Source: an optimization exercise on an open RTL-to-GDS flow (aim: small area). Production flows keep margins and buffers that such runs may drop. RTL that was checked went through simulation tests only; none was proved equivalent to the original. Not every run is shown, and edits may drop behaviour that the tests do not exercise. Function not checked in run 2: the RTL went through the layout flow alone. Power figures rest on the tool's default switching activity, not on a simulated workload.

<file path="design/flow/constraint.sdc">
create_clock -name core_clock -period 5.0 [get_ports {clk_in}]
set_input_delay 1.0000 -clock core_clock [delete_from_list [all_inputs] [get_ports {clk_in}]]
set_output_delay 1.0000 -clock core_clock [all_outputs]
set_load 0.01 [all_outputs]
</file>
<file path="design/flow/config.mk">
export PLATFORM = sky130hd
export DESIGN_NAME = rgb2YCbCr
export DESIGN_NICKNAME = rgb2YCbCr
export VERILOG_FILES = /design/flow/design.v
export SDC_FILE = /design/flow/constraint.sdc
export NUM_CORES = 4
export LEC_CHECK = 0
export CAP_MARGIN = 20
export CORE_MARGIN = 2
export CORE_UTILIZATION = 40
export SLEW_MARGIN = 20
</file>
<file path="design/flow/design.v">
`timescale 1ns / 1ps
module rgb2YCbCr #(
parameter pix_per_clock = 4,
parameter data_width    = 8
)
(
input wire clk_in                                   ,
input wire reset                                    ,
input wire[(data_width*pix_per_clock*3)-1 :0] rdata ,
input wire rlast                                    ,
output reg rready                                   ,
input wire ruser                                    ,
input wire rvalid                                   ,
output reg[(data_width*pix_per_clock*3)-1 :0] tdata ,
output reg tlast                                    ,
input wire tready                                   ,
output reg tuser                                    ,
output reg tvalid                                   
);
localparam para_0183_10b = 10'd47;  
localparam para_0614_10b = 10'd157;
localparam para_0062_10b = 10'd16;
localparam para_0101_10b = 10'd26;
localparam para_0338_10b = 10'd86;
localparam para_0439_10b = 10'd112;
localparam para_0399_10b = 10'd102;
localparam para_0040_10b = 10'd10;
localparam para_16_18b   = 18'd4096;
localparam para_128_18b  = 18'd32768;
wire[pix_per_clock-1:0] sign_cb;
wire[pix_per_clock-1:0] sign_cr;
wire[data_width-1:0] R[pix_per_clock-1:0];
wire[data_width-1:0] G[pix_per_clock-1:0];
wire[data_width-1:0] B[pix_per_clock-1:0];
reg[data_width+9:0] M0[pix_per_clock-1:0];
reg[data_width+9:0] M1[pix_per_clock-1:0];
reg[data_width+9:0] M2[pix_per_clock-1:0];
reg[data_width+9:0] M3[pix_per_clock-1:0];
reg[data_width+9:0] M4[pix_per_clock-1:0];
reg[data_width+9:0] M5[pix_per_clock-1:0];
reg[data_width+9:0] M6[pix_per_clock-1:0];
reg[data_width+9:0] M7[pix_per_clock-1:0];
reg[data_width+9:0] M8[pix_per_clock-1:0];
reg[data_width+9:0] A0[pix_per_clock-1:0];
reg[data_width+9:0] A1[pix_per_clock-1:0];
reg[data_width+9:0] A2[pix_per_clock-1:0];  
reg[data_width+9:0] A3[pix_per_clock-1:0];
reg[data_width+9:0] A4[pix_per_clock-1:0];
reg[data_width+9:0] A5[pix_per_clock-1:0];
reg[data_width+9:0] Y[pix_per_clock-1:0];
reg[data_width+9:0] Cb[pix_per_clock-1:0];
reg[data_width+9:0] Cr[pix_per_clock-1:0];
genvar i;
generate 
    for (i = 1; i < (pix_per_clock + 1); i = i + 1)
    begin
        assign R[i-1] = rdata[(data_width*3*i-1)              -: data_width];
        assign G[i-1] = rdata[(data_width*3*i-1-data_width)   -: data_width];
        assign B[i-1] = rdata[(data_width*3*i-1-2*data_width) -: data_width];
    end
endgenerate
generate
    for (i = 0; i < pix_per_clock; i = i + 1)
    begin:convert
        always @ (posedge clk_in)
        begin
            M0[i] <= para_0183_10b * R[i];
            M1[i] <= para_0614_10b * G[i];
            M2[i] <= para_0062_10b * B[i];
            M3[i] <= para_0101_10b * R[i];
            M4[i] <= para_0338_10b * G[i];
            M5[i] <= para_0439_10b * B[i];
            M6[i] <= para_0439_10b * R[i];
            M7[i] <= para_0399_10b * G[i];
            M8[i] <= para_0040_10b * B[i];
        end
        always @ (posedge clk_in)
        begin
            A0[i] <= M0[i] + M1[i];
            A1[i] <= M2[i] + para_16_18b;
            A2[i] <= M5[i] + para_128_18b;
            A3[i] <= M3[i] + M4[i];
            A4[i] <= M6[i] + para_128_18b;
            A5[i] <= M7[i] + M8[i];
        end
        assign sign_cb[i] = (A2[i] >= A3[i]);
        assign sign_cr[i] = (A4[i] >= A5[i]);
        always @ (posedge clk_in)
        begin
            Y[i]    <= A0[i] + A1[i];
            Cb[i]   <= sign_cb[i] ? (A2[i] - A3[i]) : 18'd0;
            Cr[i]   <= sign_cr[i] ? (A4[i] - A5[i]) : 18'd0;
        end
    end
endgenerate
generate
    for (i = 1; i < (pix_per_clock + 1); i = i + 1)
    begin
        always @ (posedge clk_in)
        begin
            tdata[(data_width*3*i-1)              -: data_width] <= Cr[i-1][data_width+9:8];
            tdata[(data_width*3*i-1-data_width)   -: data_width] <= Cb[i-1][data_width+9:8];
            tdata[(data_width*3*i-1-2*data_width) -: data_width] <= Y[i-1][data_width+9:8];
        end
    end
endgenerate
reg     rlast_dly1;
reg     rlast_dly2;
reg     rlast_dly3;
reg     ruser_dly1;
reg     ruser_dly2;
reg     ruser_dly3;
reg     rvalid_dly1;
reg     rvalid_dly2;
reg     rvalid_dly3;
always @ (posedge clk_in)
begin
    rlast_dly1  <= rlast;
    rlast_dly2  <= rlast_dly1;
    rlast_dly3  <= rlast_dly2;
    ruser_dly1  <= ruser;
    ruser_dly2  <= ruser_dly1;
    ruser_dly3  <= ruser_dly2;
    rvalid_dly1 <= rvalid;
    rvalid_dly2 <= rvalid_dly1;
    rvalid_dly3 <= rvalid_dly2;
end
always @ (posedge clk_in)
begin
    tlast   <= rlast_dly3  ;
    rready  <= tready ;
    tuser   <= ruser_dly3  ;
    tvalid  <= rvalid_dly3 ;
end
endmodule
</file>
<file path="design/flow/run.sh">
#!/bin/bash
# synth_recipe.tcl (not shown) runs the flow's synth.tcl, then flattens the netlist and writes it again
# the make line also repeats each setting of config.mk as NAME=value (left out here)
make -C /OpenROAD-flow-scripts/flow DESIGN_CONFIG=/design/flow/config.mk WORK_HOME=/design/flow/orfs CLKGATE_MAP_FILE= SYNTH_SCRIPT=/design/flow/synth_recipe.tcl finish
</file>
run_1/cell_density.png
Scale bar: 100 microns. The die is cut into 36 by 36 equal tiles; dark blue is low, red is high, 0 to 100% covered.
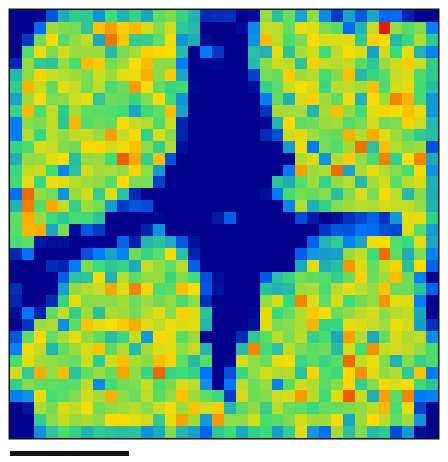
tiles over 75% full	8.7%
nearly empty tiles	18%
fullest tile	97%
mean over tiles	45%
emptiest ninth of the die	middle

run_1/io_fan.png
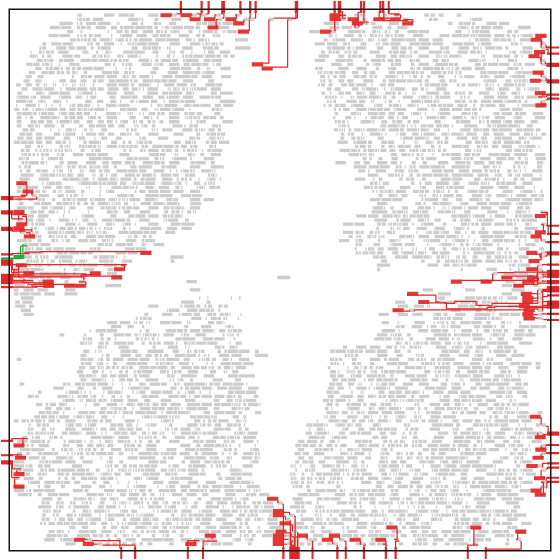
port	colour	bits	direction	edge	end cells	buffers	wire
tdata	red	96	output	38 right, 20 bottom, 20 left, 18 top	96	96	2150 microns
rready	green	1	output	left	1	1	28.0 microns

==> results.sh, run 1 <==
export IMPL_start_util=0.402
export IMPL_p_switching_w=0.0126
export IMPL_hp_start="Y[0][12]"
export IMPL_cts_hold_buf=0
export IMPL_top_register="tdata"
export IMPL_path_class="in -> reg"
export IMPL_ys_flop_type="dfxtp_1"
export IMPL_drtIter0Drc=1212
export IMPL_cts_resized=0
export IMPL_post_route_min_period_ps=4600
export IMPL_synthDistinctLibCells=77
export IMPL_clkLatencyLatePin_ps=690
export IMPL_rows=130
export IMPL_async_flop_share=0
export IMPL_cp_arrival_ps=5210
export IMPL_worstMarginPinSlew_ps=810
export IMPL_place_congestion=0.861
export IMPL_drt_total_wl_microns=100000
export IMPL_ir_drop_uv=438
export IMPL_inverters=824
export IMPL_vias=33300
export IMPL_wl_per_cell_microns=14.1
export IMPL_leakage_nw=29.0
export IMPL_swShare=0.355
export IMPL_track_usage=0.159
export IMPL_ys_seq_elements=889
export IMPL_cts_sinks=889
export IMPL_outcome="finished clean"
export IMPL_die_height_microns=358
export IMPL_yosysSeqAreaShare=0.354
export IMPL_die_area_sq_um=128000
export IMPL_sh_seq_area=0.300
export IMPL_vias_per_cell=4.69
export IMPL_critPathRequiredTime_ps=5610
run_1/wires.png
Scale bar: 100 microns. Only two layers are drawn.
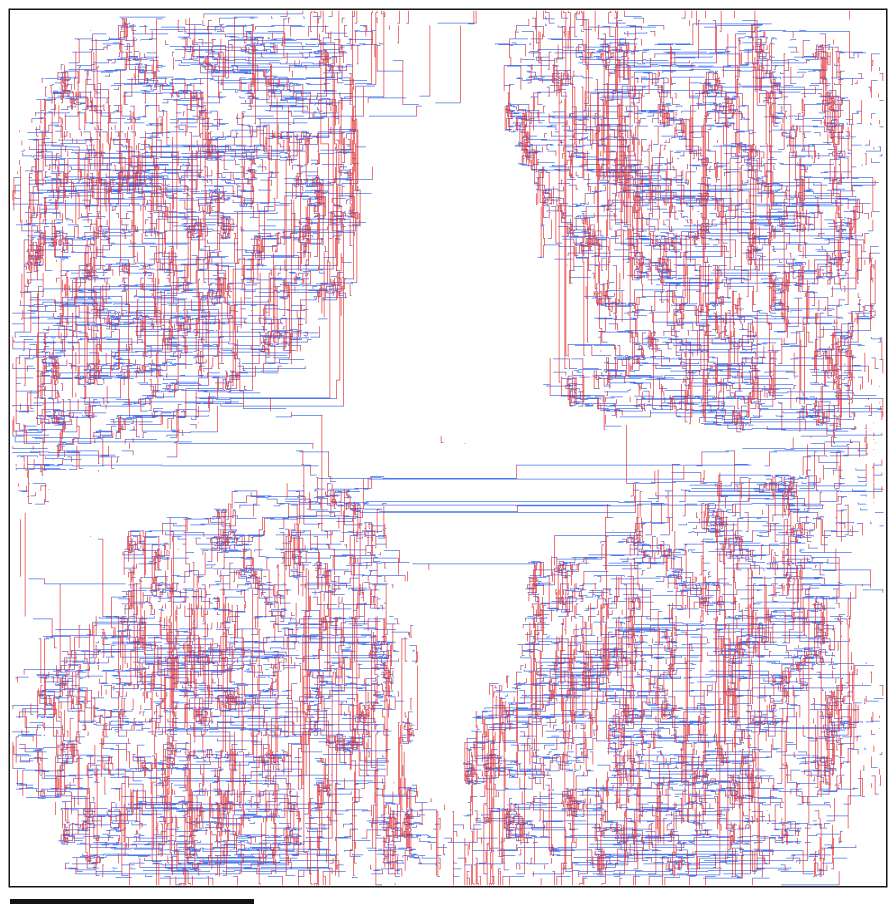
layer	colour	wire length
metal 1	blue	49.2 mm
metal 2	red	45.8 mm

run_1/placement.png
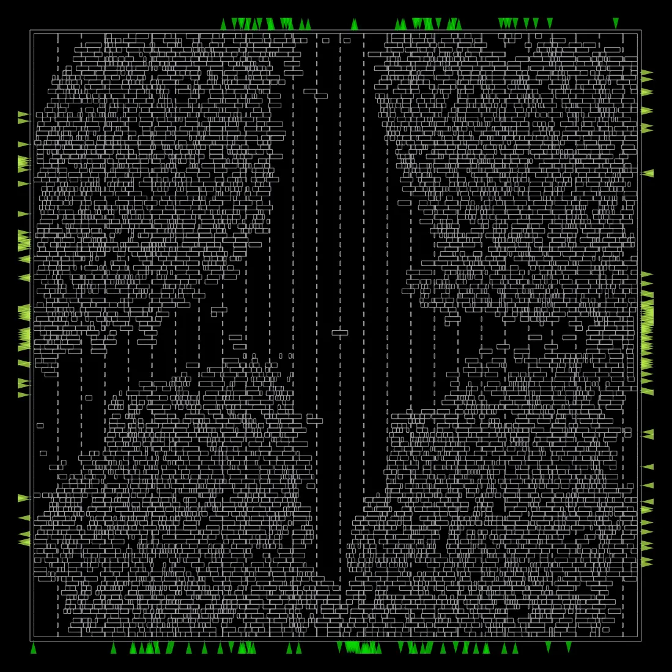
core area: 125000 sq um
tap cell count: 1650
fin util: 0.474

run 1: metal layers:
metal / up-vias / GRT usage / part of all wire
met4: 0 / 0.0470 / 0.022
met3: 127 / 0.0232 / 0.030
met2: 356 / 0.265 / 0.46
li1: 17400 / - / -
met5: - / 0 / 0
met1: 15400 / 0.214 / 0.49
run 1: stage by stage:
step	utilization	total power [W]	setup slack, ps	hold slack, ps
after floorplan	-	0.0233	439	310
after global placement	0.446	0.0279	-177	310
after detailed placement	0.446	0.0281	-189	312
after CTS	0.474	0.0361	496	316
after global routing	0.474	0.0387	285	326
final	0.474	0.0356	402	317
run 1: logic make-up after synthesis:
group	count (synthesis)	synth area share
compound gates	830	0.108
xor+xnor	400	0.0697
fa+ha+maj	1166	0.329
buf+inv	828	0.0619
flops	889	0.354
mux	8	0.00164
simple gates	755	0.0755
run 1: power by group through the flow:
stage | clock [W] | sequential [W] | combinational (W)
final | 0.00766 | 0.0112 | 0.0167
after global routing | 0.00820 | 0.0114 | 0.0191
after CTS | 0.00791 | 0.0112 | 0.0170
after detailed placement | 0 | 0.0113 | 0.0168
after global placement | 0 | 0.0113 | 0.0166
after floorplan | 0 | 0.0111 | 0.0122
==> run 2: a larger rewrite; changed files in full <==
==> design/flow/design.v <==
`timescale 1ns / 1ps
module rgb2YCbCr #(
parameter pix_per_clock = 4,
parameter data_width    = 8
)
(
input wire clk_in,
input wire reset,
input wire [(data_width*pix_per_clock*3)-1:0] rdata,
input wire rlast,
output reg rready,
input wire ruser,
input wire rvalid,
output reg [(data_width*pix_per_clock*3)-1:0] tdata,
output reg tlast,
input wire tready,
output reg tuser,
output reg tvalid
);
reg [95:0] pix_d1, pix_d2;
reg [7:0] g_d3 [0:3];
reg [8:0] u_d3 [0:3];
reg [8:0] v_d3 [0:3];
always @(posedge clk_in) begin
    pix_d1 <= rdata;
    pix_d2 <= pix_d1;
end
genvar i;
generate for (i = 0; i < 4; i = i + 1) begin : px
    wire [7:0] r = pix_d2[24*i+16 +: 8];
    wire [7:0] g = pix_d2[24*i+8  +: 8];
    wire [7:0] b = pix_d2[24*i    +: 8];
    wire [8:0] u, v;
    wire [7:0] y, cb, cr;
    rgb2ycc_diff du (.a(r), .g(g), .d(u));
    rgb2ycc_diff dv (.a(b), .g(g), .d(v));
    always @(posedge clk_in) begin
        g_d3[i] <= g;
        u_d3[i] <= u;
        v_d3[i] <= v;
    end
    rgb2ycc_sum cs (.g(g_d3[i]), .u(u_d3[i]), .v(v_d3[i]), .y(y), .cb(cb), .cr(cr));
    always @(posedge clk_in)
        tdata[24*i +: 24] <= {cr, cb, y};
end endgenerate
reg rlast_d1, rlast_d2, rlast_d3;
reg ruser_d1, ruser_d2, ruser_d3;
reg rvalid_d1, rvalid_d2, rvalid_d3;
always @(posedge clk_in) begin
    rlast_d1  <= rlast;  rlast_d2  <= rlast_d1;  rlast_d3  <= rlast_d2;  tlast  <= rlast_d3;
    ruser_d1  <= ruser;  ruser_d2  <= ruser_d1;  ruser_d3  <= ruser_d2;  tuser  <= ruser_d3;
    rvalid_d1 <= rvalid; rvalid_d2 <= rvalid_d1; rvalid_d3 <= rvalid_d2; tvalid <= rvalid_d3;
    rready    <= tready;
end
endmodule
module rgb2ycc_diff (input wire [7:0] a, input wire [7:0] g, output wire [8:0] d);
  wire [8:0] c;
  assign c[0] = 1'b1;
  genvar k;
  generate for (k = 0; k < 8; k = k + 1) begin : bit_
    assign d[k]   = a[k] ^ ~g[k] ^ c[k];
    assign c[k+1] = (a[k] & ~g[k]) | (c[k] & (a[k] ^ ~g[k]));
  end endgenerate
  assign d[8] = c[8];
endmodule
module rgb2ycc_sum (input wire [7:0] g, input wire [8:0] u, input wire [8:0] v,
  output wire [7:0] y, output wire [7:0] cb, output wire [7:0] cr);
  wire n1;
  wire n2;
  wire n3;
  wire n4;
  wire n5;
  wire n6;
  wire n7;
  wire n8;
  wire n9;
  wire n10;
  wire n11;
  wire n12;
  wire n13;
  wire n14;
  wire n15;
  wire n16;
  wire n17;
  wire n18;
  wire n19;
  wire n20;
  wire n21;
  wire n22;
  wire n23;
  wire n24;
  wire n25;
  wire n26;
  wire n27;
  wire n28;
  wire n29;
  wire n30;
  wire n31;
  wire n32;
  wire n33;
  wire n34;
  wire n35;
  wire n36;
  wire n37;
  wire n38;
  wire n39;
  wire n40;
  wire n41;
  wire n42;
  wire n43;
  wire n44;
  wire n45;
  wire n46;
  wire n47;
  wire n48;
  wire n49;
  wire n50;
  wire n51;
  wire n52;
  wire n53;
  wire n54;
  wire n55;
  wire n56;
  wire n57;
  wire n58;
  wire n59;
  wire n60;
  wire n61;
  wire n62;
  wire n63;
  wire n64;
  wire n65;
  wire n66;
  wire n67;
  wire n68;
  wire n69;
  wire n70;
  wire n71;
  wire n72;
  wire n73;
  wire n74;
  wire n75;
  wire n76;
  wire n77;
  wire n78;
  wire n79;
  wire n80;
  wire n81;
  wire n82;
  wire n83;
  wire n84;
  wire n85;
  wire n86;
  wire n87;
  wire n88;
  wire n89;
  wire n90;
  wire n91;
  wire n92;
  wire n93;
  wire n94;
  wire n95;
  wire n96;
  wire n97;
  wire n98;
  wire n99;
  wire n100;
  wire n101;
  wire n102;
  wire n103;
  wire n104;
  wire n105;
  wire n106;
  wire n107;
  wire n108;
  wire n109;
  wire n110;
  wire n111;
  wire n112;
  wire n113;
  wire n114;
  wire n115;
  wire n116;
  wire n117;
  wire n118;
  wire n119;
  wire n120;
  wire n121;
  wire n122;
  wire n123;
  wire n124;
  wire n125;
  wire n126;
  wire n127;
  wire n128;
  wire n129;
  wire n130;
  wire n131;
  wire n132;
  wire n133;
  wire n134;
  wire n135;
  wire n136;
  wire n137;
  wire n138;
  wire n139;
  wire n140;
  wire n141;
  wire n142;
  wire n143;
  wire n144;
  wire n145;
  wire n146;
  wire n147;
  wire n148;
  wire n149;
  wire n150;
  wire n151;
  wire n152;
  wire n153;
  wire n154;
  wire n155;
  wire n156;
  wire n157;
  wire n158;
  wire n159;
  wire n160;
  wire n161;
  wire n162;
  wire n163;
  wire n164;
  wire n165;
  wire n166;
  wire n167;
  wire n168;
  wire n169;
  wire n170;
  wire n171;
  wire n172;
  wire n173;
  wire n174;
  wire n175;
  wire n176;
  wire n177;
  wire n178;
  wire n179;
  wire n180;
  wire n181;
  wire n182;
  wire n183;
  wire n184;
  wire n185;
  wire n186;
  wire n187;
  wire n188;
  wire n189;
  wire n190;
  wire n191;
  wire n192;
  wire n193;
  wire n194;
  wire n195;
  wire n196;
  wire n197;
  wire n198;
  wire n199;
  wire n200;
  wire n201;
  wire n202;
  wire n203;
  wire n204;
  wire n205;
  wire n206;
  wire n207;
  wire n208;
  wire n209;
  wire n210;
  wire n211;
  wire n212;
  wire n213;
  wire n214;
  wire n215;
  wire n216;
  wire n217;
  wire n218;
  wire n219;
  wire n220;
  wire n221;
  wire n222;
  wire n223;
  wire n224;
  wire n225;
  wire n226;
  wire n227;
  wire n228;
  wire n229;
  wire n230;
  wire n231;
  wire n232;
  wire n233;
  wire n234;
  wire n235;
  wire n236;
  wire n237;
  wire n238;
  wire n239;
  wire n240;
  wire n241;
  wire n242;
  wire n243;
  wire n244;
  wire n245;
  wire n246;
  wire n247;
  wire n248;
  wire n249;
  wire n250;
  wire n251;
  wire n252;
  wire n253;
  wire n254;
  wire n255;
  wire n256;
  assign n1 = ~u[1] & ~u[0];
  assign n2 = ~g[0] | ~u[2];
  assign n3 = ~(~g[0] ^ ~u[2]);
  assign n4 = n3 & n1;
  assign n5 = ~g[1] ^ ~u[3] ^ n2;
  assign n6 = (~g[1] & ~u[3]) | (n2 & (~g[1] ^ ~u[3]));
  assign n7 = n4 & n5;
  assign n8 = ~g[2] | ~u[4];
  assign n9 = ~(~g[2] ^ ~u[4]);
  assign n10 = ~u[0] ^ v[0] ^ n9;
  assign n11 = (~u[0] & v[0]) | (n9 & (~u[0] ^ v[0]));
  assign n12 = (n10 & n6) | (n7 & (n10 | n6));
  assign n13 = ~g[3] | ~g[0];
  assign n14 = ~(~g[3] ^ ~g[0]);
  assign n15 = ~u[5] ^ ~u[1] ^ v[1];
  assign n16 = (~u[5] & ~u[1]) | (v[1] & (~u[5] ^ ~u[1]));
  assign n17 = n14 ^ n8 ^ n15;
  assign n18 = (n14 & n8) | (n15 & (n14 ^ n8));
  assign n19 = (n11 & n17) | (n12 & (n11 | n17));
  assign n20 = ~g[4] ^ ~g[1] ^ ~u[6];
  assign n21 = (~g[4] & ~g[1]) | (~u[6] & (~g[4] ^ ~g[1]));
  assign n22 = ~u[2] ^ u[0] ^ v[2];
  assign n23 = (~u[2] & u[0]) | (v[2] & (~u[2] ^ u[0]));
  assign n24 = n13 ^ n16 ^ n20;
  assign n25 = (n13 & n16) | (n20 & (n13 ^ n16));
  assign n26 = n22 ^ n18 ^ n24;
  assign n27 = (n22 & n18) | (n24 & (n22 ^ n18));
  assign n28 = n26 & n19;
  assign n29 = ~g[5] ^ ~g[2] ^ ~u[7];
  assign n30 = (~g[5] & ~g[2]) | (~u[7] & (~g[5] ^ ~g[2]));
  assign n31 = ~u[3] ^ u[1] ^ v[3];
  assign n32 = (~u[3] & u[1]) | (v[3] & (~u[3] ^ u[1]));
  assign n33 = n21 ^ n23 ^ n29;
  assign n34 = (n21 & n23) | (n29 & (n21 ^ n23));
  assign n35 = n31 ^ n25 ^ n33;
  assign n36 = (n31 & n25) | (n33 & (n31 ^ n25));
  assign n37 = (n27 & n35) | (n28 & (n27 | n35));
  assign n38 = ~g[6] | ~g[3];
  assign n39 = ~(~g[6] ^ ~g[3]);
  assign n40 = g[0] ^ ~u[8] ^ ~u[4];
  assign n41 = (g[0] & ~u[8]) | (~u[4] & (g[0] ^ ~u[8]));
  assign n42 = u[2] ^ v[4] ^ n39;
  assign n43 = (u[2] & v[4]) | (n39 & (u[2] ^ v[4]));
  assign n44 = n30 ^ n32 ^ n40;
  assign n45 = (n30 & n32) | (n40 & (n30 ^ n32));
  assign n46 = n42 ^ n34 ^ n44;
  assign n47 = (n42 & n34) | (n44 & (n42 ^ n34));
  assign n48 = n36 ^ n46 ^ n37;
  assign n49 = (n36 & n46) | (n37 & (n36 ^ n46));
  assign n50 = ~g[7] | ~g[4];
  assign n51 = ~(~g[7] ^ ~g[4]);
  assign n52 = g[1] ^ ~u[5] ^ u[3];
  assign n53 = (g[1] & ~u[5]) | (u[3] & (g[1] ^ ~u[5]));
  assign n54 = v[5] ^ n51 ^ n38;
  assign n55 = (v[5] & n51) | (n38 & (v[5] ^ n51));
  assign n56 = n41 ^ n52 ^ n43;
  assign n57 = (n41 & n52) | (n43 & (n41 ^ n52));
  assign n58 = n54 ^ n45 ^ n56;
  assign n59 = (n54 & n45) | (n56 & (n54 ^ n45));
  assign n60 = n47 ^ n58 ^ n49;
  assign n61 = (n47 & n58) | (n49 & (n47 ^ n58));
  assign n62 = ~g[5] ^ g[2] ^ ~u[6];
  assign n63 = (~g[5] & g[2]) | (~u[6] & (~g[5] ^ g[2]));
  assign n64 = u[4] ^ v[6] ^ n50;
  assign n65 = (u[4] & v[6]) | (n50 & (u[4] ^ v[6]));
  assign n66 = n53 ^ n62 ^ n55;
  assign n67 = (n53 & n62) | (n55 & (n53 ^ n62));
  assign n68 = n64 ^ n57 ^ n66;
  assign n69 = (n64 & n57) | (n66 & (n64 ^ n57));
  assign n70 = n59 ^ n68 ^ n61;
  assign n71 = (n59 & n68) | (n61 & (n59 ^ n68));
  assign n72 = ~g[6] | g[3];
  assign n73 = ~(~g[6] ^ g[3]);
  assign n74 = ~u[7] ^ u[5] ^ v[7];
  assign n75 = (~u[7] & u[5]) | (v[7] & (~u[7] ^ u[5]));
  assign n76 = n73 ^ n63 ^ n74;
  assign n77 = (n73 & n63) | (n74 & (n73 ^ n63));
  assign n78 = n65 ^ n76 ^ n67;
  assign n79 = (n65 & n76) | (n67 & (n65 ^ n76));
  assign n80 = n69 ^ n78 ^ n71;
  assign n81 = (n69 & n78) | (n71 & (n69 ^ n78));
  assign n82 = ~g[7] ^ g[4] ^ ~u[8];
  assign n83 = (~g[7] & g[4]) | (~u[8] & (~g[7] ^ g[4]));
  assign n84 = u[6] ^ v[8] ^ n72;
  assign n85 = (u[6] & v[8]) | (n72 & (u[6] ^ v[8]));
  assign n86 = n75 ^ n82 ^ n84;
  assign n87 = (n75 & n82) | (n84 & (n75 ^ n82));
  assign n88 = n77 ^ n86 ^ n79;
  assign n89 = (n77 & n86) | (n79 & (n77 ^ n86));
  assign n90 = n88 ^ n81;
  assign n91 = n88 & n81;
  assign n92 = g[5] ^ u[7] ^ n83;
  assign n93 = (g[5] & u[7]) | (n83 & (g[5] ^ u[7]));
  assign n94 = n85 ^ n92 ^ n87;
  assign n95 = (n85 & n92) | (n87 & (n85 ^ n92));
  assign n96 = n94 ^ n89 ^ n91;
  assign n97 = (n94 & n89) | (n91 & (n94 ^ n89));
  assign n98 = g[6] ^ u[8] ^ n93;
  assign n99 = (g[6] & u[8]) | (n93 & (g[6] ^ u[8]));
  assign n100 = n98 ^ n95 ^ n97;
  assign n101 = (n98 & n95) | (n97 & (n98 ^ n95));
  assign n102 = g[7] | n99;
  assign n103 = ~(g[7] ^ n99);
  assign n104 = n103 ^ n101;
  assign n105 = ~u[1] & ~u[0];
  assign n106 = ~u[2] | ~u[0];
  assign n107 = ~(~u[2] ^ ~u[0]);
  assign n108 = n107 & n105;
  assign n109 = ~u[3] ^ ~u[1] ^ ~u[0];
  assign n110 = (~u[3] & ~u[1]) | (~u[0] & (~u[3] ^ ~u[1]));
  assign n111 = ~v[0] ^ n106 ^ n108;
  assign n112 = (~v[0] & n106) | (n108 & (~v[0] ^ n106));
  assign n113 = n109 & n111;
  assign n114 = ~u[4] | ~u[2];
  assign n115 = ~(~u[4] ^ ~u[2]);
  assign n116 = ~u[1] ^ ~v[1] ^ n115;
  assign n117 = (~u[1] & ~v[1]) | (n115 & (~u[1] ^ ~v[1]));
  assign n118 = n110 ^ n116 ^ n112;
  assign n119 = (n110 & n116) | (n112 & (n110 ^ n116));
  assign n120 = n113 & n118;
  assign n121 = ~u[5] ^ ~u[3] ^ ~u[2];
  assign n122 = (~u[5] & ~u[3]) | (~u[2] & (~u[5] ^ ~u[3]));
  assign n123 = ~v[2] ^ n114 ^ n121;
  assign n124 = (~v[2] & n114) | (n121 & (~v[2] ^ n114));
  assign n125 = n117 ^ n123 ^ n119;
  assign n126 = (n117 & n123) | (n119 & (n117 ^ n123));
  assign n127 = n120 & n125;
  assign n128 = ~u[6] ^ ~u[4] ^ ~u[3];
  assign n129 = (~u[6] & ~u[4]) | (~u[3] & (~u[6] ^ ~u[4]));
  assign n130 = ~v[3] ^ v[0] ^ n122;
  assign n131 = (~v[3] & v[0]) | (n122 & (~v[3] ^ v[0]));
  assign n132 = n128 ^ n124 ^ n130;
  assign n133 = (n128 & n124) | (n130 & (n128 ^ n124));
  assign n134 = (n132 & n126) | (n127 & (n132 | n126));
  assign n135 = ~u[7] ^ ~u[5] ^ ~u[4];
  assign n136 = (~u[7] & ~u[5]) | (~u[4] & (~u[7] ^ ~u[5]));
  assign n137 = ~v[4] ^ v[1] ^ n129;
  assign n138 = (~v[4] & v[1]) | (n129 & (~v[4] ^ v[1]));
  assign n139 = n135 ^ n131 ^ n137;
  assign n140 = (n135 & n131) | (n137 & (n135 ^ n131));
  assign n141 = n133 ^ n139 ^ n134;
  assign n142 = (n133 & n139) | (n134 & (n133 ^ n139));
  assign n143 = ~u[8] | ~u[6];
  assign n144 = ~(~u[8] ^ ~u[6]);
  assign n145 = ~u[5] ^ ~v[5] ^ v[2];
  assign n146 = (~u[5] & ~v[5]) | (v[2] & (~u[5] ^ ~v[5]));
  assign n147 = n144 ^ n136 ^ n145;
  assign n148 = (n144 & n136) | (n145 & (n144 ^ n136));
  assign n149 = n138 ^ n147 ^ n140;
  assign n150 = (n138 & n147) | (n140 & (n138 ^ n147));
  assign n151 = n149 ^ n142;
  assign n152 = n149 & n142;
  assign n153 = ~u[7] | ~u[6];
  assign n154 = ~(~u[7] ^ ~u[6]);
  assign n155 = ~v[6] ^ v[3] ^ n154;
  assign n156 = (~v[6] & v[3]) | (n154 & (~v[6] ^ v[3]));
  assign n157 = n143 ^ n146 ^ n155;
  assign n158 = (n143 & n146) | (n155 & (n143 ^ n146));
  assign n159 = n148 ^ n157 ^ n150;
  assign n160 = (n148 & n157) | (n150 & (n148 ^ n157));
  assign n161 = n159 ^ n152;
  assign n162 = n159 & n152;
  assign n163 = ~u[8] ^ ~u[7] ^ ~v[7];
  assign n164 = (~u[8] & ~u[7]) | (~v[7] & (~u[8] ^ ~u[7]));
  assign n165 = v[4] ^ n153 ^ n163;
  assign n166 = (v[4] & n153) | (n163 & (v[4] ^ n153));
  assign n167 = n156 ^ n165 ^ n158;
  assign n168 = (n156 & n165) | (n158 & (n156 ^ n165));
  assign n169 = n167 ^ n160 ^ n162;
  assign n170 = (n167 & n160) | (n162 & (n167 ^ n160));
  assign n171 = ~u[8] | ~v[8];
  assign n172 = ~(~u[8] ^ ~v[8]);
  assign n173 = v[5] ^ n172 ^ n164;
  assign n174 = (v[5] & n172) | (n164 & (v[5] ^ n172));
  assign n175 = n166 ^ n173 ^ n168;
  assign n176 = (n166 & n173) | (n168 & (n166 ^ n173));
  assign n177 = n175 ^ n170;
  assign n178 = n175 & n170;
  assign n179 = v[6] ^ n171 ^ n174;
  assign n180 = (v[6] & n171) | (n174 & (v[6] ^ n171));
  assign n181 = n179 ^ n176 ^ n178;
  assign n182 = (n179 & n176) | (n178 & (n179 ^ n176));
  assign n183 = v[7] | n180;
  assign n184 = ~(v[7] ^ n180);
  assign n185 = n184 ^ n182;
  assign n186 = n184 & n182;
  assign n187 = v[8] | n183;
  assign n188 = ~(v[8] ^ n183);
  assign n189 = n188 ^ n186;
  assign n190 = ~v[1] & ~v[0];
  assign n191 = ~v[2] | ~v[0];
  assign n192 = ~(~v[2] ^ ~v[0]);
  assign n193 = n192 & n190;
  assign n194 = ~u[0] | ~v[3];
  assign n195 = ~(~u[0] ^ ~v[3]);
  assign n196 = ~v[1] ^ n195 ^ n191;
  assign n197 = (~v[1] & n195) | (n191 & (~v[1] ^ n195));
  assign n198 = n193 & n196;
  assign n199 = ~u[1] ^ ~v[4] ^ ~v[2];
  assign n200 = (~u[1] & ~v[4]) | (~v[2] & (~u[1] ^ ~v[4]));
  assign n201 = n194 ^ n199 ^ n197;
  assign n202 = (n194 & n199) | (n197 & (n194 ^ n199));
  assign n203 = n198 & n201;
  assign n204 = ~u[2] ^ ~v[5] ^ ~v[3];
  assign n205 = (~u[2] & ~v[5]) | (~v[3] & (~u[2] ^ ~v[5]));
  assign n206 = n200 ^ n204 ^ n202;
  assign n207 = (n200 & n204) | (n202 & (n200 ^ n204));
  assign n208 = n203 & n206;
  assign n209 = ~u[3] ^ u[0] ^ ~v[6];
  assign n210 = (~u[3] & u[0]) | (~v[6] & (~u[3] ^ u[0]));
  assign n211 = ~v[4] ^ n205 ^ n209;
  assign n212 = (~v[4] & n205) | (n209 & (~v[4] ^ n205));
  assign n213 = (n211 & n207) | (n208 & (n211 | n207));
  assign n214 = ~u[4] ^ u[1] ^ ~v[7];
  assign n215 = (~u[4] & u[1]) | (~v[7] & (~u[4] ^ u[1]));
  assign n216 = ~v[5] ^ n210 ^ n214;
  assign n217 = (~v[5] & n210) | (n214 & (~v[5] ^ n210));
  assign n218 = n212 ^ n216 ^ n213;
  assign n219 = (n212 & n216) | (n213 & (n212 ^ n216));
  assign n220 = ~u[5] | u[2];
  assign n221 = ~(~u[5] ^ u[2]);
  assign n222 = ~v[8] ^ ~v[6] ^ n221;
  assign n223 = (~v[8] & ~v[6]) | (n221 & (~v[8] ^ ~v[6]));
  assign n224 = n215 ^ n222 ^ n217;
  assign n225 = (n215 & n222) | (n217 & (n215 ^ n222));
  assign n226 = n224 ^ n219;
  assign n227 = n224 & n219;
  assign n228 = ~u[6] | u[3];
  assign n229 = ~(~u[6] ^ u[3]);
  assign n230 = ~v[7] ^ n229 ^ n220;
  assign n231 = (~v[7] & n229) | (n220 & (~v[7] ^ n229));
  assign n232 = n223 ^ n230 ^ n225;
  assign n233 = (n223 & n230) | (n225 & (n223 ^ n230));
  assign n234 = n232 ^ n227;
  assign n235 = n232 & n227;
  assign n236 = ~u[7] ^ u[4] ^ ~v[8];
  assign n237 = (~u[7] & u[4]) | (~v[8] & (~u[7] ^ u[4]));
  assign n238 = n228 ^ n236 ^ n231;
  assign n239 = (n228 & n236) | (n231 & (n228 ^ n236));
  assign n240 = n238 ^ n233 ^ n235;
  assign n241 = (n238 & n233) | (n235 & (n238 ^ n233));
  assign n242 = ~u[8] ^ u[5] ^ n237;
  assign n243 = (~u[8] & u[5]) | (n237 & (~u[8] ^ u[5]));
  assign n244 = n242 ^ n239 ^ n241;
  assign n245 = (n242 & n239) | (n241 & (n242 ^ n239));
  assign n246 = u[6] | n243;
  assign n247 = ~(u[6] ^ n243);
  assign n248 = n247 ^ n245;
  assign n249 = n247 & n245;
  assign n250 = u[7] | n246;
  assign n251 = ~(u[7] ^ n246);
  assign n252 = n251 ^ n249;
  assign n253 = n251 & n249;
  assign n254 = u[8] | n250;
  assign n255 = ~(u[8] ^ n250);
  assign n256 = n255 ^ n253;
  assign y[0] = n48;
  assign y[1] = n60;
  assign y[2] = n70;
  assign y[3] = n80;
  assign y[4] = n90;
  assign y[5] = n96;
  assign y[6] = n100;
  assign y[7] = n104;
  assign cb[0] = n141;
  assign cb[1] = n151;
  assign cb[2] = n161;
  assign cb[3] = n169;
  assign cb[4] = n177;
  assign cb[5] = n181;
  assign cb[6] = n185;
  assign cb[7] = n189;
  assign cr[0] = n218;
  assign cr[1] = n226;
  assign cr[2] = n234;
  assign cr[3] = n240;
  assign cr[4] = n244;
  assign cr[5] = n248;
  assign cr[6] = n252;
  assign cr[7] = n256;
endmodule
run_2/wires.png
Scale bar: 50 microns. Only two layers are drawn.
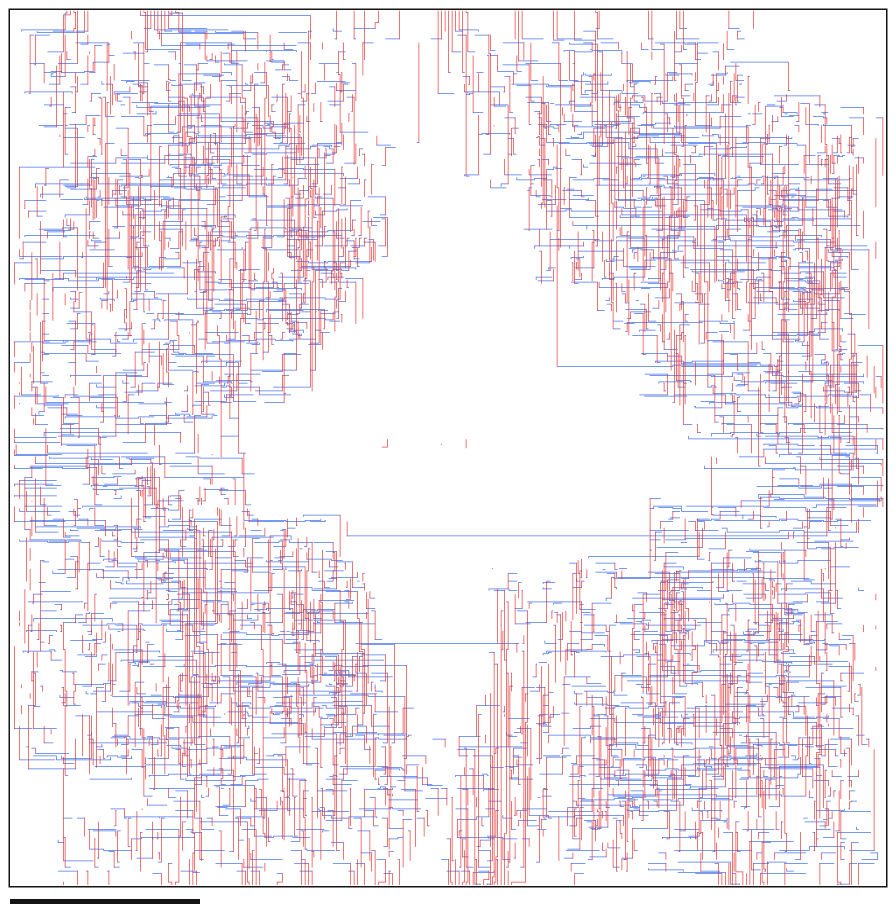
layer	colour	wire length
metal 2	red	19100 microns
metal 1	blue	15800 microns

run_2/io_placement.png
Scale bar: 50 microns. Pins as bars across the die edge, other pins in grey.
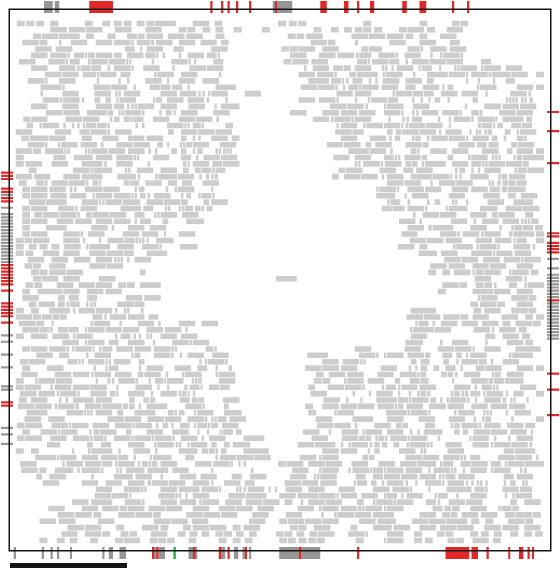
port	colour	pins	direction	edge
rready	green	1	output	bottom
tdata	red	96	output	32 top, 28 bottom, 23 left, 13 right

run_2/cell_density.png
Scale bar: 50 microns. The die is cut into 23 by 23 equal tiles; dark blue is low, red is high, 0 to 100% covered.
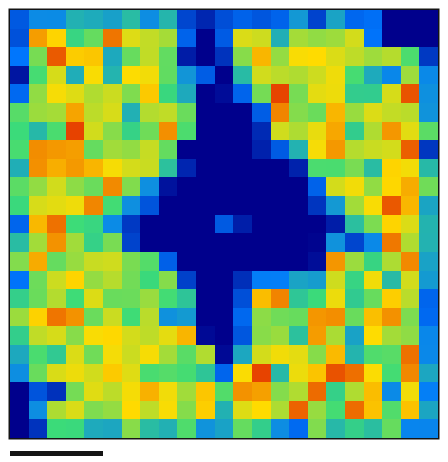
emptiest ninth of the die	middle
mean over tiles	47%
nearly empty tiles	15%

==> run 2 against run 1 <==
Net effect: the layout now fails its checks (setup timing); combinational power down 47%; sequential power shrank 61%; clock skew fell by 6.1 ps; clock power fell by 58%; hold slack improved by 1.7 ps; worst setup slack worse by 460 ps; sequential share of layout area rose by 1.6 points; via count down 68%; non-clock buffer count down 91; largest cell class unchanged; highest routed layer unchanged.
==> results.sh, run 2 <==
export IMPL_outcome="complete, but fails checks"
export IMPL_so_faults="setup timing"
export IMPL_dr_wl_met2_microns=19100
export IMPL_met3_length_microns=1440
export IMPL_ys_flop_type="dfxtp_1"
export IMPL_async_flop_share=0
export IMPL_tap_cell_count=672
export IMPL_place_ws_ps=-174
export IMPL_vias=10800
export IMPL_path_class="reg -> reg"
export IMPL_inverters=558
export IMPL_highest_layer="met4"
export IMPL_cp_arrival_ps=5500
export IMPL_pg_comb_w=0.00883
export IMPL_track_usage=0.151
export IMPL_rows=82
export IMPL_whs_ps=319
export IMPL_swShare=0.370
export IMPL_leakage_nw=12.4
export IMPL_hp_start="pix_d1[22]"
export IMPL_ys_seq_elements=405
export IMPL_grtUsageMet3=0.0269
export IMPL_routedLengthMet1_microns=15800
export IMPL_post_route_min_period_ps=5060
export IMPL_sh_seq_area=0.316
export IMPL_drc=0
export IMPL_setup_viol=1
export IMPL_yosysSeqAreaShare=0.396
export IMPL_core_sq_um=50300
export IMPL_drtIter0Drc=261
export IMPL_start_util=0.407
export IMPL_critPathRequiredTime_ps=5440
export IMPL_met1_usage=0.190
export IMPL_cts_sinks=405
export IMPL_die_height_microns=230
export IMPL_synthDistinctLibCells=25
export IMPL_crit_start="g_d3[2][1]"
export IMPL_setup_ws_ps=-55.7
export IMPL_ir_drop_uv=447
export IMPL_final_util=0.512
export IMPL_place_congestion=0.850
export IMPL_vias_per_cell=4.11
export IMPL_wl_per_cell_microns=14.1
export IMPL_nClkBuffers=57
export IMPL_die_area_sq_um=53000
export IMPL_drt_total_wl_microns=37100
export IMPL_use_met2=0.264
export IMPL_netlist_top_cells_count="inv_1 (558), dfxtp_1 (405), fa_1 (404), ha_1 (124), xnor2_1 (20)"
export IMPL_worstMarginPinSlew_ps=378
export IMPL_busiest_layer="met2"
run 2: cell types whose count changed after synthesis, moves of 87 or more:
cell | before | now
a21oi_1 | 254 | 3
fa_1 | 261 | 404
nor2_1 | 239 | 6
nand2_1 | 111 | 6
xnor2_1 | 309 | 20
xor2_1 | 91 | 4
o21ai_0 | 152 | 0
dfxtp_1 | 889 | 405
ha_1 | 905 | 124
inv_1 | 824 | 558
run 2: per-stage QoR:
| step | total power, W | setup TNS [ps] |
|---|---|---|
| final | 0.0165 | -55.7 |
| after floorplan | 0.00996 | -23.4 |
| after global placement | 0.0132 | -284 |
| after CTS | 0.0168 | -86.3 |
| after detailed placement | 0.0133 | -566 |
| after global routing | 0.0185 | -555 |
run 2: kinds of logic (layout without fill, tap and decap cells):
group           count (synthesis)  count (layout)  synth area share
fa+ha+maj                     537             537             0.476
flops                         405             405             0.396
compound gates                 13              13           0.00526
simple gates                   35              35           0.00997
xor+xnor                       24              24            0.0103
buf+inv                       558             939             0.102
run 2: timing repair:
| action | in CTS | in global routing |
|---|---|---|
| gates resized for setup | 12 | 29 |
| hold buffers | 0 | 0 |
| endpoints found under the setup margin | 7 | 12 |
| pin swaps | 6 | 8 |
| setup buffers | 0 | 3 |
==> run 3: a larger rewrite; changed files in full <==
==> design/flow/design.v <==
`timescale 1ns / 1ps
module rgb2YCbCr #(
parameter pix_per_clock = 4,
parameter data_width    = 8
)
(
input wire clk_in,
input wire reset,
input wire [(data_width*pix_per_clock*3)-1:0] rdata,
input wire rlast,
output reg rready,
input wire ruser,
input wire rvalid,
output reg [(data_width*pix_per_clock*3)-1:0] tdata,
output reg tlast,
input wire tready,
output reg tuser,
output reg tvalid
);
reg [95:0] pix_d1, pix_d2;
reg [7:0] g_d3 [0:3];
reg [8:0] u_d3 [0:3];
reg [8:0] v_d3 [0:3];
always @(posedge clk_in) begin
    pix_d1 <= rdata;
    pix_d2 <= pix_d1;
end
genvar i;
generate for (i = 0; i < 4; i = i + 1) begin : px
    wire [7:0] r = pix_d2[24*i+16 +: 8];
    wire [7:0] g = pix_d2[24*i+8  +: 8];
    wire [7:0] b = pix_d2[24*i    +: 8];
    wire [8:0] u, v;
    wire [7:0] y, cb, cr;
    rgb2ycc_diff du (.a(r), .g(g), .d(u));
    rgb2ycc_diff dv (.a(b), .g(g), .d(v));
    always @(posedge clk_in) begin
        g_d3[i] <= g;
        u_d3[i] <= u;
        v_d3[i] <= v;
    end
    rgb2ycc_sum cs (.g(g_d3[i]), .u(u_d3[i]), .v(v_d3[i]), .y(y), .cb(cb), .cr(cr));
    always @(posedge clk_in)
        tdata[24*i +: 24] <= {cr, cb, y};
end endgenerate
reg rlast_d1, rlast_d2, rlast_d3;
reg ruser_d1, ruser_d2, ruser_d3;
reg rvalid_d1, rvalid_d2, rvalid_d3;
always @(posedge clk_in) begin
    rlast_d1  <= rlast;  rlast_d2  <= rlast_d1;  rlast_d3  <= rlast_d2;  tlast  <= rlast_d3;
    ruser_d1  <= ruser;  ruser_d2  <= ruser_d1;  ruser_d3  <= ruser_d2;  tuser  <= ruser_d3;
    rvalid_d1 <= rvalid; rvalid_d2 <= rvalid_d1; rvalid_d3 <= rvalid_d2; tvalid <= rvalid_d3;
    rready    <= tready;
end
endmodule
module rgb2ycc_diff (input wire [7:0] a, input wire [7:0] g, output wire [8:0] d);
  wire [8:0] c;
  assign c[0] = 1'b1;
  genvar k;
  generate for (k = 0; k < 8; k = k + 1) begin : bit_
    wire gn = ~g[k];
    rgb2ycc_fa f (.a(a[k]), .b(gn), .c(c[k]), .s(d[k]), .co(c[k+1]));
  end endgenerate
  assign d[8] = c[8];
endmodule
module rgb2ycc_fa (input wire a, input wire b, input wire c, output wire s, output wire co);
  assign s  = a ^ b ^ c;
  assign co = (a & b) | (c & (a ^ b));
endmodule
module rgb2ycc_ha (input wire a, input wire b, output wire s, output wire co);
  assign s  = a ^ b;
  assign co = a & b;
endmodule
module rgb2ycc_sum (input wire [7:0] g, input wire [8:0] u, input wire [8:0] v,
  output wire [7:0] y, output wire [7:0] cb, output wire [7:0] cr);
  wire n1;
  wire n2;
  wire n3;
  wire n4;
  wire n5;
  wire n6;
  wire n7;
  wire n8;
  wire n9;
  wire n10;
  wire n11;
  wire n12;
  wire n13;
  wire n14;
  wire n15;
  wire n16;
  wire n17;
  wire n18;
  wire n19;
  wire n20;
  wire n21;
  wire n22;
  wire n23;
  wire n24;
  wire n25;
  wire n26;
  wire n27;
  wire n28;
  wire n29;
  wire n30;
  wire n31;
  wire n32;
  wire n33;
  wire n34;
  wire n35;
  wire n36;
  wire n37;
  wire n38;
  wire n39;
  wire n40;
  wire n41;
  wire n42;
  wire n43;
  wire n44;
  wire n45;
  wire n46;
  wire n47;
  wire n48;
  wire n49;
  wire n50;
  wire n51;
  wire n52;
  wire n53;
  wire n54;
  wire n55;
  wire n56;
  wire n57;
  wire n58;
  wire n59;
  wire n60;
  wire n61;
  wire n62;
  wire n63;
  wire n64;
  wire n65;
  wire n66;
  wire n67;
  wire n68;
  wire n69;
  wire n70;
  wire n71;
  wire n72;
  wire n73;
  wire n74;
  wire n75;
  wire n76;
  wire n77;
  wire n78;
  wire n79;
  wire n80;
  wire n81;
  wire n82;
  wire n83;
  wire n84;
  wire n85;
  wire n86;
  wire n87;
  wire n88;
  wire n89;
  wire n90;
  wire n91;
  wire n92;
  wire n93;
  wire n94;
  wire n95;
  wire n96;
  wire n97;
  wire n98;
  wire n99;
  wire n100;
  wire n101;
  wire n102;
  wire n103;
  wire n104;
  wire n105;
  wire n106;
  wire n107;
  wire n108;
  wire n109;
  wire n110;
  wire n111;
  wire n112;
  wire n113;
  wire n114;
  wire n115;
  wire n116;
  wire n117;
  wire n118;
  wire n119;
  wire n120;
  wire n121;
  wire n122;
  wire n123;
  wire n124;
  wire n125;
  wire n126;
  wire n127;
  wire n128;
  wire n129;
  wire n130;
  wire n131;
  wire n132;
  wire n133;
  wire n134;
  wire n135;
  wire n136;
  wire n137;
  wire n138;
  wire n139;
  wire n140;
  wire n141;
  wire n142;
  wire n143;
  wire n144;
  wire n145;
  wire n146;
  wire n147;
  wire n148;
  wire n149;
  wire n150;
  wire n151;
  wire n152;
  wire n153;
  wire n154;
  wire n155;
  wire n156;
  wire n157;
  wire n158;
  wire n159;
  wire n160;
  wire n161;
  wire n162;
  wire n163;
  wire n164;
  wire n165;
  wire n166;
  wire n167;
  wire n168;
  wire n169;
  wire n170;
  wire n171;
  wire n172;
  wire n173;
  wire n174;
  wire n175;
  wire n176;
  wire n177;
  wire n178;
  wire n179;
  wire n180;
  wire n181;
  wire n182;
  wire n183;
  wire n184;
  wire n185;
  wire n186;
  wire n187;
  wire n188;
  wire n189;
  wire n190;
  wire n191;
  wire n192;
  wire n193;
  wire n194;
  wire n195;
  wire n196;
  wire n197;
  wire n198;
  wire n199;
  wire n200;
  wire n201;
  wire n202;
  wire n203;
  wire n204;
  wire n205;
  wire n206;
  wire n207;
  wire n208;
  wire n209;
  wire n210;
  wire n211;
  wire n212;
  wire n213;
  wire n214;
  wire n215;
  wire n216;
  wire n217;
  wire n218;
  wire n219;
  wire n220;
  wire n221;
  wire n222;
  wire n223;
  wire n224;
  wire n225;
  wire n226;
  wire n227;
  wire n228;
  wire n229;
  wire n230;
  wire n231;
  wire n232;
  wire n233;
  wire n234;
  wire n235;
  wire n236;
  wire n237;
  wire n238;
  wire n239;
  wire n240;
  wire n241;
  wire n242;
  wire n243;
  wire n244;
  wire n245;
  wire n246;
  wire n247;
  wire n248;
  wire n249;
  wire n250;
  wire n251;
  wire n252;
  wire n253;
  wire n254;
  wire n255;
  wire n256;
  assign n1 = ~u[1] & ~u[0];
  assign n2 = ~g[0] | ~u[2];
  assign n3 = ~(~g[0] ^ ~u[2]);
  assign n4 = n3 & n1;
  rgb2ycc_fa fa_n5 (.a(~g[1]), .b(~u[3]), .c(n2), .s(n5), .co(n6));
  assign n7 = n4 & n5;
  assign n8 = ~g[2] | ~u[4];
  assign n9 = ~(~g[2] ^ ~u[4]);
  rgb2ycc_fa fa_n10 (.a(~u[0]), .b(v[0]), .c(n9), .s(n10), .co(n11));
  assign n12 = (n10 & n6) | (n7 & (n10 | n6));
  assign n13 = ~g[3] | ~g[0];
  assign n14 = ~(~g[3] ^ ~g[0]);
  rgb2ycc_fa fa_n15 (.a(~u[5]), .b(~u[1]), .c(v[1]), .s(n15), .co(n16));
  rgb2ycc_fa fa_n17 (.a(n14), .b(n8), .c(n15), .s(n17), .co(n18));
  assign n19 = (n11 & n17) | (n12 & (n11 | n17));
  rgb2ycc_fa fa_n20 (.a(~g[4]), .b(~g[1]), .c(~u[6]), .s(n20), .co(n21));
  rgb2ycc_fa fa_n22 (.a(~u[2]), .b(u[0]), .c(v[2]), .s(n22), .co(n23));
  rgb2ycc_fa fa_n24 (.a(n13), .b(n16), .c(n20), .s(n24), .co(n25));
  rgb2ycc_fa fa_n26 (.a(n22), .b(n18), .c(n24), .s(n26), .co(n27));
  assign n28 = n26 & n19;
  rgb2ycc_fa fa_n29 (.a(~g[5]), .b(~g[2]), .c(~u[7]), .s(n29), .co(n30));
  rgb2ycc_fa fa_n31 (.a(~u[3]), .b(u[1]), .c(v[3]), .s(n31), .co(n32));
  rgb2ycc_fa fa_n33 (.a(n21), .b(n23), .c(n29), .s(n33), .co(n34));
  rgb2ycc_fa fa_n35 (.a(n31), .b(n25), .c(n33), .s(n35), .co(n36));
  assign n37 = (n27 & n35) | (n28 & (n27 | n35));
  assign n38 = ~g[6] | ~g[3];
  assign n39 = ~(~g[6] ^ ~g[3]);
  rgb2ycc_fa fa_n40 (.a(g[0]), .b(~u[8]), .c(~u[4]), .s(n40), .co(n41));
  rgb2ycc_fa fa_n42 (.a(u[2]), .b(v[4]), .c(n39), .s(n42), .co(n43));
  rgb2ycc_fa fa_n44 (.a(n30), .b(n32), .c(n40), .s(n44), .co(n45));
  rgb2ycc_fa fa_n46 (.a(n42), .b(n34), .c(n44), .s(n46), .co(n47));
  rgb2ycc_fa fa_n48 (.a(n36), .b(n46), .c(n37), .s(n48), .co(n49));
  assign n50 = ~g[7] | ~g[4];
  assign n51 = ~(~g[7] ^ ~g[4]);
  rgb2ycc_fa fa_n52 (.a(g[1]), .b(~u[5]), .c(u[3]), .s(n52), .co(n53));
  rgb2ycc_fa fa_n54 (.a(v[5]), .b(n51), .c(n38), .s(n54), .co(n55));
  rgb2ycc_fa fa_n56 (.a(n41), .b(n52), .c(n43), .s(n56), .co(n57));
  rgb2ycc_fa fa_n58 (.a(n54), .b(n45), .c(n56), .s(n58), .co(n59));
  rgb2ycc_fa fa_n60 (.a(n47), .b(n58), .c(n49), .s(n60), .co(n61));
  rgb2ycc_fa fa_n62 (.a(~g[5]), .b(g[2]), .c(~u[6]), .s(n62), .co(n63));
  rgb2ycc_fa fa_n64 (.a(u[4]), .b(v[6]), .c(n50), .s(n64), .co(n65));
  rgb2ycc_fa fa_n66 (.a(n53), .b(n62), .c(n55), .s(n66), .co(n67));
  rgb2ycc_fa fa_n68 (.a(n64), .b(n57), .c(n66), .s(n68), .co(n69));
  rgb2ycc_fa fa_n70 (.a(n59), .b(n68), .c(n61), .s(n70), .co(n71));
  assign n72 = ~g[6] | g[3];
  assign n73 = ~(~g[6] ^ g[3]);
  rgb2ycc_fa fa_n74 (.a(~u[7]), .b(u[5]), .c(v[7]), .s(n74), .co(n75));
  rgb2ycc_fa fa_n76 (.a(n73), .b(n63), .c(n74), .s(n76), .co(n77));
  rgb2ycc_fa fa_n78 (.a(n65), .b(n76), .c(n67), .s(n78), .co(n79));
  rgb2ycc_fa fa_n80 (.a(n69), .b(n78), .c(n71), .s(n80), .co(n81));
  rgb2ycc_fa fa_n82 (.a(~g[7]), .b(g[4]), .c(~u[8]), .s(n82), .co(n83));
  rgb2ycc_fa fa_n84 (.a(u[6]), .b(v[8]), .c(n72), .s(n84), .co(n85));
  rgb2ycc_fa fa_n86 (.a(n75), .b(n82), .c(n84), .s(n86), .co(n87));
  rgb2ycc_fa fa_n88 (.a(n77), .b(n86), .c(n79), .s(n88), .co(n89));
  rgb2ycc_ha ha_n90 (.a(n88), .b(n81), .s(n90), .co(n91));
  rgb2ycc_fa fa_n92 (.a(g[5]), .b(u[7]), .c(n83), .s(n92), .co(n93));
  rgb2ycc_fa fa_n94 (.a(n85), .b(n92), .c(n87), .s(n94), .co(n95));
  rgb2ycc_fa fa_n96 (.a(n94), .b(n89), .c(n91), .s(n96), .co(n97));
  rgb2ycc_fa fa_n98 (.a(g[6]), .b(u[8]), .c(n93), .s(n98), .co(n99));
  rgb2ycc_fa fa_n100 (.a(n98), .b(n95), .c(n97), .s(n100), .co(n101));
  assign n102 = g[7] | n99;
  assign n103 = ~(g[7] ^ n99);
  assign n104 = n103 ^ n101;
  assign n105 = ~u[1] & ~u[0];
  assign n106 = ~u[2] | ~u[0];
  assign n107 = ~(~u[2] ^ ~u[0]);
  assign n108 = n107 & n105;
  rgb2ycc_fa fa_n109 (.a(~u[3]), .b(~u[1]), .c(~u[0]), .s(n109), .co(n110));
  rgb2ycc_fa fa_n111 (.a(~v[0]), .b(n106), .c(n108), .s(n111), .co(n112));
  assign n113 = n109 & n111;
  assign n114 = ~u[4] | ~u[2];
  assign n115 = ~(~u[4] ^ ~u[2]);
  rgb2ycc_fa fa_n116 (.a(~u[1]), .b(~v[1]), .c(n115), .s(n116), .co(n117));
  rgb2ycc_fa fa_n118 (.a(n110), .b(n116), .c(n112), .s(n118), .co(n119));
  assign n120 = n113 & n118;
  rgb2ycc_fa fa_n121 (.a(~u[5]), .b(~u[3]), .c(~u[2]), .s(n121), .co(n122));
  rgb2ycc_fa fa_n123 (.a(~v[2]), .b(n114), .c(n121), .s(n123), .co(n124));
  rgb2ycc_fa fa_n125 (.a(n117), .b(n123), .c(n119), .s(n125), .co(n126));
  assign n127 = n120 & n125;
  rgb2ycc_fa fa_n128 (.a(~u[6]), .b(~u[4]), .c(~u[3]), .s(n128), .co(n129));
  rgb2ycc_fa fa_n130 (.a(~v[3]), .b(v[0]), .c(n122), .s(n130), .co(n131));
  rgb2ycc_fa fa_n132 (.a(n128), .b(n124), .c(n130), .s(n132), .co(n133));
  assign n134 = (n132 & n126) | (n127 & (n132 | n126));
  rgb2ycc_fa fa_n135 (.a(~u[7]), .b(~u[5]), .c(~u[4]), .s(n135), .co(n136));
  rgb2ycc_fa fa_n137 (.a(~v[4]), .b(v[1]), .c(n129), .s(n137), .co(n138));
  rgb2ycc_fa fa_n139 (.a(n135), .b(n131), .c(n137), .s(n139), .co(n140));
  rgb2ycc_fa fa_n141 (.a(n133), .b(n139), .c(n134), .s(n141), .co(n142));
  assign n143 = ~u[8] | ~u[6];
  assign n144 = ~(~u[8] ^ ~u[6]);
  rgb2ycc_fa fa_n145 (.a(~u[5]), .b(~v[5]), .c(v[2]), .s(n145), .co(n146));
  rgb2ycc_fa fa_n147 (.a(n144), .b(n136), .c(n145), .s(n147), .co(n148));
  rgb2ycc_fa fa_n149 (.a(n138), .b(n147), .c(n140), .s(n149), .co(n150));
  rgb2ycc_ha ha_n151 (.a(n149), .b(n142), .s(n151), .co(n152));
  assign n153 = ~u[7] | ~u[6];
  assign n154 = ~(~u[7] ^ ~u[6]);
  rgb2ycc_fa fa_n155 (.a(~v[6]), .b(v[3]), .c(n154), .s(n155), .co(n156));
  rgb2ycc_fa fa_n157 (.a(n143), .b(n146), .c(n155), .s(n157), .co(n158));
  rgb2ycc_fa fa_n159 (.a(n148), .b(n157), .c(n150), .s(n159), .co(n160));
  rgb2ycc_ha ha_n161 (.a(n159), .b(n152), .s(n161), .co(n162));
  rgb2ycc_fa fa_n163 (.a(~u[8]), .b(~u[7]), .c(~v[7]), .s(n163), .co(n164));
  rgb2ycc_fa fa_n165 (.a(v[4]), .b(n153), .c(n163), .s(n165), .co(n166));
  rgb2ycc_fa fa_n167 (.a(n156), .b(n165), .c(n158), .s(n167), .co(n168));
  rgb2ycc_fa fa_n169 (.a(n167), .b(n160), .c(n162), .s(n169), .co(n170));
  assign n171 = ~u[8] | ~v[8];
  assign n172 = ~(~u[8] ^ ~v[8]);
  rgb2ycc_fa fa_n173 (.a(v[5]), .b(n172), .c(n164), .s(n173), .co(n174));
  rgb2ycc_fa fa_n175 (.a(n166), .b(n173), .c(n168), .s(n175), .co(n176));
  rgb2ycc_ha ha_n177 (.a(n175), .b(n170), .s(n177), .co(n178));
  rgb2ycc_fa fa_n179 (.a(v[6]), .b(n171), .c(n174), .s(n179), .co(n180));
  rgb2ycc_fa fa_n181 (.a(n179), .b(n176), .c(n178), .s(n181), .co(n182));
  assign n183 = v[7] | n180;
  assign n184 = ~(v[7] ^ n180);
  rgb2ycc_ha ha_n185 (.a(n184), .b(n182), .s(n185), .co(n186));
  assign n187 = v[8] | n183;
  assign n188 = ~(v[8] ^ n183);
  assign n189 = n188 ^ n186;
  assign n190 = ~v[1] & ~v[0];
  assign n191 = ~v[2] | ~v[0];
  assign n192 = ~(~v[2] ^ ~v[0]);
  assign n193 = n192 & n190;
  assign n194 = ~u[0] | ~v[3];
  assign n195 = ~(~u[0] ^ ~v[3]);
  rgb2ycc_fa fa_n196 (.a(~v[1]), .b(n195), .c(n191), .s(n196), .co(n197));
  assign n198 = n193 & n196;
  rgb2ycc_fa fa_n199 (.a(~u[1]), .b(~v[4]), .c(~v[2]), .s(n199), .co(n200));
  rgb2ycc_fa fa_n201 (.a(n194), .b(n199), .c(n197), .s(n201), .co(n202));
  assign n203 = n198 & n201;
  rgb2ycc_fa fa_n204 (.a(~u[2]), .b(~v[5]), .c(~v[3]), .s(n204), .co(n205));
  rgb2ycc_fa fa_n206 (.a(n200), .b(n204), .c(n202), .s(n206), .co(n207));
  assign n208 = n203 & n206;
  rgb2ycc_fa fa_n209 (.a(~u[3]), .b(u[0]), .c(~v[6]), .s(n209), .co(n210));
  rgb2ycc_fa fa_n211 (.a(~v[4]), .b(n205), .c(n209), .s(n211), .co(n212));
  assign n213 = (n211 & n207) | (n208 & (n211 | n207));
  rgb2ycc_fa fa_n214 (.a(~u[4]), .b(u[1]), .c(~v[7]), .s(n214), .co(n215));
  rgb2ycc_fa fa_n216 (.a(~v[5]), .b(n210), .c(n214), .s(n216), .co(n217));
  rgb2ycc_fa fa_n218 (.a(n212), .b(n216), .c(n213), .s(n218), .co(n219));
  assign n220 = ~u[5] | u[2];
  assign n221 = ~(~u[5] ^ u[2]);
  rgb2ycc_fa fa_n222 (.a(~v[8]), .b(~v[6]), .c(n221), .s(n222), .co(n223));
  rgb2ycc_fa fa_n224 (.a(n215), .b(n222), .c(n217), .s(n224), .co(n225));
  rgb2ycc_ha ha_n226 (.a(n224), .b(n219), .s(n226), .co(n227));
  assign n228 = ~u[6] | u[3];
  assign n229 = ~(~u[6] ^ u[3]);
  rgb2ycc_fa fa_n230 (.a(~v[7]), .b(n229), .c(n220), .s(n230), .co(n231));
  rgb2ycc_fa fa_n232 (.a(n223), .b(n230), .c(n225), .s(n232), .co(n233));
  rgb2ycc_ha ha_n234 (.a(n232), .b(n227), .s(n234), .co(n235));
  rgb2ycc_fa fa_n236 (.a(~u[7]), .b(u[4]), .c(~v[8]), .s(n236), .co(n237));
  rgb2ycc_fa fa_n238 (.a(n228), .b(n236), .c(n231), .s(n238), .co(n239));
  rgb2ycc_fa fa_n240 (.a(n238), .b(n233), .c(n235), .s(n240), .co(n241));
  rgb2ycc_fa fa_n242 (.a(~u[8]), .b(u[5]), .c(n237), .s(n242), .co(n243));
  rgb2ycc_fa fa_n244 (.a(n242), .b(n239), .c(n241), .s(n244), .co(n245));
  assign n246 = u[6] | n243;
  assign n247 = ~(u[6] ^ n243);
  rgb2ycc_ha ha_n248 (.a(n247), .b(n245), .s(n248), .co(n249));
  assign n250 = u[7] | n246;
  assign n251 = ~(u[7] ^ n246);
  rgb2ycc_ha ha_n252 (.a(n251), .b(n249), .s(n252), .co(n253));
  assign n254 = u[8] | n250;
  assign n255 = ~(u[8] ^ n250);
  assign n256 = n255 ^ n253;
  assign y[0] = n48;
  assign y[1] = n60;
  assign y[2] = n70;
  assign y[3] = n80;
  assign y[4] = n90;
  assign y[5] = n96;
  assign y[6] = n100;
  assign y[7] = n104;
  assign cb[0] = n141;
  assign cb[1] = n151;
  assign cb[2] = n161;
  assign cb[3] = n169;
  assign cb[4] = n177;
  assign cb[5] = n181;
  assign cb[6] = n185;
  assign cb[7] = n189;
  assign cr[0] = n218;
  assign cr[1] = n226;
  assign cr[2] = n234;
  assign cr[3] = n240;
  assign cr[4] = n244;
  assign cr[5] = n248;
  assign cr[6] = n252;
  assign cr[7] = n256;
endmodule
==> design/flow/config.mk <==
export PLATFORM = sky130hd
export DESIGN_NAME = rgb2YCbCr
export DESIGN_NICKNAME = rgb2YCbCr
export VERILOG_FILES = /design/flow/design.v
export SDC_FILE = /design/flow/constraint.sdc
export NUM_CORES = 4
export LEC_CHECK = 0
export CAP_MARGIN = 20
export CORE_MARGIN = 2
export CORE_UTILIZATION = 40
export SLEW_MARGIN = 20
export SYNTH_HIERARCHICAL = 1
export SYNTH_MINIMUM_KEEP_SIZE = 0
run_3/io_fan.png
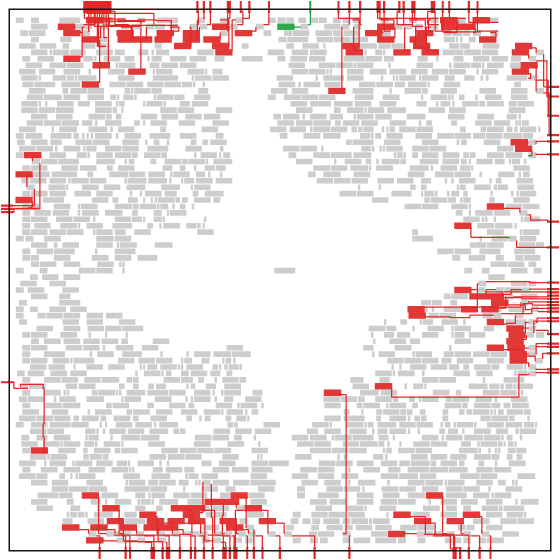
port	colour	bits	direction	edge	end cells	buffers	wire
tdata	red	96	output	37 top, 30 bottom, 25 right, 4 left	96	96	2270 microns
rready	green	1	output	top	1	1	10.3 microns

run_3/cell_density.png
Scale bar: 50 microns. The die is cut into 23 by 23 equal tiles; dark blue is low, red is high, 0 to 100% covered.
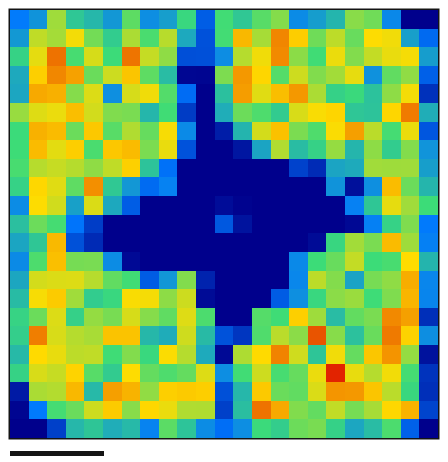
emptiest ninth of the die	middle
fullest tile	96%
nearly empty tiles	15%
mean over tiles	46%
tiles over 75% full	14%

run_3/placement.png
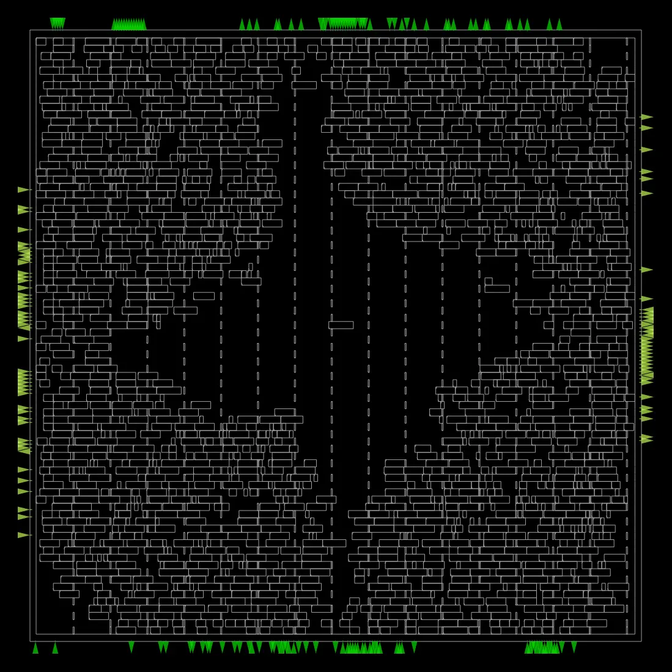
seq_cells: 405
fraction of area in registers: 0.328
tap cell count: 672

==> run 3 against run 2 <==
Net effect: the run now finishes clean; via count decreased by 8.4%; critical path type unchanged; largest cell class unchanged; sequential cell count unchanged; synthesized area decreased by 1.2%; synthesized cell count decreased by 11%; count of clock-buffer cells in the layout increased by 3.
==> results.sh, run 3 <==
export IMPL_outcome="finished clean"
export IMPL_async_flop_share=0
export IMPL_cts_hold_buf=0
export IMPL_ir_drop_uv=356
export IMPL_cts_sinks=405
export IMPL_cp_arrival_ps=5380
export IMPL_wl_per_cell_microns=14.9
export IMPL_dr_wl_met2_microns=18400
export IMPL_vias=9874
export IMPL_whs_ps=323
export IMPL_highest_layer="met4"
export IMPL_synthDistinctLibCells=17
export IMPL_clkLatencyLatePin_ps=550
export IMPL_p_clk_w=0.00321
export IMPL_final_util=0.499
export IMPL_p_switching_w=0.00616
export IMPL_pg_comb_w=0.00946
export IMPL_place_ws_ps=-91.6
export IMPL_nClkBuffers=60
export IMPL_yosysSeqAreaShare=0.401
export IMPL_hp_start="pix_d1[47]"
export IMPL_setup_viol=0
export IMPL_start_util=0.404
export IMPL_die_height_microns=229
export IMPL_drtIter0Drc=225
export IMPL_met3_length_microns=1370
## run 3: changes by cell type after synthesis, moves of 6 or more
cell,previous run,this run
inv_1,558,284
buf_4,0,104
ha_1,124,108
nand2_1,6,16
conb_1,0,8
fa_1,404,412
nor2_1,6,0
## run 3: per-layer routing
| metal | GRT usage | up-vias |
|---|---|---|
| met5 | 0 | - |
| met4 | 0.0570 | 0 |
| met3 | 0.0241 | 66 |
| met2 | 0.257 | 189 |
| met1 | 0.175 | 5066 |
| li1 | - | 4553 |
## run 3: cell families (layout without fill, tap and decap cells)
group	after synthesis	after routing	synth area share
AO/OA/AOI/OAI	12	12	0.00495
XOR/XNOR	24	24	0.0104
adder cells (fa/ha/maj)	528	528	0.479
buffers and inverters	388	673	0.0914
flip-flops	405	405	0.401
other	8	8	0.00149
AND/OR/NAND/NOR	40	40	0.0114
## run 3: per-module statistics from Yosys, one instance, submodules excluded
module / flops+latches / area (sq um) / cells / times used
rgb2YCbCr: 405 / 8110 / 405 / 1
rgb2ycc_diff: 0 / 41.3 / 10 / 8
rgb2ycc_fa: 0 / 20.0 / 1 / 412
rgb2ycc_ha: 0 / 12.5 / 1 / 36
rgb2ycc_sum: 0 / 767 / 118 / 4
## Run 4: files that changed since run 3, shown whole
==> design/flow/design.v <==
`timescale 1ns / 1ps
module rgb2YCbCr #(
parameter pix_per_clock = 4,
parameter data_width    = 8
)
(
input wire clk_in,
input wire reset,
input wire [(data_width*pix_per_clock*3)-1:0] rdata,
input wire rlast,
output reg rready,
input wire ruser,
input wire rvalid,
output reg [(data_width*pix_per_clock*3)-1:0] tdata,
output reg tlast,
input wire tready,
output reg tuser,
output reg tvalid
);
reg [95:0] pix_d1, pix_d2;
reg [7:0] g_d3 [0:3];
reg [8:0] u_d3 [0:3];
reg [8:0] v_d3 [0:3];
always @(posedge clk_in) begin
    pix_d1 <= rdata;
    pix_d2 <= pix_d1;
end
genvar i;
generate for (i = 0; i < 4; i = i + 1) begin : px
    wire [7:0] r = pix_d2[24*i+16 +: 8];
    wire [7:0] g = pix_d2[24*i+8  +: 8];
    wire [7:0] b = pix_d2[24*i    +: 8];
    wire [7:0] gn = ~g;
    wire [8:0] u, v;
    wire [7:0] y, cb, cr;
    rgb2ycc_diff_u du (.a(r), .g(g), .gn(gn), .d(u));
    rgb2ycc_diff_v dv (.a(b), .g(g), .gn(gn), .d(v));
    always @(posedge clk_in) begin
        g_d3[i] <= g;
        u_d3[i] <= u;
        v_d3[i] <= v;
    end
    rgb2ycc_sum cs (.g(g_d3[i]), .u(u_d3[i]), .v(v_d3[i]), .y(y), .cb(cb), .cr(cr));
    always @(posedge clk_in)
        tdata[24*i +: 24] <= {cr, cb, y};
end endgenerate
reg rlast_d1, rlast_d2, rlast_d3;
reg ruser_d1, ruser_d2, ruser_d3;
reg rvalid_d1, rvalid_d2, rvalid_d3;
always @(posedge clk_in) begin
    rlast_d1  <= rlast;  rlast_d2  <= rlast_d1;  rlast_d3  <= rlast_d2;  tlast  <= rlast_d3;
    ruser_d1  <= ruser;  ruser_d2  <= ruser_d1;  ruser_d3  <= ruser_d2;  tuser  <= ruser_d3;
    rvalid_d1 <= rvalid; rvalid_d2 <= rvalid_d1; rvalid_d3 <= rvalid_d2; tvalid <= rvalid_d3;
    rready    <= tready;
end
endmodule
module rgb2ycc_fa (input wire a, input wire b, input wire c, output wire s, output wire co);
  assign s  = a ^ b ^ c;
  assign co = (a & b) | (c & (a ^ b));
endmodule
module rgb2ycc_ha (input wire a, input wire b, output wire s, output wire co);
  assign s  = a ^ b;
  assign co = a & b;
endmodule
module rgb2ycc_maj (input wire a, input wire b, input wire c, output wire co);
  assign co = (a & b) | (c & (a | b));
endmodule
module rgb2ycc_xor (input wire a, input wire b, output wire s);
  assign s = a ^ b;
endmodule
module rgb2ycc_xnor (input wire a, input wire b, output wire s);
  assign s = ~(a ^ b);
endmodule
module rgb2ycc_or (input wire a, input wire b, output wire co);
  assign co = a | b;
endmodule
module rgb2ycc_and (input wire a, input wire b, output wire co);
  assign co = a & b;
endmodule
module rgb2ycc_diff_u (input wire [7:0] a, input wire [7:0] g, input wire [7:0] gn, output wire [8:0] d);
  wire [7:0] an = ~a;
  wire [8:0] c;
  rgb2ycc_ha   h0 (.a(a[0]), .b(gn[0]), .s(d[0]), .co(c[1]));
  genvar k;
  generate for (k = 1; k < 8; k = k + 1) begin : bit_
    rgb2ycc_fa f (.a(a[k]), .b(gn[k]), .c(c[k]), .s(d[k]), .co(c[k+1]));
  end endgenerate
  assign d[8] = c[8];
endmodule
module rgb2ycc_diff_v (input wire [7:0] a, input wire [7:0] g, input wire [7:0] gn, output wire [8:0] d);
  wire [7:0] an = ~a;
  wire [8:0] c;
  rgb2ycc_ha   h0 (.a(a[0]), .b(gn[0]), .s(d[0]), .co(c[1]));
  genvar k;
  generate for (k = 1; k < 8; k = k + 1) begin : bit_
    rgb2ycc_fa f (.a(a[k]), .b(gn[k]), .c(c[k]), .s(d[k]), .co(c[k+1]));
  end endgenerate
  assign d[8] = c[8];
endmodule
module rgb2ycc_sum (input wire [7:0] g, input wire [8:0] u, input wire [8:0] v,
  output wire [7:0] y, output wire [7:0] cb, output wire [7:0] cr);
  wire [7:0] g_n = ~g;
  wire [8:0] u_n = ~u;
  wire [8:0] v_n = ~v;
  wire n1;
  wire n2;
  wire n3, n4;
  wire n5;
  wire n6;
  wire n7;
  wire n8, n9;
  wire n10, n11;
  wire n12;
  wire n13;
  wire n14;
  wire n15, n16;
  wire n17, n18;
  wire n19, n20;
  wire n21;
  wire n22, n23;
  wire n24, n25;
  wire n26, n27;
  wire n28, n29;
  wire n30;
  wire n31;
  wire n32;
  wire n33, n34;
  wire n35, n36;
  wire n37, n38;
  wire n39, n40;
  wire n41, n42;
  wire n43;
  wire n44;
  wire n45, n46;
  wire n47, n48;
  wire n49, n50;
  wire n51, n52;
  wire n53, n54;
  wire n55, n56;
  wire n57, n58;
  wire n59, n60;
  wire n61, n62;
  wire n63, n64;
  wire n65;
  wire n66;
  wire n67, n68;
  wire n69, n70;
  wire n71, n72;
  wire n73, n74;
  wire n75, n76;
  wire n77, n78;
  wire n79, n80;
  wire n81, n82;
  wire n83, n84;
  wire n85;
  wire n86;
  wire n87, n88;
  wire n89, n90;
  wire n91, n92;
  wire n93, n94;
  wire n95, n96;
  wire n97;
  wire n98;
  wire n99;
  wire n100, n101;
  wire n102;
  wire n103, n104;
  wire n105, n106;
  wire n107;
  wire n108, n109;
  wire n110, n111;
  wire n112;
  wire n113;
  wire n114;
  wire n115, n116;
  wire n117, n118;
  wire n119;
  wire n120, n121;
  wire n122, n123;
  wire n124, n125;
  wire n126, n127;
  wire n128;
  wire n129;
  wire n130, n131;
  wire n132, n133;
  wire n134, n135;
  wire n136, n137;
  wire n138;
  wire n139;
  wire n140, n141;
  wire n142, n143;
  wire n144, n145;
  wire n146, n147;
  wire n148, n149;
  wire n150, n151;
  wire n152, n153;
  wire n154, n155;
  wire n156, n157;
  wire n158, n159;
  wire n160, n161;
  wire n162, n163;
  wire n164, n165;
  wire n166;
  wire n167;
  wire n168, n169;
  wire n170;
  wire n171;
  wire n172;
  wire n173, n174;
  wire n175;
  wire n176, n177;
  wire n178;
  wire n179, n180;
  wire n181;
  wire n182;
  wire n183;
  wire n184, n185;
  wire n186;
  wire n187, n188;
  wire n189, n190;
  wire n191, n192;
  wire n193;
  wire n194;
  wire n195, n196;
  wire n197, n198;
  wire n199, n200;
  wire n201;
  wire n202;
  wire n203, n204;
  wire n205, n206;
  wire n207, n208;
  wire n209, n210;
  wire n211, n212;
  wire n213, n214;
  wire n215, n216;
  wire n217, n218;
  wire n219;
  wire n220;
  wire n221, n222;
  wire n223;
  wire n224;
  wire n225, n226;
  wire n227;
  wire n228;
  rgb2ycc_or  cn1 (.a(g_n[0]), .b(u_n[2]), .co(n1));
  rgb2ycc_maj cn2 (.a(g_n[1]), .b(u_n[3]), .c(n1), .co(n2));
  rgb2ycc_fa  cn3 (.a(g_n[2]), .b(u_n[4]), .c(u[0]), .s(n3), .co(n4));
  rgb2ycc_maj cn5 (.a(v[0]), .b(n3), .c(n2), .co(n5));
  rgb2ycc_or  cn6 (.a(g_n[3]), .b(g_n[0]), .co(n6));
  rgb2ycc_xnor cn7 (.a(g_n[3]), .b(g_n[0]), .s(n7));
  rgb2ycc_fa  cn8 (.a(u_n[5]), .b(u[1]), .c(u[0]), .s(n8), .co(n9));
  rgb2ycc_fa  cn10 (.a(v[1]), .b(n7), .c(n4), .s(n10), .co(n11));
  rgb2ycc_maj cn12 (.a(n8), .b(n10), .c(n5), .co(n12));
  rgb2ycc_or  cn13 (.a(g_n[4]), .b(g_n[1]), .co(n13));
  rgb2ycc_xnor cn14 (.a(g_n[4]), .b(g_n[1]), .s(n14));
  rgb2ycc_fa  cn15 (.a(u_n[6]), .b(u[2]), .c(u[1]), .s(n15), .co(n16));
  rgb2ycc_fa  cn17 (.a(v[2]), .b(n14), .c(n6), .s(n17), .co(n18));
  rgb2ycc_fa  cn19 (.a(n9), .b(n15), .c(n17), .s(n19), .co(n20));
  rgb2ycc_maj cn21 (.a(n11), .b(n19), .c(n12), .co(n21));
  rgb2ycc_fa  cn22 (.a(g_n[5]), .b(g_n[2]), .c(u_n[7]), .s(n22), .co(n23));
  rgb2ycc_fa  cn24 (.a(u[3]), .b(u[2]), .c(v[3]), .s(n24), .co(n25));
  rgb2ycc_fa  cn26 (.a(n13), .b(n16), .c(n22), .s(n26), .co(n27));
  rgb2ycc_fa  cn28 (.a(n24), .b(n18), .c(n26), .s(n28), .co(n29));
  rgb2ycc_maj cn30 (.a(n20), .b(n28), .c(n21), .co(n30));
  rgb2ycc_or  cn31 (.a(g_n[6]), .b(g_n[3]), .co(n31));
  rgb2ycc_xnor cn32 (.a(g_n[6]), .b(g_n[3]), .s(n32));
  rgb2ycc_fa  cn33 (.a(g[0]), .b(u_n[8]), .c(u[4]), .s(n33), .co(n34));
  rgb2ycc_fa  cn35 (.a(u[3]), .b(v[4]), .c(n32), .s(n35), .co(n36));
  rgb2ycc_fa  cn37 (.a(n23), .b(n25), .c(n33), .s(n37), .co(n38));
  rgb2ycc_fa  cn39 (.a(n35), .b(n27), .c(n37), .s(n39), .co(n40));
  rgb2ycc_fa  cn41 (.a(n29), .b(n39), .c(n30), .s(n41), .co(n42));
  rgb2ycc_or  cn43 (.a(g_n[7]), .b(g_n[4]), .co(n43));
  rgb2ycc_xnor cn44 (.a(g_n[7]), .b(g_n[4]), .s(n44));
  rgb2ycc_fa  cn45 (.a(g[1]), .b(u[5]), .c(u[4]), .s(n45), .co(n46));
  rgb2ycc_fa  cn47 (.a(v[5]), .b(n44), .c(n31), .s(n47), .co(n48));
  rgb2ycc_fa  cn49 (.a(n34), .b(n45), .c(n36), .s(n49), .co(n50));
  rgb2ycc_fa  cn51 (.a(n47), .b(n38), .c(n49), .s(n51), .co(n52));
  rgb2ycc_fa  cn53 (.a(n40), .b(n51), .c(n42), .s(n53), .co(n54));
  rgb2ycc_fa  cn55 (.a(g_n[5]), .b(g[2]), .c(u[6]), .s(n55), .co(n56));
  rgb2ycc_fa  cn57 (.a(u[5]), .b(v[6]), .c(n43), .s(n57), .co(n58));
  rgb2ycc_fa  cn59 (.a(n46), .b(n55), .c(n48), .s(n59), .co(n60));
  rgb2ycc_fa  cn61 (.a(n57), .b(n50), .c(n59), .s(n61), .co(n62));
  rgb2ycc_fa  cn63 (.a(n52), .b(n61), .c(n54), .s(n63), .co(n64));
  rgb2ycc_or  cn65 (.a(g_n[6]), .b(g[3]), .co(n65));
  rgb2ycc_xnor cn66 (.a(g_n[6]), .b(g[3]), .s(n66));
  rgb2ycc_fa  cn67 (.a(u[7]), .b(u[6]), .c(v[7]), .s(n67), .co(n68));
  rgb2ycc_fa  cn69 (.a(n66), .b(n56), .c(n67), .s(n69), .co(n70));
  rgb2ycc_fa  cn71 (.a(n58), .b(n69), .c(n60), .s(n71), .co(n72));
  rgb2ycc_fa  cn73 (.a(n62), .b(n71), .c(n64), .s(n73), .co(n74));
  rgb2ycc_fa  cn75 (.a(g_n[7]), .b(g[4]), .c(u[8]), .s(n75), .co(n76));
  rgb2ycc_fa  cn77 (.a(u[7]), .b(v[8]), .c(n65), .s(n77), .co(n78));
  rgb2ycc_fa  cn79 (.a(n68), .b(n75), .c(n77), .s(n79), .co(n80));
  rgb2ycc_fa  cn81 (.a(n70), .b(n79), .c(n72), .s(n81), .co(n82));
  rgb2ycc_ha  cn83 (.a(n81), .b(n74), .s(n83), .co(n84));
  rgb2ycc_or  cn85 (.a(g[5]), .b(u[8]), .co(n85));
  rgb2ycc_xnor cn86 (.a(g[5]), .b(u[8]), .s(n86));
  rgb2ycc_fa  cn87 (.a(n86), .b(n76), .c(n78), .s(n87), .co(n88));
  rgb2ycc_fa  cn89 (.a(n80), .b(n87), .c(n82), .s(n89), .co(n90));
  rgb2ycc_ha  cn91 (.a(n89), .b(n84), .s(n91), .co(n92));
  rgb2ycc_fa  cn93 (.a(g[6]), .b(n85), .c(n88), .s(n93), .co(n94));
  rgb2ycc_fa  cn95 (.a(n93), .b(n90), .c(n92), .s(n95), .co(n96));
  rgb2ycc_xnor cn97 (.a(g[7]), .b(n94), .s(n97));
  rgb2ycc_xor cn98 (.a(n97), .b(n96), .s(n98));
  rgb2ycc_or  cn99 (.a(u_n[2]), .b(u[0]), .co(n99));
  rgb2ycc_fa  cn100 (.a(u_n[3]), .b(u[1]), .c(v_n[0]), .s(n100), .co(n101));
  rgb2ycc_and cn102 (.a(n99), .b(n100), .co(n102));
  rgb2ycc_fa  cn103 (.a(u_n[4]), .b(u[2]), .c(u_n[0]), .s(n103), .co(n104));
  rgb2ycc_fa  cn105 (.a(v_n[1]), .b(n101), .c(n103), .s(n105), .co(n106));
  rgb2ycc_and cn107 (.a(n102), .b(n105), .co(n107));
  rgb2ycc_fa  cn108 (.a(u_n[5]), .b(u[3]), .c(u_n[1]), .s(n108), .co(n109));
  rgb2ycc_fa  cn110 (.a(v_n[2]), .b(n104), .c(n108), .s(n110), .co(n111));
  rgb2ycc_maj cn112 (.a(n106), .b(n110), .c(n107), .co(n112));
  rgb2ycc_or  cn113 (.a(u_n[6]), .b(u[4]), .co(n113));
  rgb2ycc_xnor cn114 (.a(u_n[6]), .b(u[4]), .s(n114));
  rgb2ycc_fa  cn115 (.a(u_n[2]), .b(v_n[3]), .c(v[0]), .s(n115), .co(n116));
  rgb2ycc_fa  cn117 (.a(n114), .b(n109), .c(n115), .s(n117), .co(n118));
  rgb2ycc_maj cn119 (.a(n111), .b(n117), .c(n112), .co(n119));
  rgb2ycc_fa  cn120 (.a(u_n[7]), .b(u[5]), .c(u_n[3]), .s(n120), .co(n121));
  rgb2ycc_fa  cn122 (.a(v_n[4]), .b(v[1]), .c(n113), .s(n122), .co(n123));
  rgb2ycc_fa  cn124 (.a(n116), .b(n120), .c(n122), .s(n124), .co(n125));
  rgb2ycc_fa  cn126 (.a(n118), .b(n124), .c(n119), .s(n126), .co(n127));
  rgb2ycc_or  cn128 (.a(u_n[8]), .b(u[6]), .co(n128));
  rgb2ycc_xnor cn129 (.a(u_n[8]), .b(u[6]), .s(n129));
  rgb2ycc_fa  cn130 (.a(u_n[4]), .b(v_n[5]), .c(v[2]), .s(n130), .co(n131));
  rgb2ycc_fa  cn132 (.a(n129), .b(n121), .c(n130), .s(n132), .co(n133));
  rgb2ycc_fa  cn134 (.a(n123), .b(n132), .c(n125), .s(n134), .co(n135));
  rgb2ycc_ha  cn136 (.a(n134), .b(n127), .s(n136), .co(n137));
  rgb2ycc_or  cn138 (.a(u[7]), .b(u_n[5]), .co(n138));
  rgb2ycc_xnor cn139 (.a(u[7]), .b(u_n[5]), .s(n139));
  rgb2ycc_fa  cn140 (.a(v_n[6]), .b(v[3]), .c(n139), .s(n140), .co(n141));
  rgb2ycc_fa  cn142 (.a(n128), .b(n131), .c(n140), .s(n142), .co(n143));
  rgb2ycc_fa  cn144 (.a(n133), .b(n142), .c(n135), .s(n144), .co(n145));
  rgb2ycc_ha  cn146 (.a(n144), .b(n137), .s(n146), .co(n147));
  rgb2ycc_fa  cn148 (.a(u[8]), .b(u_n[6]), .c(v_n[7]), .s(n148), .co(n149));
  rgb2ycc_fa  cn150 (.a(v[4]), .b(n138), .c(n148), .s(n150), .co(n151));
  rgb2ycc_fa  cn152 (.a(n141), .b(n150), .c(n143), .s(n152), .co(n153));
  rgb2ycc_fa  cn154 (.a(n152), .b(n145), .c(n147), .s(n154), .co(n155));
  rgb2ycc_fa  cn156 (.a(u_n[7]), .b(v_n[8]), .c(v[5]), .s(n156), .co(n157));
  rgb2ycc_fa  cn158 (.a(n149), .b(n156), .c(n151), .s(n158), .co(n159));
  rgb2ycc_fa  cn160 (.a(n158), .b(n153), .c(n155), .s(n160), .co(n161));
  rgb2ycc_fa  cn162 (.a(u_n[8]), .b(v[6]), .c(n157), .s(n162), .co(n163));
  rgb2ycc_fa  cn164 (.a(n162), .b(n159), .c(n161), .s(n164), .co(n165));
  rgb2ycc_or  cn166 (.a(v[7]), .b(n163), .co(n166));
  rgb2ycc_xnor cn167 (.a(v[7]), .b(n163), .s(n167));
  rgb2ycc_ha  cn168 (.a(n167), .b(n165), .s(n168), .co(n169));
  rgb2ycc_xnor cn170 (.a(v[8]), .b(n166), .s(n170));
  rgb2ycc_xor cn171 (.a(n170), .b(n169), .s(n171));
  rgb2ycc_and cn172 (.a(v_n[2]), .b(v_n[0]), .co(n172));
  rgb2ycc_fa  cn173 (.a(u_n[0]), .b(v_n[3]), .c(v_n[1]), .s(n173), .co(n174));
  rgb2ycc_and cn175 (.a(n172), .b(n173), .co(n175));
  rgb2ycc_fa  cn176 (.a(u_n[1]), .b(v_n[4]), .c(v_n[2]), .s(n176), .co(n177));
  rgb2ycc_maj cn178 (.a(n174), .b(n176), .c(n175), .co(n178));
  rgb2ycc_fa  cn179 (.a(u_n[2]), .b(v_n[5]), .c(v_n[3]), .s(n179), .co(n180));
  rgb2ycc_maj cn181 (.a(n177), .b(n179), .c(n178), .co(n181));
  rgb2ycc_or  cn182 (.a(u_n[3]), .b(u[0]), .co(n182));
  rgb2ycc_xnor cn183 (.a(u_n[3]), .b(u[0]), .s(n183));
  rgb2ycc_fa  cn184 (.a(v_n[6]), .b(v_n[4]), .c(n183), .s(n184), .co(n185));
  rgb2ycc_maj cn186 (.a(n180), .b(n184), .c(n181), .co(n186));
  rgb2ycc_fa  cn187 (.a(u_n[4]), .b(u[1]), .c(v_n[7]), .s(n187), .co(n188));
  rgb2ycc_fa  cn189 (.a(v_n[5]), .b(n182), .c(n187), .s(n189), .co(n190));
  rgb2ycc_fa  cn191 (.a(n185), .b(n189), .c(n186), .s(n191), .co(n192));
  rgb2ycc_or  cn193 (.a(u_n[5]), .b(u[2]), .co(n193));
  rgb2ycc_xnor cn194 (.a(u_n[5]), .b(u[2]), .s(n194));
  rgb2ycc_fa  cn195 (.a(v_n[8]), .b(v_n[6]), .c(n194), .s(n195), .co(n196));
  rgb2ycc_fa  cn197 (.a(n188), .b(n195), .c(n190), .s(n197), .co(n198));
  rgb2ycc_ha  cn199 (.a(n197), .b(n192), .s(n199), .co(n200));
  rgb2ycc_or  cn201 (.a(u_n[6]), .b(u[3]), .co(n201));
  rgb2ycc_xnor cn202 (.a(u_n[6]), .b(u[3]), .s(n202));
  rgb2ycc_fa  cn203 (.a(v_n[7]), .b(n202), .c(n193), .s(n203), .co(n204));
  rgb2ycc_fa  cn205 (.a(n196), .b(n203), .c(n198), .s(n205), .co(n206));
  rgb2ycc_ha  cn207 (.a(n205), .b(n200), .s(n207), .co(n208));
  rgb2ycc_fa  cn209 (.a(u_n[7]), .b(u[4]), .c(v_n[8]), .s(n209), .co(n210));
  rgb2ycc_fa  cn211 (.a(n201), .b(n209), .c(n204), .s(n211), .co(n212));
  rgb2ycc_fa  cn213 (.a(n211), .b(n206), .c(n208), .s(n213), .co(n214));
  rgb2ycc_fa  cn215 (.a(u_n[8]), .b(u[5]), .c(n210), .s(n215), .co(n216));
  rgb2ycc_fa  cn217 (.a(n215), .b(n212), .c(n214), .s(n217), .co(n218));
  rgb2ycc_or  cn219 (.a(u[6]), .b(n216), .co(n219));
  rgb2ycc_xnor cn220 (.a(u[6]), .b(n216), .s(n220));
  rgb2ycc_ha  cn221 (.a(n220), .b(n218), .s(n221), .co(n222));
  rgb2ycc_or  cn223 (.a(u[7]), .b(n219), .co(n223));
  rgb2ycc_xnor cn224 (.a(u[7]), .b(n219), .s(n224));
  rgb2ycc_ha  cn225 (.a(n224), .b(n222), .s(n225), .co(n226));
  rgb2ycc_xnor cn227 (.a(u[8]), .b(n223), .s(n227));
  rgb2ycc_xor cn228 (.a(n227), .b(n226), .s(n228));
  assign y[0] = n41;
  assign y[1] = n53;
  assign y[2] = n63;
  assign y[3] = n73;
  assign y[4] = n83;
  assign y[5] = n91;
  assign y[6] = n95;
  assign y[7] = n98;
  assign cb[0] = n126;
  assign cb[1] = n136;
  assign cb[2] = n146;
  assign cb[3] = n154;
  assign cb[4] = n160;
  assign cb[5] = n164;
  assign cb[6] = n168;
  assign cb[7] = n171;
  assign cr[0] = n191;
  assign cr[1] = n199;
  assign cr[2] = n207;
  assign cr[3] = n213;
  assign cr[4] = n217;
  assign cr[5] = n221;
  assign cr[6] = n225;
  assign cr[7] = n228;
endmodule
run_4/placement.png
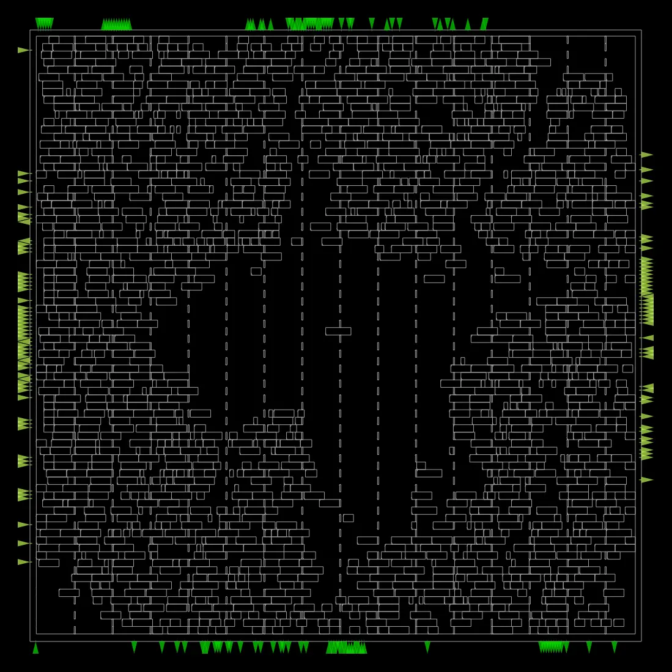
fraction of area in registers: 0.353
non-filler cells, final: 2105
core area: 47400 sq um
tap cell count: 615

run_4/io_fan.png
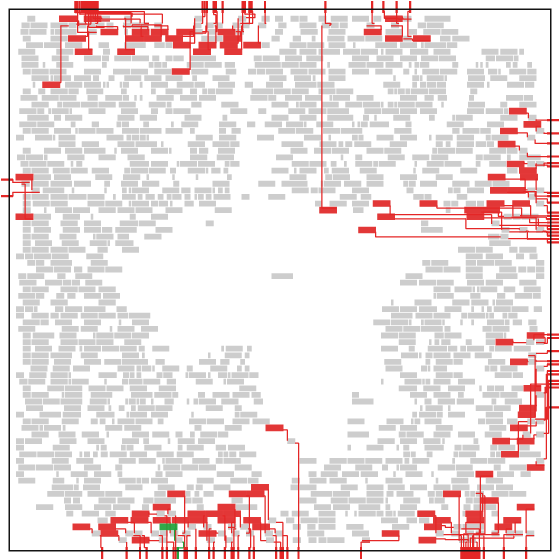
port	colour	bits	direction	edge	end cells	buffers	wire
tdata	red	96	output	37 bottom, 30 right, 27 top, 2 left	96	96	2160 microns
rready	green	1	output	bottom	1	1	11.3 microns

run_4/wires.png
Scale bar: 50 microns. Only two layers are drawn.
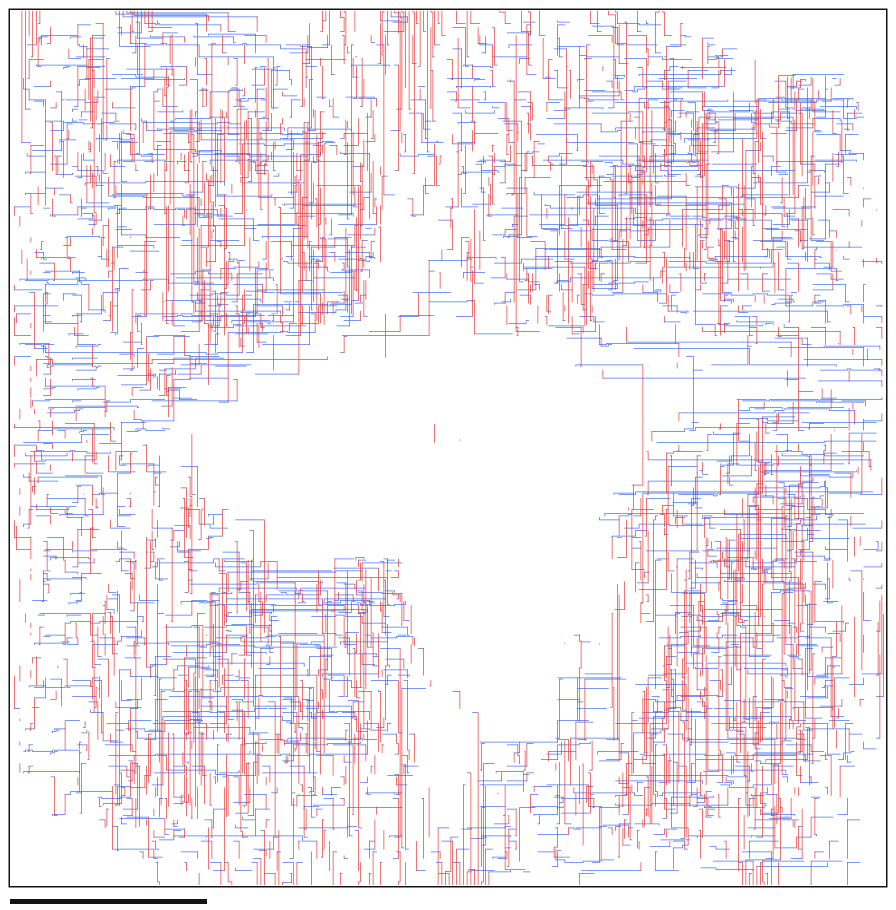
layer	colour	wire length
metal 1	blue	13200 microns
metal 2	red	16700 microns

==> run 4 against run 3 <==
Net effect: still clean; sequential cell count unchanged; non-clock buffer count is 63 lower; clock skew about the same; maximum frequency grew 1.8%; routed wire length down 9.0%; synthesized area decreased by 5.4%; sequential power shrank 1%; count of clock-buffer cells in the layout fell by 4; combinational power down about 20%; hold slack worse by 2.1 ps; via count is 10% lower; critical endpoint is now tdata[7]; largest cell class unchanged; largest power group unchanged.
==> results.sh, run 4 <==
export IMPL_outcome="finished clean"
export IMPL_use_met2=0.243
export IMPL_p_switching_w=0.00520
export IMPL_vias=8855
export IMPL_ir_drop_uv=358
export IMPL_synth_compound_area_frac=0
export IMPL_synthDistinctLibCells=10
export IMPL_synth_xor_area_frac=0.0385
export IMPL_grtUsageMet3=0.0324
export IMPL_path_class="reg -> reg"
export IMPL_rows=80
export IMPL_vias_per_cell=4.21
export IMPL_netlist_top_cells_count="dfxtp_1 (405), fa_1 (372), inv_1 (136), buf_4 (104), xnor2_1 (72)"
export IMPL_synth_mux_area_frac=0
export IMPL_die_area_sq_um=49500
export IMPL_start_util=0.403
export IMPL_clkLatencyLatePin_ps=540
export IMPL_cts_sinks=405
export IMPL_inverters=136
export IMPL_ys_flop_type="dfxtp_1"
export IMPL_routedLengthMet1_microns=13200
export IMPL_p_clk_w=0.00321
export IMPL_track_usage=0.138
export IMPL_cp_arrival_ps=5290
export IMPL_powerSeq_w=0.00439
export IMPL_post_route_min_period_ps=4860
export IMPL_wl_per_cell_microns=15.2
export IMPL_synth_simple_area_share=0.0275
export IMPL_drc=0
export IMPL_die_height_microns=223
export IMPL_hp_start="pix_d1[66]"
export IMPL_synth_fa_ha_area_frac=0.442
export IMPL_tns_ps=0
export IMPL_dr_wl_met2_microns=16700
export IMPL_drt_total_wl_microns=32000
export IMPL_met3_length_microns=1440
export IMPL_ys_seq_elements=405
export IMPL_cts_hold_buf=0
export IMPL_busiest_layer="met2"
export IMPL_leakage_nw=9.45
export IMPL_drtIter0Drc=209
export IMPL_critPathRequiredTime_ps=5430
[run 4: cell types whose count changed after synthesis, moves of 12 or more]
cell / delta
and2_1: +16
fa_1: -40
ha_1: -64
inv_1: -148
maj3_2: +40
nand2_1: -16
or2_1: +68
xnor2_1: +48
xor2_1: +12
[run 4: metrics by stage]
step | instance area [sq um] | setup slack, ps | total power (W)
finish | 23000 | 141 | 0.0152
global placement | 21500 | 90.4 | 0.0123
floorplan | 19100 | 0.967 | 0.0127
global route | 23000 | -16.0 | 0.0168
CTS | 22900 | 34.4 | 0.0157
detailed placement | 21500 | 52.2 | 0.0123
[run 4: cells by family after synthesis]
group,after synthesis
XOR/XNOR,84
adder cells (fa/ha/maj),456
buffers and inverters,240
flip-flops,405
AND/OR/NAND/NOR,84
[run 4: worst max-delay path by stage]
stage | endpoint | from | depth (start not counted) | slack, ps
3_3_place_gp | tdata[55] | g_d3[2][3] | 14 | 90
2_1_floorplan | tdata[31] | u_d3[1][2] | 16 | 1
6_report | tdata[7] | g_d3[0][0] | 14 | 140
4_1_cts | tdata[55] | g_d3[2][3] | 14 | 30
5_1_grt | tdata[7] | g_d3[0][0] | 14 | -20
3_5_place_dp | tdata[7] | g_d3[0][2] | 14 | 50
==> inputs of run 5 (changes only) <==
--- a/design/flow/config.mk
+++ b/design/flow/config.mk
@@ -10,2 +10,4 @@
 export CORE_UTILIZATION = 40
+export CTS_BUF_LIST = sky130_fd_sc_hd__clkbuf_4
+export CTS_CLUSTER_SIZE = 30
 export SLEW_MARGIN = 20
run_5/io_fan.png
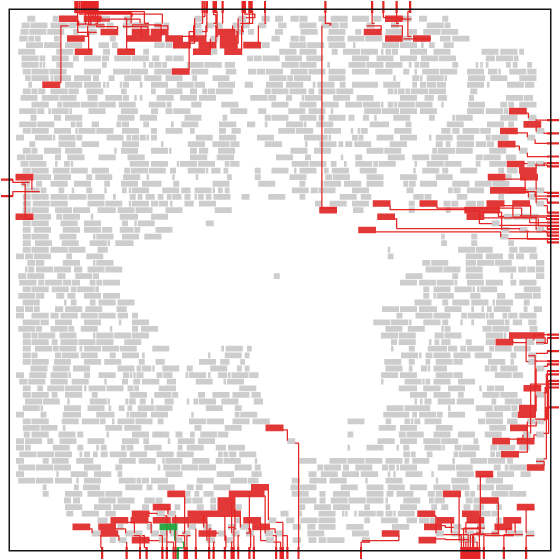
port	colour	bits	direction	edge	end cells	buffers	wire
tdata	red	96	output	37 bottom, 30 right, 27 top, 2 left	96	96	2150 microns
rready	green	1	output	bottom	1	1	11.3 microns

run_5/wires.png
Scale bar: 50 microns. Only two layers are drawn.
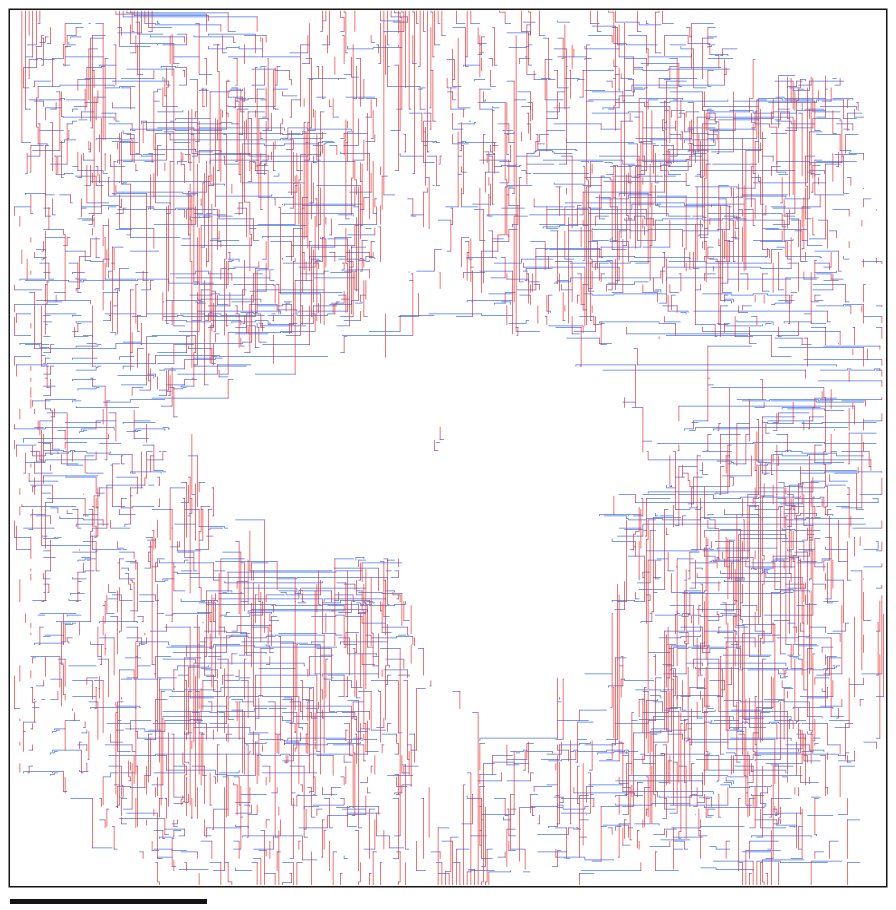
layer	colour	wire length
metal 2	red	17000 microns
metal 1	blue	13300 microns

run_5/cell_density.png
Scale bar: 50 microns. The die is cut into 22 by 22 equal tiles; dark blue is low, red is high, 0 to 100% covered.
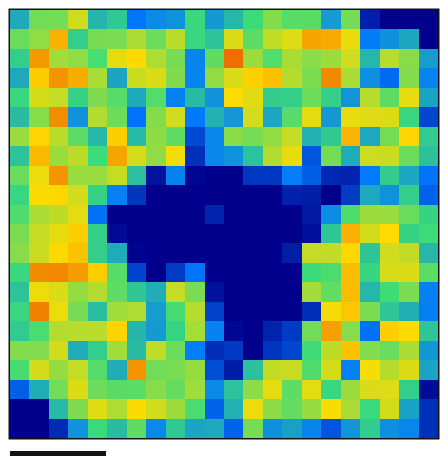
nearly empty tiles	13%
tiles over 75% full	8.3%
fullest tile	87%
emptiest ninth of the die	middle
mean over tiles	45%

==> run 5 against run 4 <==
Net effect: die area unchanged; sequential share of layout area up 0.22 points; highest routed layer unchanged; routed wire length up 1.9%; largest cell class unchanged.
==> results.sh, run 5 <==
export IMPL_use_met2=0.243
export IMPL_yosysMostFrequentCell="dfxtp_1"
export IMPL_nets=2037
export IMPL_placed_cell_area_sq_um=21500
export IMPL_grtUsageMet3=0.0376
export IMPL_swShare=0.357
export IMPL_setup_viol=0
export IMPL_ant_nets=0
export IMPL_yosysSeqAreaShare=0.424
export IMPL_hp_start="pix_d2[32]"
export IMPL_drc=0
export IMPL_report_power_total_w=0.0147
export IMPL_die_area_sq_um=49500
export IMPL_die_height_microns=223
export IMPL_met3_length_microns=1540
export IMPL_pg_comb_w=0.00759
export IMPL_vias=9187
export IMPL_busiest_layer="met2"
export IMPL_synthDistinctLibCells=10
export IMPL_ys_flop_type="dfxtp_1"
export IMPL_place_ws_ps=52.2
export IMPL_ys_seq_elements=405
export IMPL_seq_area_sq_um=8120
export IMPL_cts_sinks=405
export IMPL_setup_ws_ps=144
export IMPL_stdcell_count=2213
export IMPL_place_congestion=0.826
export IMPL_met1_usage=0.168
export IMPL_final_area_sq_um=22800
export IMPL_leakage_nw=9.49
export IMPL_powerSeq_w=0.00438
export IMPL_p_switching_w=0.00525
export IMPL_rows=80
export IMPL_whs_ps=301
export IMPL_tns_ps=0
export IMPL_track_usage=0.142
export IMPL_worstMarginPinSlew_ps=369
export IMPL_r2r_cells=14
export IMPL_outcome="finished clean"
export IMPL_cts_hold_buf=0
export IMPL_ir_drop_uv=307
export IMPL_path_class="reg -> reg"
export IMPL_cts_max_level=3
export IMPL_cp_arrival_ps=5580
export IMPL_cts_resized=0
export IMPL_yosys_warnings=13
export IMPL_p_clk_w=0.00274
export IMPL_highest_layer="met5"
export IMPL_routedLengthMet1_microns=13300
export IMPL_netlist_top_cells_count="dfxtp_1 (405), fa_1 (372), inv_1 (136), buf_4 (104), xnor2_1 (72)"
export IMPL_dr_wl_met2_microns=17000
export IMPL_vias_per_cell=4.15
export IMPL_startpoint_type="flop"
export IMPL_final_util=0.481
export IMPL_wl_per_cell_microns=14.7
export IMPL_critPathRequiredTime_ps=5730
export IMPL_clkLatencyLatePin_ps=860
export IMPL_postCtsSetupRepairBufs=0
export IMPL_core_sq_um=47400
export IMPL_drt_total_wl_microns=32600
## run 5: cell counts after synthesis
No cell type changed its count.
## run 5: kinds of logic after synthesis
| logic type | after synthesis | share of synthesized area |
|---|---|---|
| xor+xnor | 84 | 0.0385 |
| fa+ha+maj | 456 | 0.442 |
| buf+inv | 240 | 0.0676 |
| flops | 405 | 0.424 |
| simple gates | 84 | 0.0275 |
## run 5: how the worst max path moves through the flow
stage / slack (ps) / startpoint / cells past startpoint / to
finish: 140 / g_d3[2][3] / 14 / tdata[55]
global route: 3 / u_d3[0][2] / 15 / tdata[7]
CTS: 10 / g_d3[0][2] / 14 / tdata[7]
global placement: 90 / g_d3[2][3] / 14 / tdata[55]
detailed placement: 50 / g_d3[0][2] / 14 / tdata[7]
floorplan: 1 / u_d3[1][2] / 16 / tdata[31]
## run 5: final cells by class
cell class	count	share of cell area
Antenna cell	6	0.000658
Clock buffer	141	0.0464
Clock inverter	35	0.0105
Inverter	136	0.0224
Multi-Input combinational cell	624	0.426
Sequential cell	405	0.356
Tap cell	615	0.0337
Timing Repair Buffer	251	0.104
==> inputs of run 6 (changes only) <==
==> design/flow/flow/run.sh (new file) <==
#!/bin/bash
# Standard layout (standard.sh, unchanged synthesis and floorplan) with two
# knobs passed through the environment:
#  - ports are buffered with the smallest buffer (buf_1) instead of the default choice;
#  - clock tree synthesis clusters more sinks per buffer and adds no dummy loads.
set -euo pipefail
cd "$(dirname "$0")/.."
export BUFFER_PORTS_ARGS="-buffer_cell sky130_fd_sc_hd__buf_1"
export CTS_ARGS="-sink_clustering_enable -repair_clock_nets -dont_use_dummy_load -sink_clustering_size 30 -buf_list sky130_fd_sc_hd__clkbuf_4"
bash standard.sh > standard.log 2>&1
==> design/flow/standard.sh (new file) <==
#!/bin/bash
# synth_recipe.tcl (not shown) runs the flow's synth.tcl, then flattens the netlist and writes it again
# the make line also repeats each setting of config.mk as NAME=value (left out here)
make -C /OpenROAD-flow-scripts/flow DESIGN_CONFIG=/design/flow/config.mk WORK_HOME=/design/flow/orfs CLKGATE_MAP_FILE= SYNTH_SCRIPT=/design/flow/synth_recipe.tcl "${@:-finish}"
--- a/design/flow/config.mk
+++ b/design/flow/config.mk
@@ -10,4 +10,2 @@
 export CORE_UTILIZATION = 40
-export CTS_BUF_LIST = sky130_fd_sc_hd__clkbuf_4
-export CTS_CLUSTER_SIZE = 30
 export SLEW_MARGIN = 20
removed: design/flow/run.sh
run_6/io_placement.png
Scale bar: 50 microns. Pins as bars across the die edge, other pins in grey.
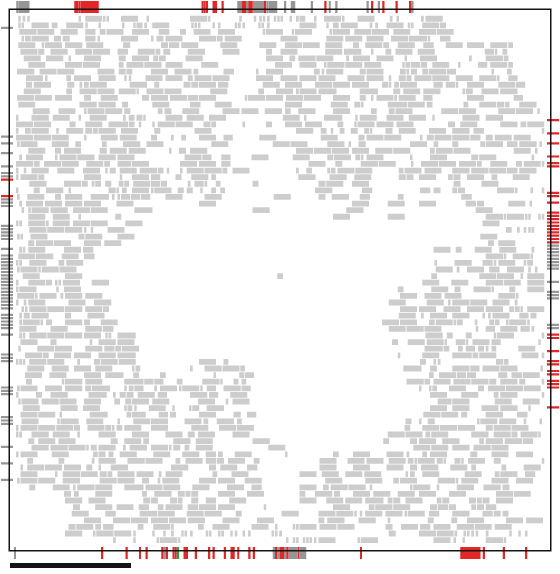
port	colour	pins	direction	edge
tdata	red	96	output	37 bottom, 30 right, 27 top, 2 left
rready	green	1	output	bottom
all pins by edge	55 top, 53 left, 50 bottom, 44 right

run_6/cell_density.png
Scale bar: 50 microns. The die is cut into 22 by 22 equal tiles; dark blue is low, red is high, 0 to 100% covered.
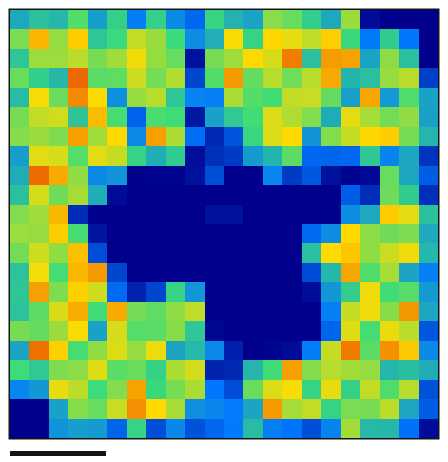
densest ninth of the die	top left
tiles over 75% full	9.7%
fullest tile	88%
mean over tiles	41%
nearly empty tiles	18%

run_6/io_fan.png
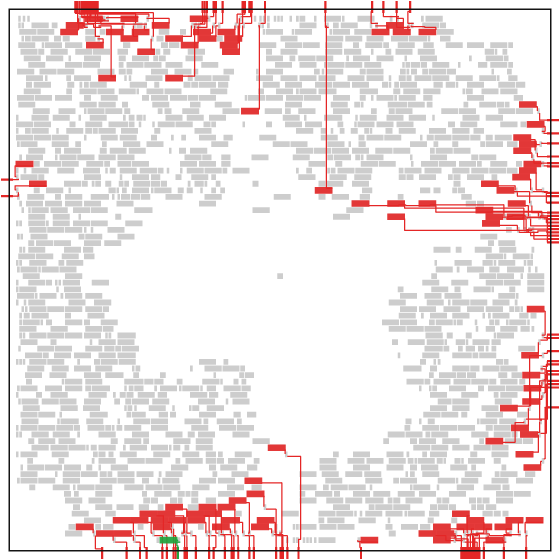
port	colour	bits	direction	edge	end cells	buffers	wire
rready	green	1	output	bottom	1	1	5.90 microns
tdata	red	96	output	37 bottom, 30 right, 27 top, 2 left	96	96	2020 microns

==> run 6 against run 5 <==
Net effect: still clean; synthesized cell count unchanged; combinational power fell by 7.1%; clock skew decreased by 16 ps; synthesized area is the same; hold slack worse by 14 ps; clock power down about 30%; die area did not move; register-to-register slack about the same; count of clock-buffer cells in the layout shrank 43; final cell count is 3.7% lower; largest power group unchanged; highest routed layer is now met4.
==> results.sh, run 6 <==
export IMPL_outcome="finished clean"
export IMPL_drt_total_wl_microns=31700
export IMPL_synth_fa_ha_area_frac=0.442
export IMPL_seq_cell_count=405
export IMPL_die_height_microns=223
export IMPL_highest_layer="met4"
export IMPL_wl_per_cell_microns=14.9
export IMPL_synthDistinctLibCells=10
export IMPL_met3_length_microns=1530
export IMPL_nClkBuffers=98
export IMPL_worstSetupPathDepth=14
export IMPL_worstMarginPinSlew_ps=364
export IMPL_clk_share=0.0350
export IMPL_synth_xor_area_frac=0.0385
export IMPL_setup_viol=0
export IMPL_place_congestion=0.855
export IMPL_ant_nets=0
export IMPL_multi_input_area_share=0.463
export IMPL_async_flop_share=0
export IMPL_path_class="reg -> reg"
export IMPL_inverters=136
export IMPL_sh_seq_area=0.387
export IMPL_ys_flop_type="dfxtp_1"
export IMPL_synth_simple_area_share=0.0275
export IMPL_crit_start="g_d3[1][3]"
export IMPL_clkLatencyLatePin_ps=800
[run 6: cell counts after synthesis]
Identical to the previous run, type by type.
[run 6: power breakdown]
part / switching, W / total (W) / leakage [nW] / internal, W
combinational: 0.00368 / 0.00705 / 4.77 / 0.00337
clock: 0.00105 / 0.00193 / 0.451 / 0.000882
sequential: 0.000293 / 0.00438 / 3.42 / 0.00409
[run 6: modules after synthesis (local to each module, per instance), a selection]
module	cells inside	flops+latches	copies in the design	cell area [sq um]
rgb2ycc_fa	1	0	372	20.0
rgb2ycc_diff_u	1	0	4	7.51
rgb2ycc_ha	1	0	44	12.5
rgb2ycc_and	1	0	16	6.26
rgb2ycc_diff_v	1	0	4	7.51
rgb2ycc_or	1	0	68	6.26
rgb2ycc_xnor	1	0	72	8.76
rgb2ycc_maj	1	0	40	11.3
[run 6: through the flow]
stage	total power [W]	hold slack, ps	instance area (sq um)
floorplan	0.0127	310	19100
global placement	0.0117	311	20200
detailed placement	0.0118	312	20200
CTS	0.0138	162	21000
global route	0.0150	172	21000
finish	0.0134	287	21000
==> inputs of run 7 (changes only) <==
--- a/design/flow/flow/run.sh
+++ b/design/flow/flow/run.sh
@@ -8,3 +8,3 @@
 export BUFFER_PORTS_ARGS="-buffer_cell sky130_fd_sc_hd__buf_1"
-export CTS_ARGS="-sink_clustering_enable -repair_clock_nets -dont_use_dummy_load -sink_clustering_size 30 -buf_list sky130_fd_sc_hd__clkbuf_4"
+export CTS_ARGS="-sink_clustering_enable -repair_clock_nets -dont_use_dummy_load -sink_clustering_size 35 -sink_clustering_max_diameter 80 -buf_list sky130_fd_sc_hd__clkbuf_16"
 bash standard.sh > standard.log 2>&1
run_7/placement.png
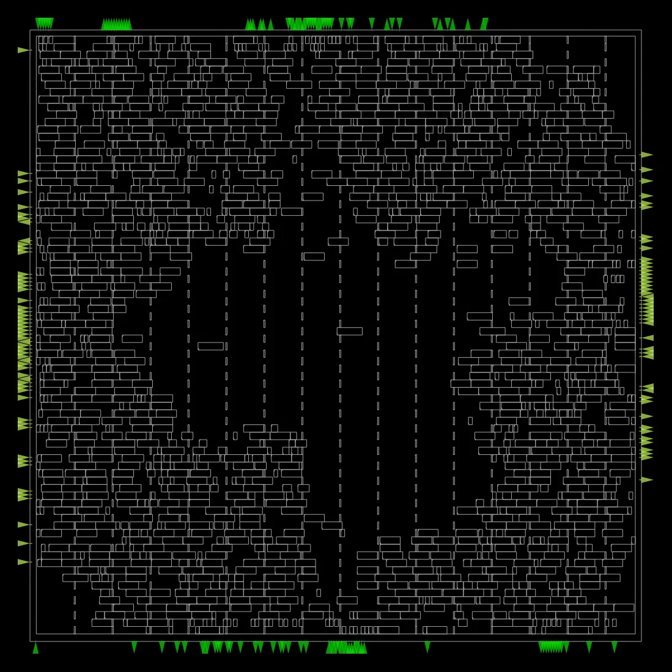
row count: 80
non-filler cells, final: 2053
fin util: 0.439

run_7/io_placement.png
Scale bar: 50 microns. Pins as bars across the die edge, other pins in grey.
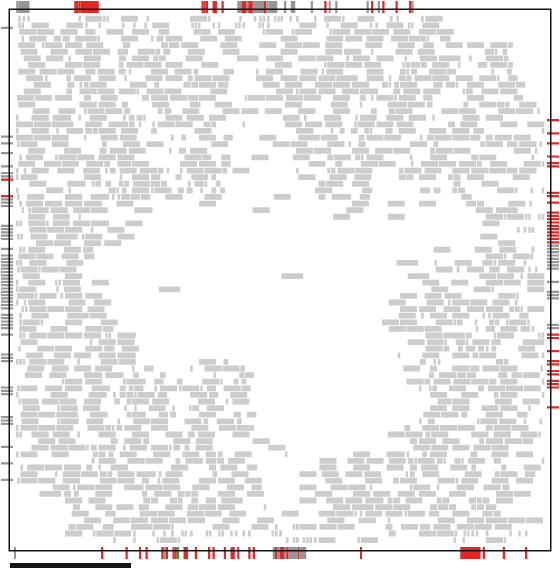
port	colour	pins	direction	edge
tdata	red	96	output	37 bottom, 30 right, 27 top, 2 left
rready	green	1	output	bottom
all pins by edge	55 top, 53 left, 50 bottom, 44 right

run_7/wires.png
Scale bar: 50 microns. Only two layers are drawn.
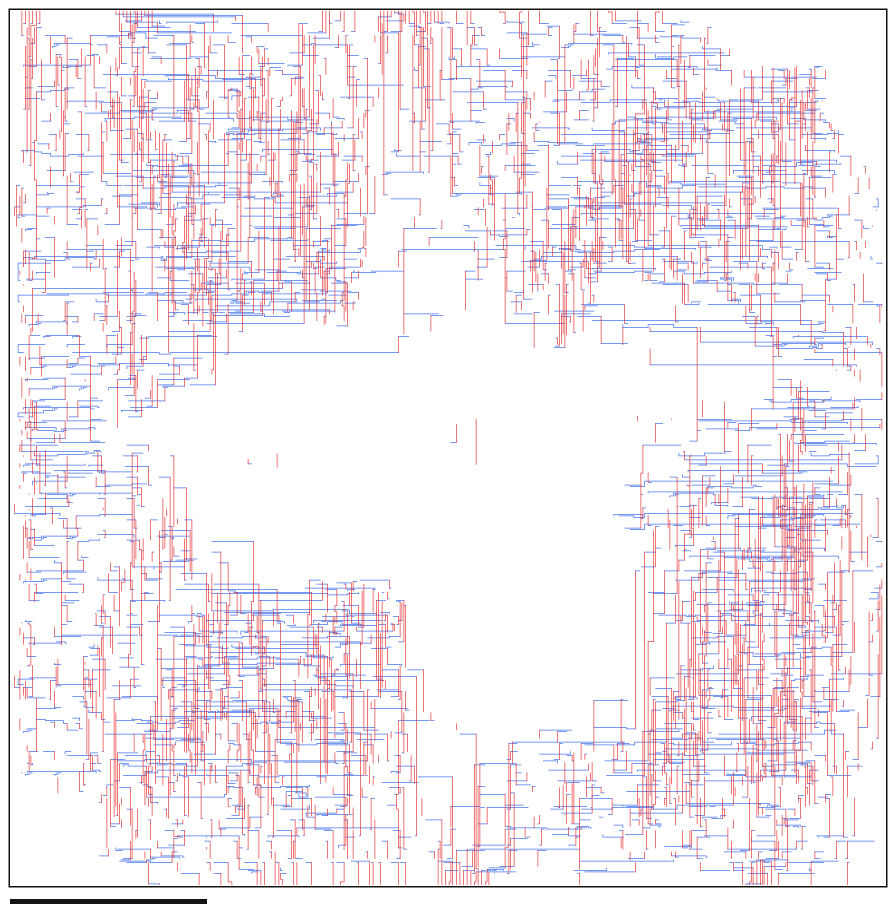
layer	colour	wire length
metal 1	blue	13100 microns
metal 2	red	16000 microns

==> run 7 against run 6 <==
Net effect: still clean on timing, DRC and antenna; cell area shrank 0.98%; final cell count shrank 3.7%; non-clock buffer count grew 1; largest cell class unchanged; largest power group unchanged.
==> results.sh, run 7 <==
export IMPL_outcome="finished clean"
export IMPL_clkLatencyLatePin_ps=550
export IMPL_synth_compound_area_frac=0
export IMPL_drt_total_wl_microns=30800
export IMPL_clockPowerShare=0.128
export IMPL_netlist_top_cells_count="dfxtp_1 (405), fa_1 (372), inv_1 (136), buf_4 (104), xnor2_1 (72)"
export IMPL_place_ws_ps=69.5
export IMPL_swShare=0.374
export IMPL_async_flop_share=0
export IMPL_drc=0
export IMPL_whs_endpoint="g_d3[0][6]"
export IMPL_maxPowerGroup="combinational logic"
export IMPL_synth_simple_area_share=0.0275
export IMPL_diodes=0
export IMPL_power_frac_comb=0.538
export IMPL_vias=8670
export IMPL_p_clk_w=0.00167
export IMPL_synth_xor_area_frac=0.0385
export IMPL_yosysSeqAreaShare=0.424
export IMPL_die_area_sq_um=49500
export IMPL_setup_ws_ps=158
export IMPL_hold_class="reg -> reg"
export IMPL_ys_flop_type="dfxtp_1"
export IMPL_crit_start="g_d3[2][0]"
export IMPL_vias_per_cell=4.22
export IMPL_path_class="reg -> reg"
export IMPL_yosysMostFrequentCell="dfxtp_1"
export IMPL_core_sq_um=47400
export IMPL_r2r_cells=14
export IMPL_synth_fa_ha_area_frac=0.442
export IMPL_cts_max_level=1
export IMPL_nets=1958
export IMPL_track_usage=0.131
export IMPL_startpoint_type="flop"
export IMPL_ir_drop_uv=385
export IMPL_final_area_sq_um=20800
export IMPL_ant_nets=0
export IMPL_place_congestion=0.855
export IMPL_intPower_w=0.00820
export IMPL_pg_comb_w=0.00705
export IMPL_hp_start="pix_d2[14]"
export IMPL_start_util=0.403
export IMPL_drtIter0Drc=242
export IMPL_powerSeq_w=0.00437
export IMPL_worstMarginPinSlew_ps=363
export IMPL_cp_arrival_ps=5290
export IMPL_ys_seq_elements=405
export IMPL_wl_per_cell_microns=15.0
export IMPL_placed_cell_area_sq_um=20200
export IMPL_synthDistinctLibCells=10
export IMPL_critPathRequiredTime_ps=5440
-- run 7: repair_timing --
item	CTS	global route
resized for setup	0	28
setup endpoints to repair	0	7
buffers inserted	0	1
-- run 7: kinds of logic after synthesis --
group | Yosys count
fa+ha+maj | 456
flops | 405
buf+inv | 240
xor+xnor | 84
simple gates | 84
-- run 7: critical path, cell delays in order (launching register included) --
cell,delay (ps)
dfxtp_1,380
inv_1,90
or2_1,240
fa_1,500
fa_1,410
maj3_2,320
maj3_2,320
fa_1,380
fa_1,400
fa_1,390
fa_1,390
ha_1,200
ha_1,190
fa_1,370
xor2_1,170
-- run 7: cell type report --
type | count | area (sq um)
Clock buffer | 21 | 526
Fill cell | 4393 | 26600
Inverter | 136 | 510
Multi-Input combinational cell | 624 | 9750
Sequential cell | 405 | 8130
Tap cell | 615 | 769
Timing Repair Buffer | 252 | 1140
-- run 7: stage by stage --
step           power, W  hold WS (ps)
2_1_floorplan    0.0127           310
3_3_place_gp     0.0117           311
3_5_place_dp     0.0118           312
4_1_cts          0.0135           303
6_report         0.0131           304
5_1_grt          0.0147           305
-- run 7: routing by layer --
layer  global-route usage  wire [microns]
met5                    0               0
met4               0.0305             663
met3               0.0218            1110
met2                0.233           16000
met1                0.168           13100

## Gallery

Cell outlines without signal wires.
panel A
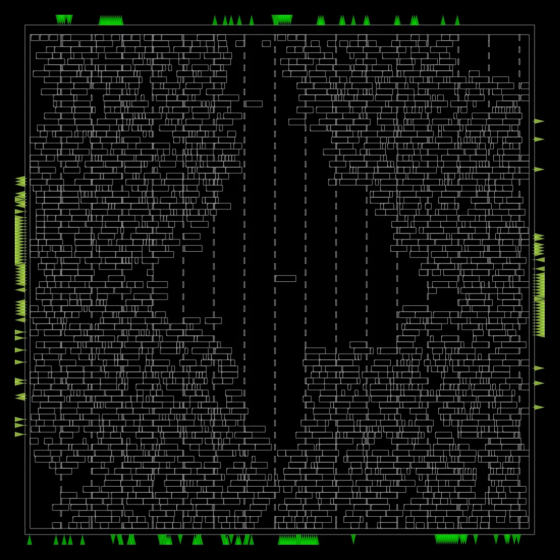
panel B
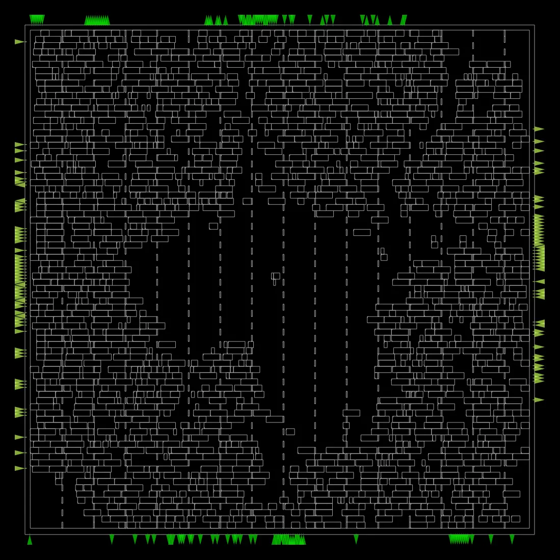
- run 5 = panel B
- run 2 = panel A


==> gallery <==
Pin map.
shot_01.png
Scale bar: 50 microns. Pins as bars across the die edge, other pins in grey.
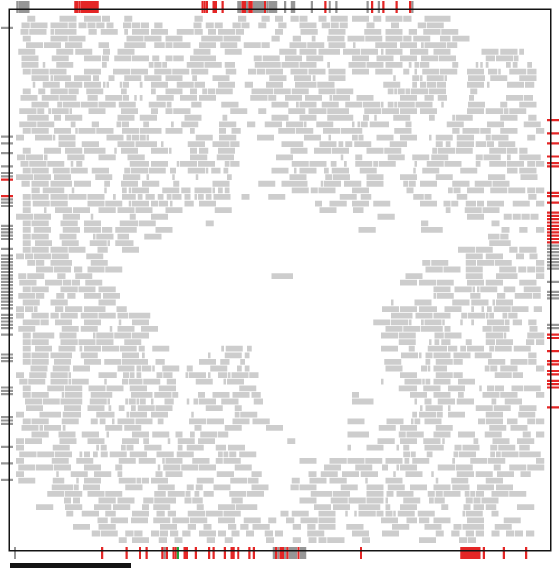
shot_02.png
Scale bar: 100 microns. Pins as bars across the die edge, other pins in grey.
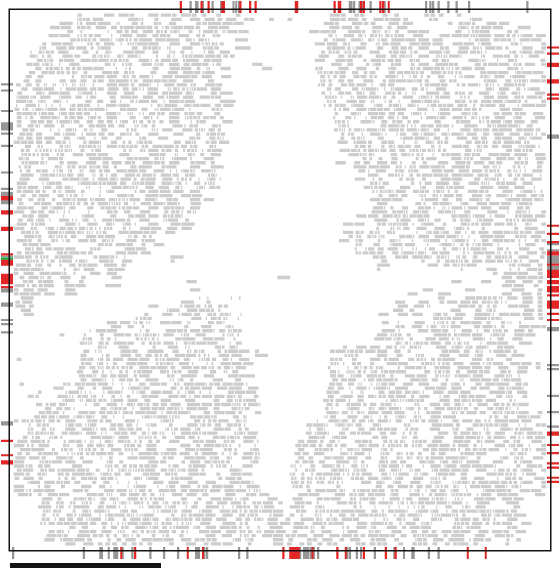
shot_01.png -> run 4
shot_02.png -> run 1
- largest die: shot_02.png

-- separate check: timing with driven ports --
In the flow no input, the clock included, has a driving cell. The finished layouts below were timed again as built, in two steps. Step 1 (the two cells are an assumption about what drives the block):
set clk [get_ports {clk_in}]
set_driving_cell -lib_cell sky130_fd_sc_hd__clkbuf_16 $clk
set_driving_cell -lib_cell sky130_fd_sc_hd__buf_2 [delete_from_list [all_inputs] $clk]
Step 2 also shifts input and output timing later by t, the mid clock arrival at the registers, as if the neighbouring blocks saw the same clock. Three values: no drivers, after step 1, after step 2; two values: the first two.
| run | t, ns | slack for setup (ns) | worst hold slack (ns) | slew at the worst register clock pin (ns) | cell pins on the clock port's net |
|---|---|---|---|---|---|
| run 1 | 0.752 | 0.402 / 0.453 / -0.299 | 0.317 / 0.317 / 0.317 | 0.07 / 0.07 | 1 |
| run 2 | 0.603 | -0.056 / -0.056 / -0.056 | 0.319 / 0.319 / 0.319 | 0.06 / 0.06 | 1 |
| run 3 | 0.600 | 0.051 / 0.051 / 0.051 | 0.323 / 0.323 / 0.323 | 0.06 / 0.06 | 1 |
| run 4 | 0.593 | 0.141 / 0.141 / 0.141 | 0.321 / 0.321 / 0.321 | 0.06 / 0.06 | 1 |
| run 5 | 0.880 | 0.144 / 0.144 / 0.144 | 0.301 / 0.301 / 0.301 | 0.08 / 0.08 | 1 |
| run 6 | 0.810 | 0.152 / 0.152 / 0.152 | 0.287 / 0.261 / 0.314 | 0.06 / 0.06 | 1 |
| run 7 | 0.583 | 0.158 / 0.158 / 0.158 | 0.304 / 0.304 / 0.304 | 0.11 / 0.11 | 1 |
With both steps, setup timing fails in run 1, where it was met with ideal ports. The setup slack of run 1, which loses most, moves by +0.051 ns with the drivers and by -0.701 ns with both steps.
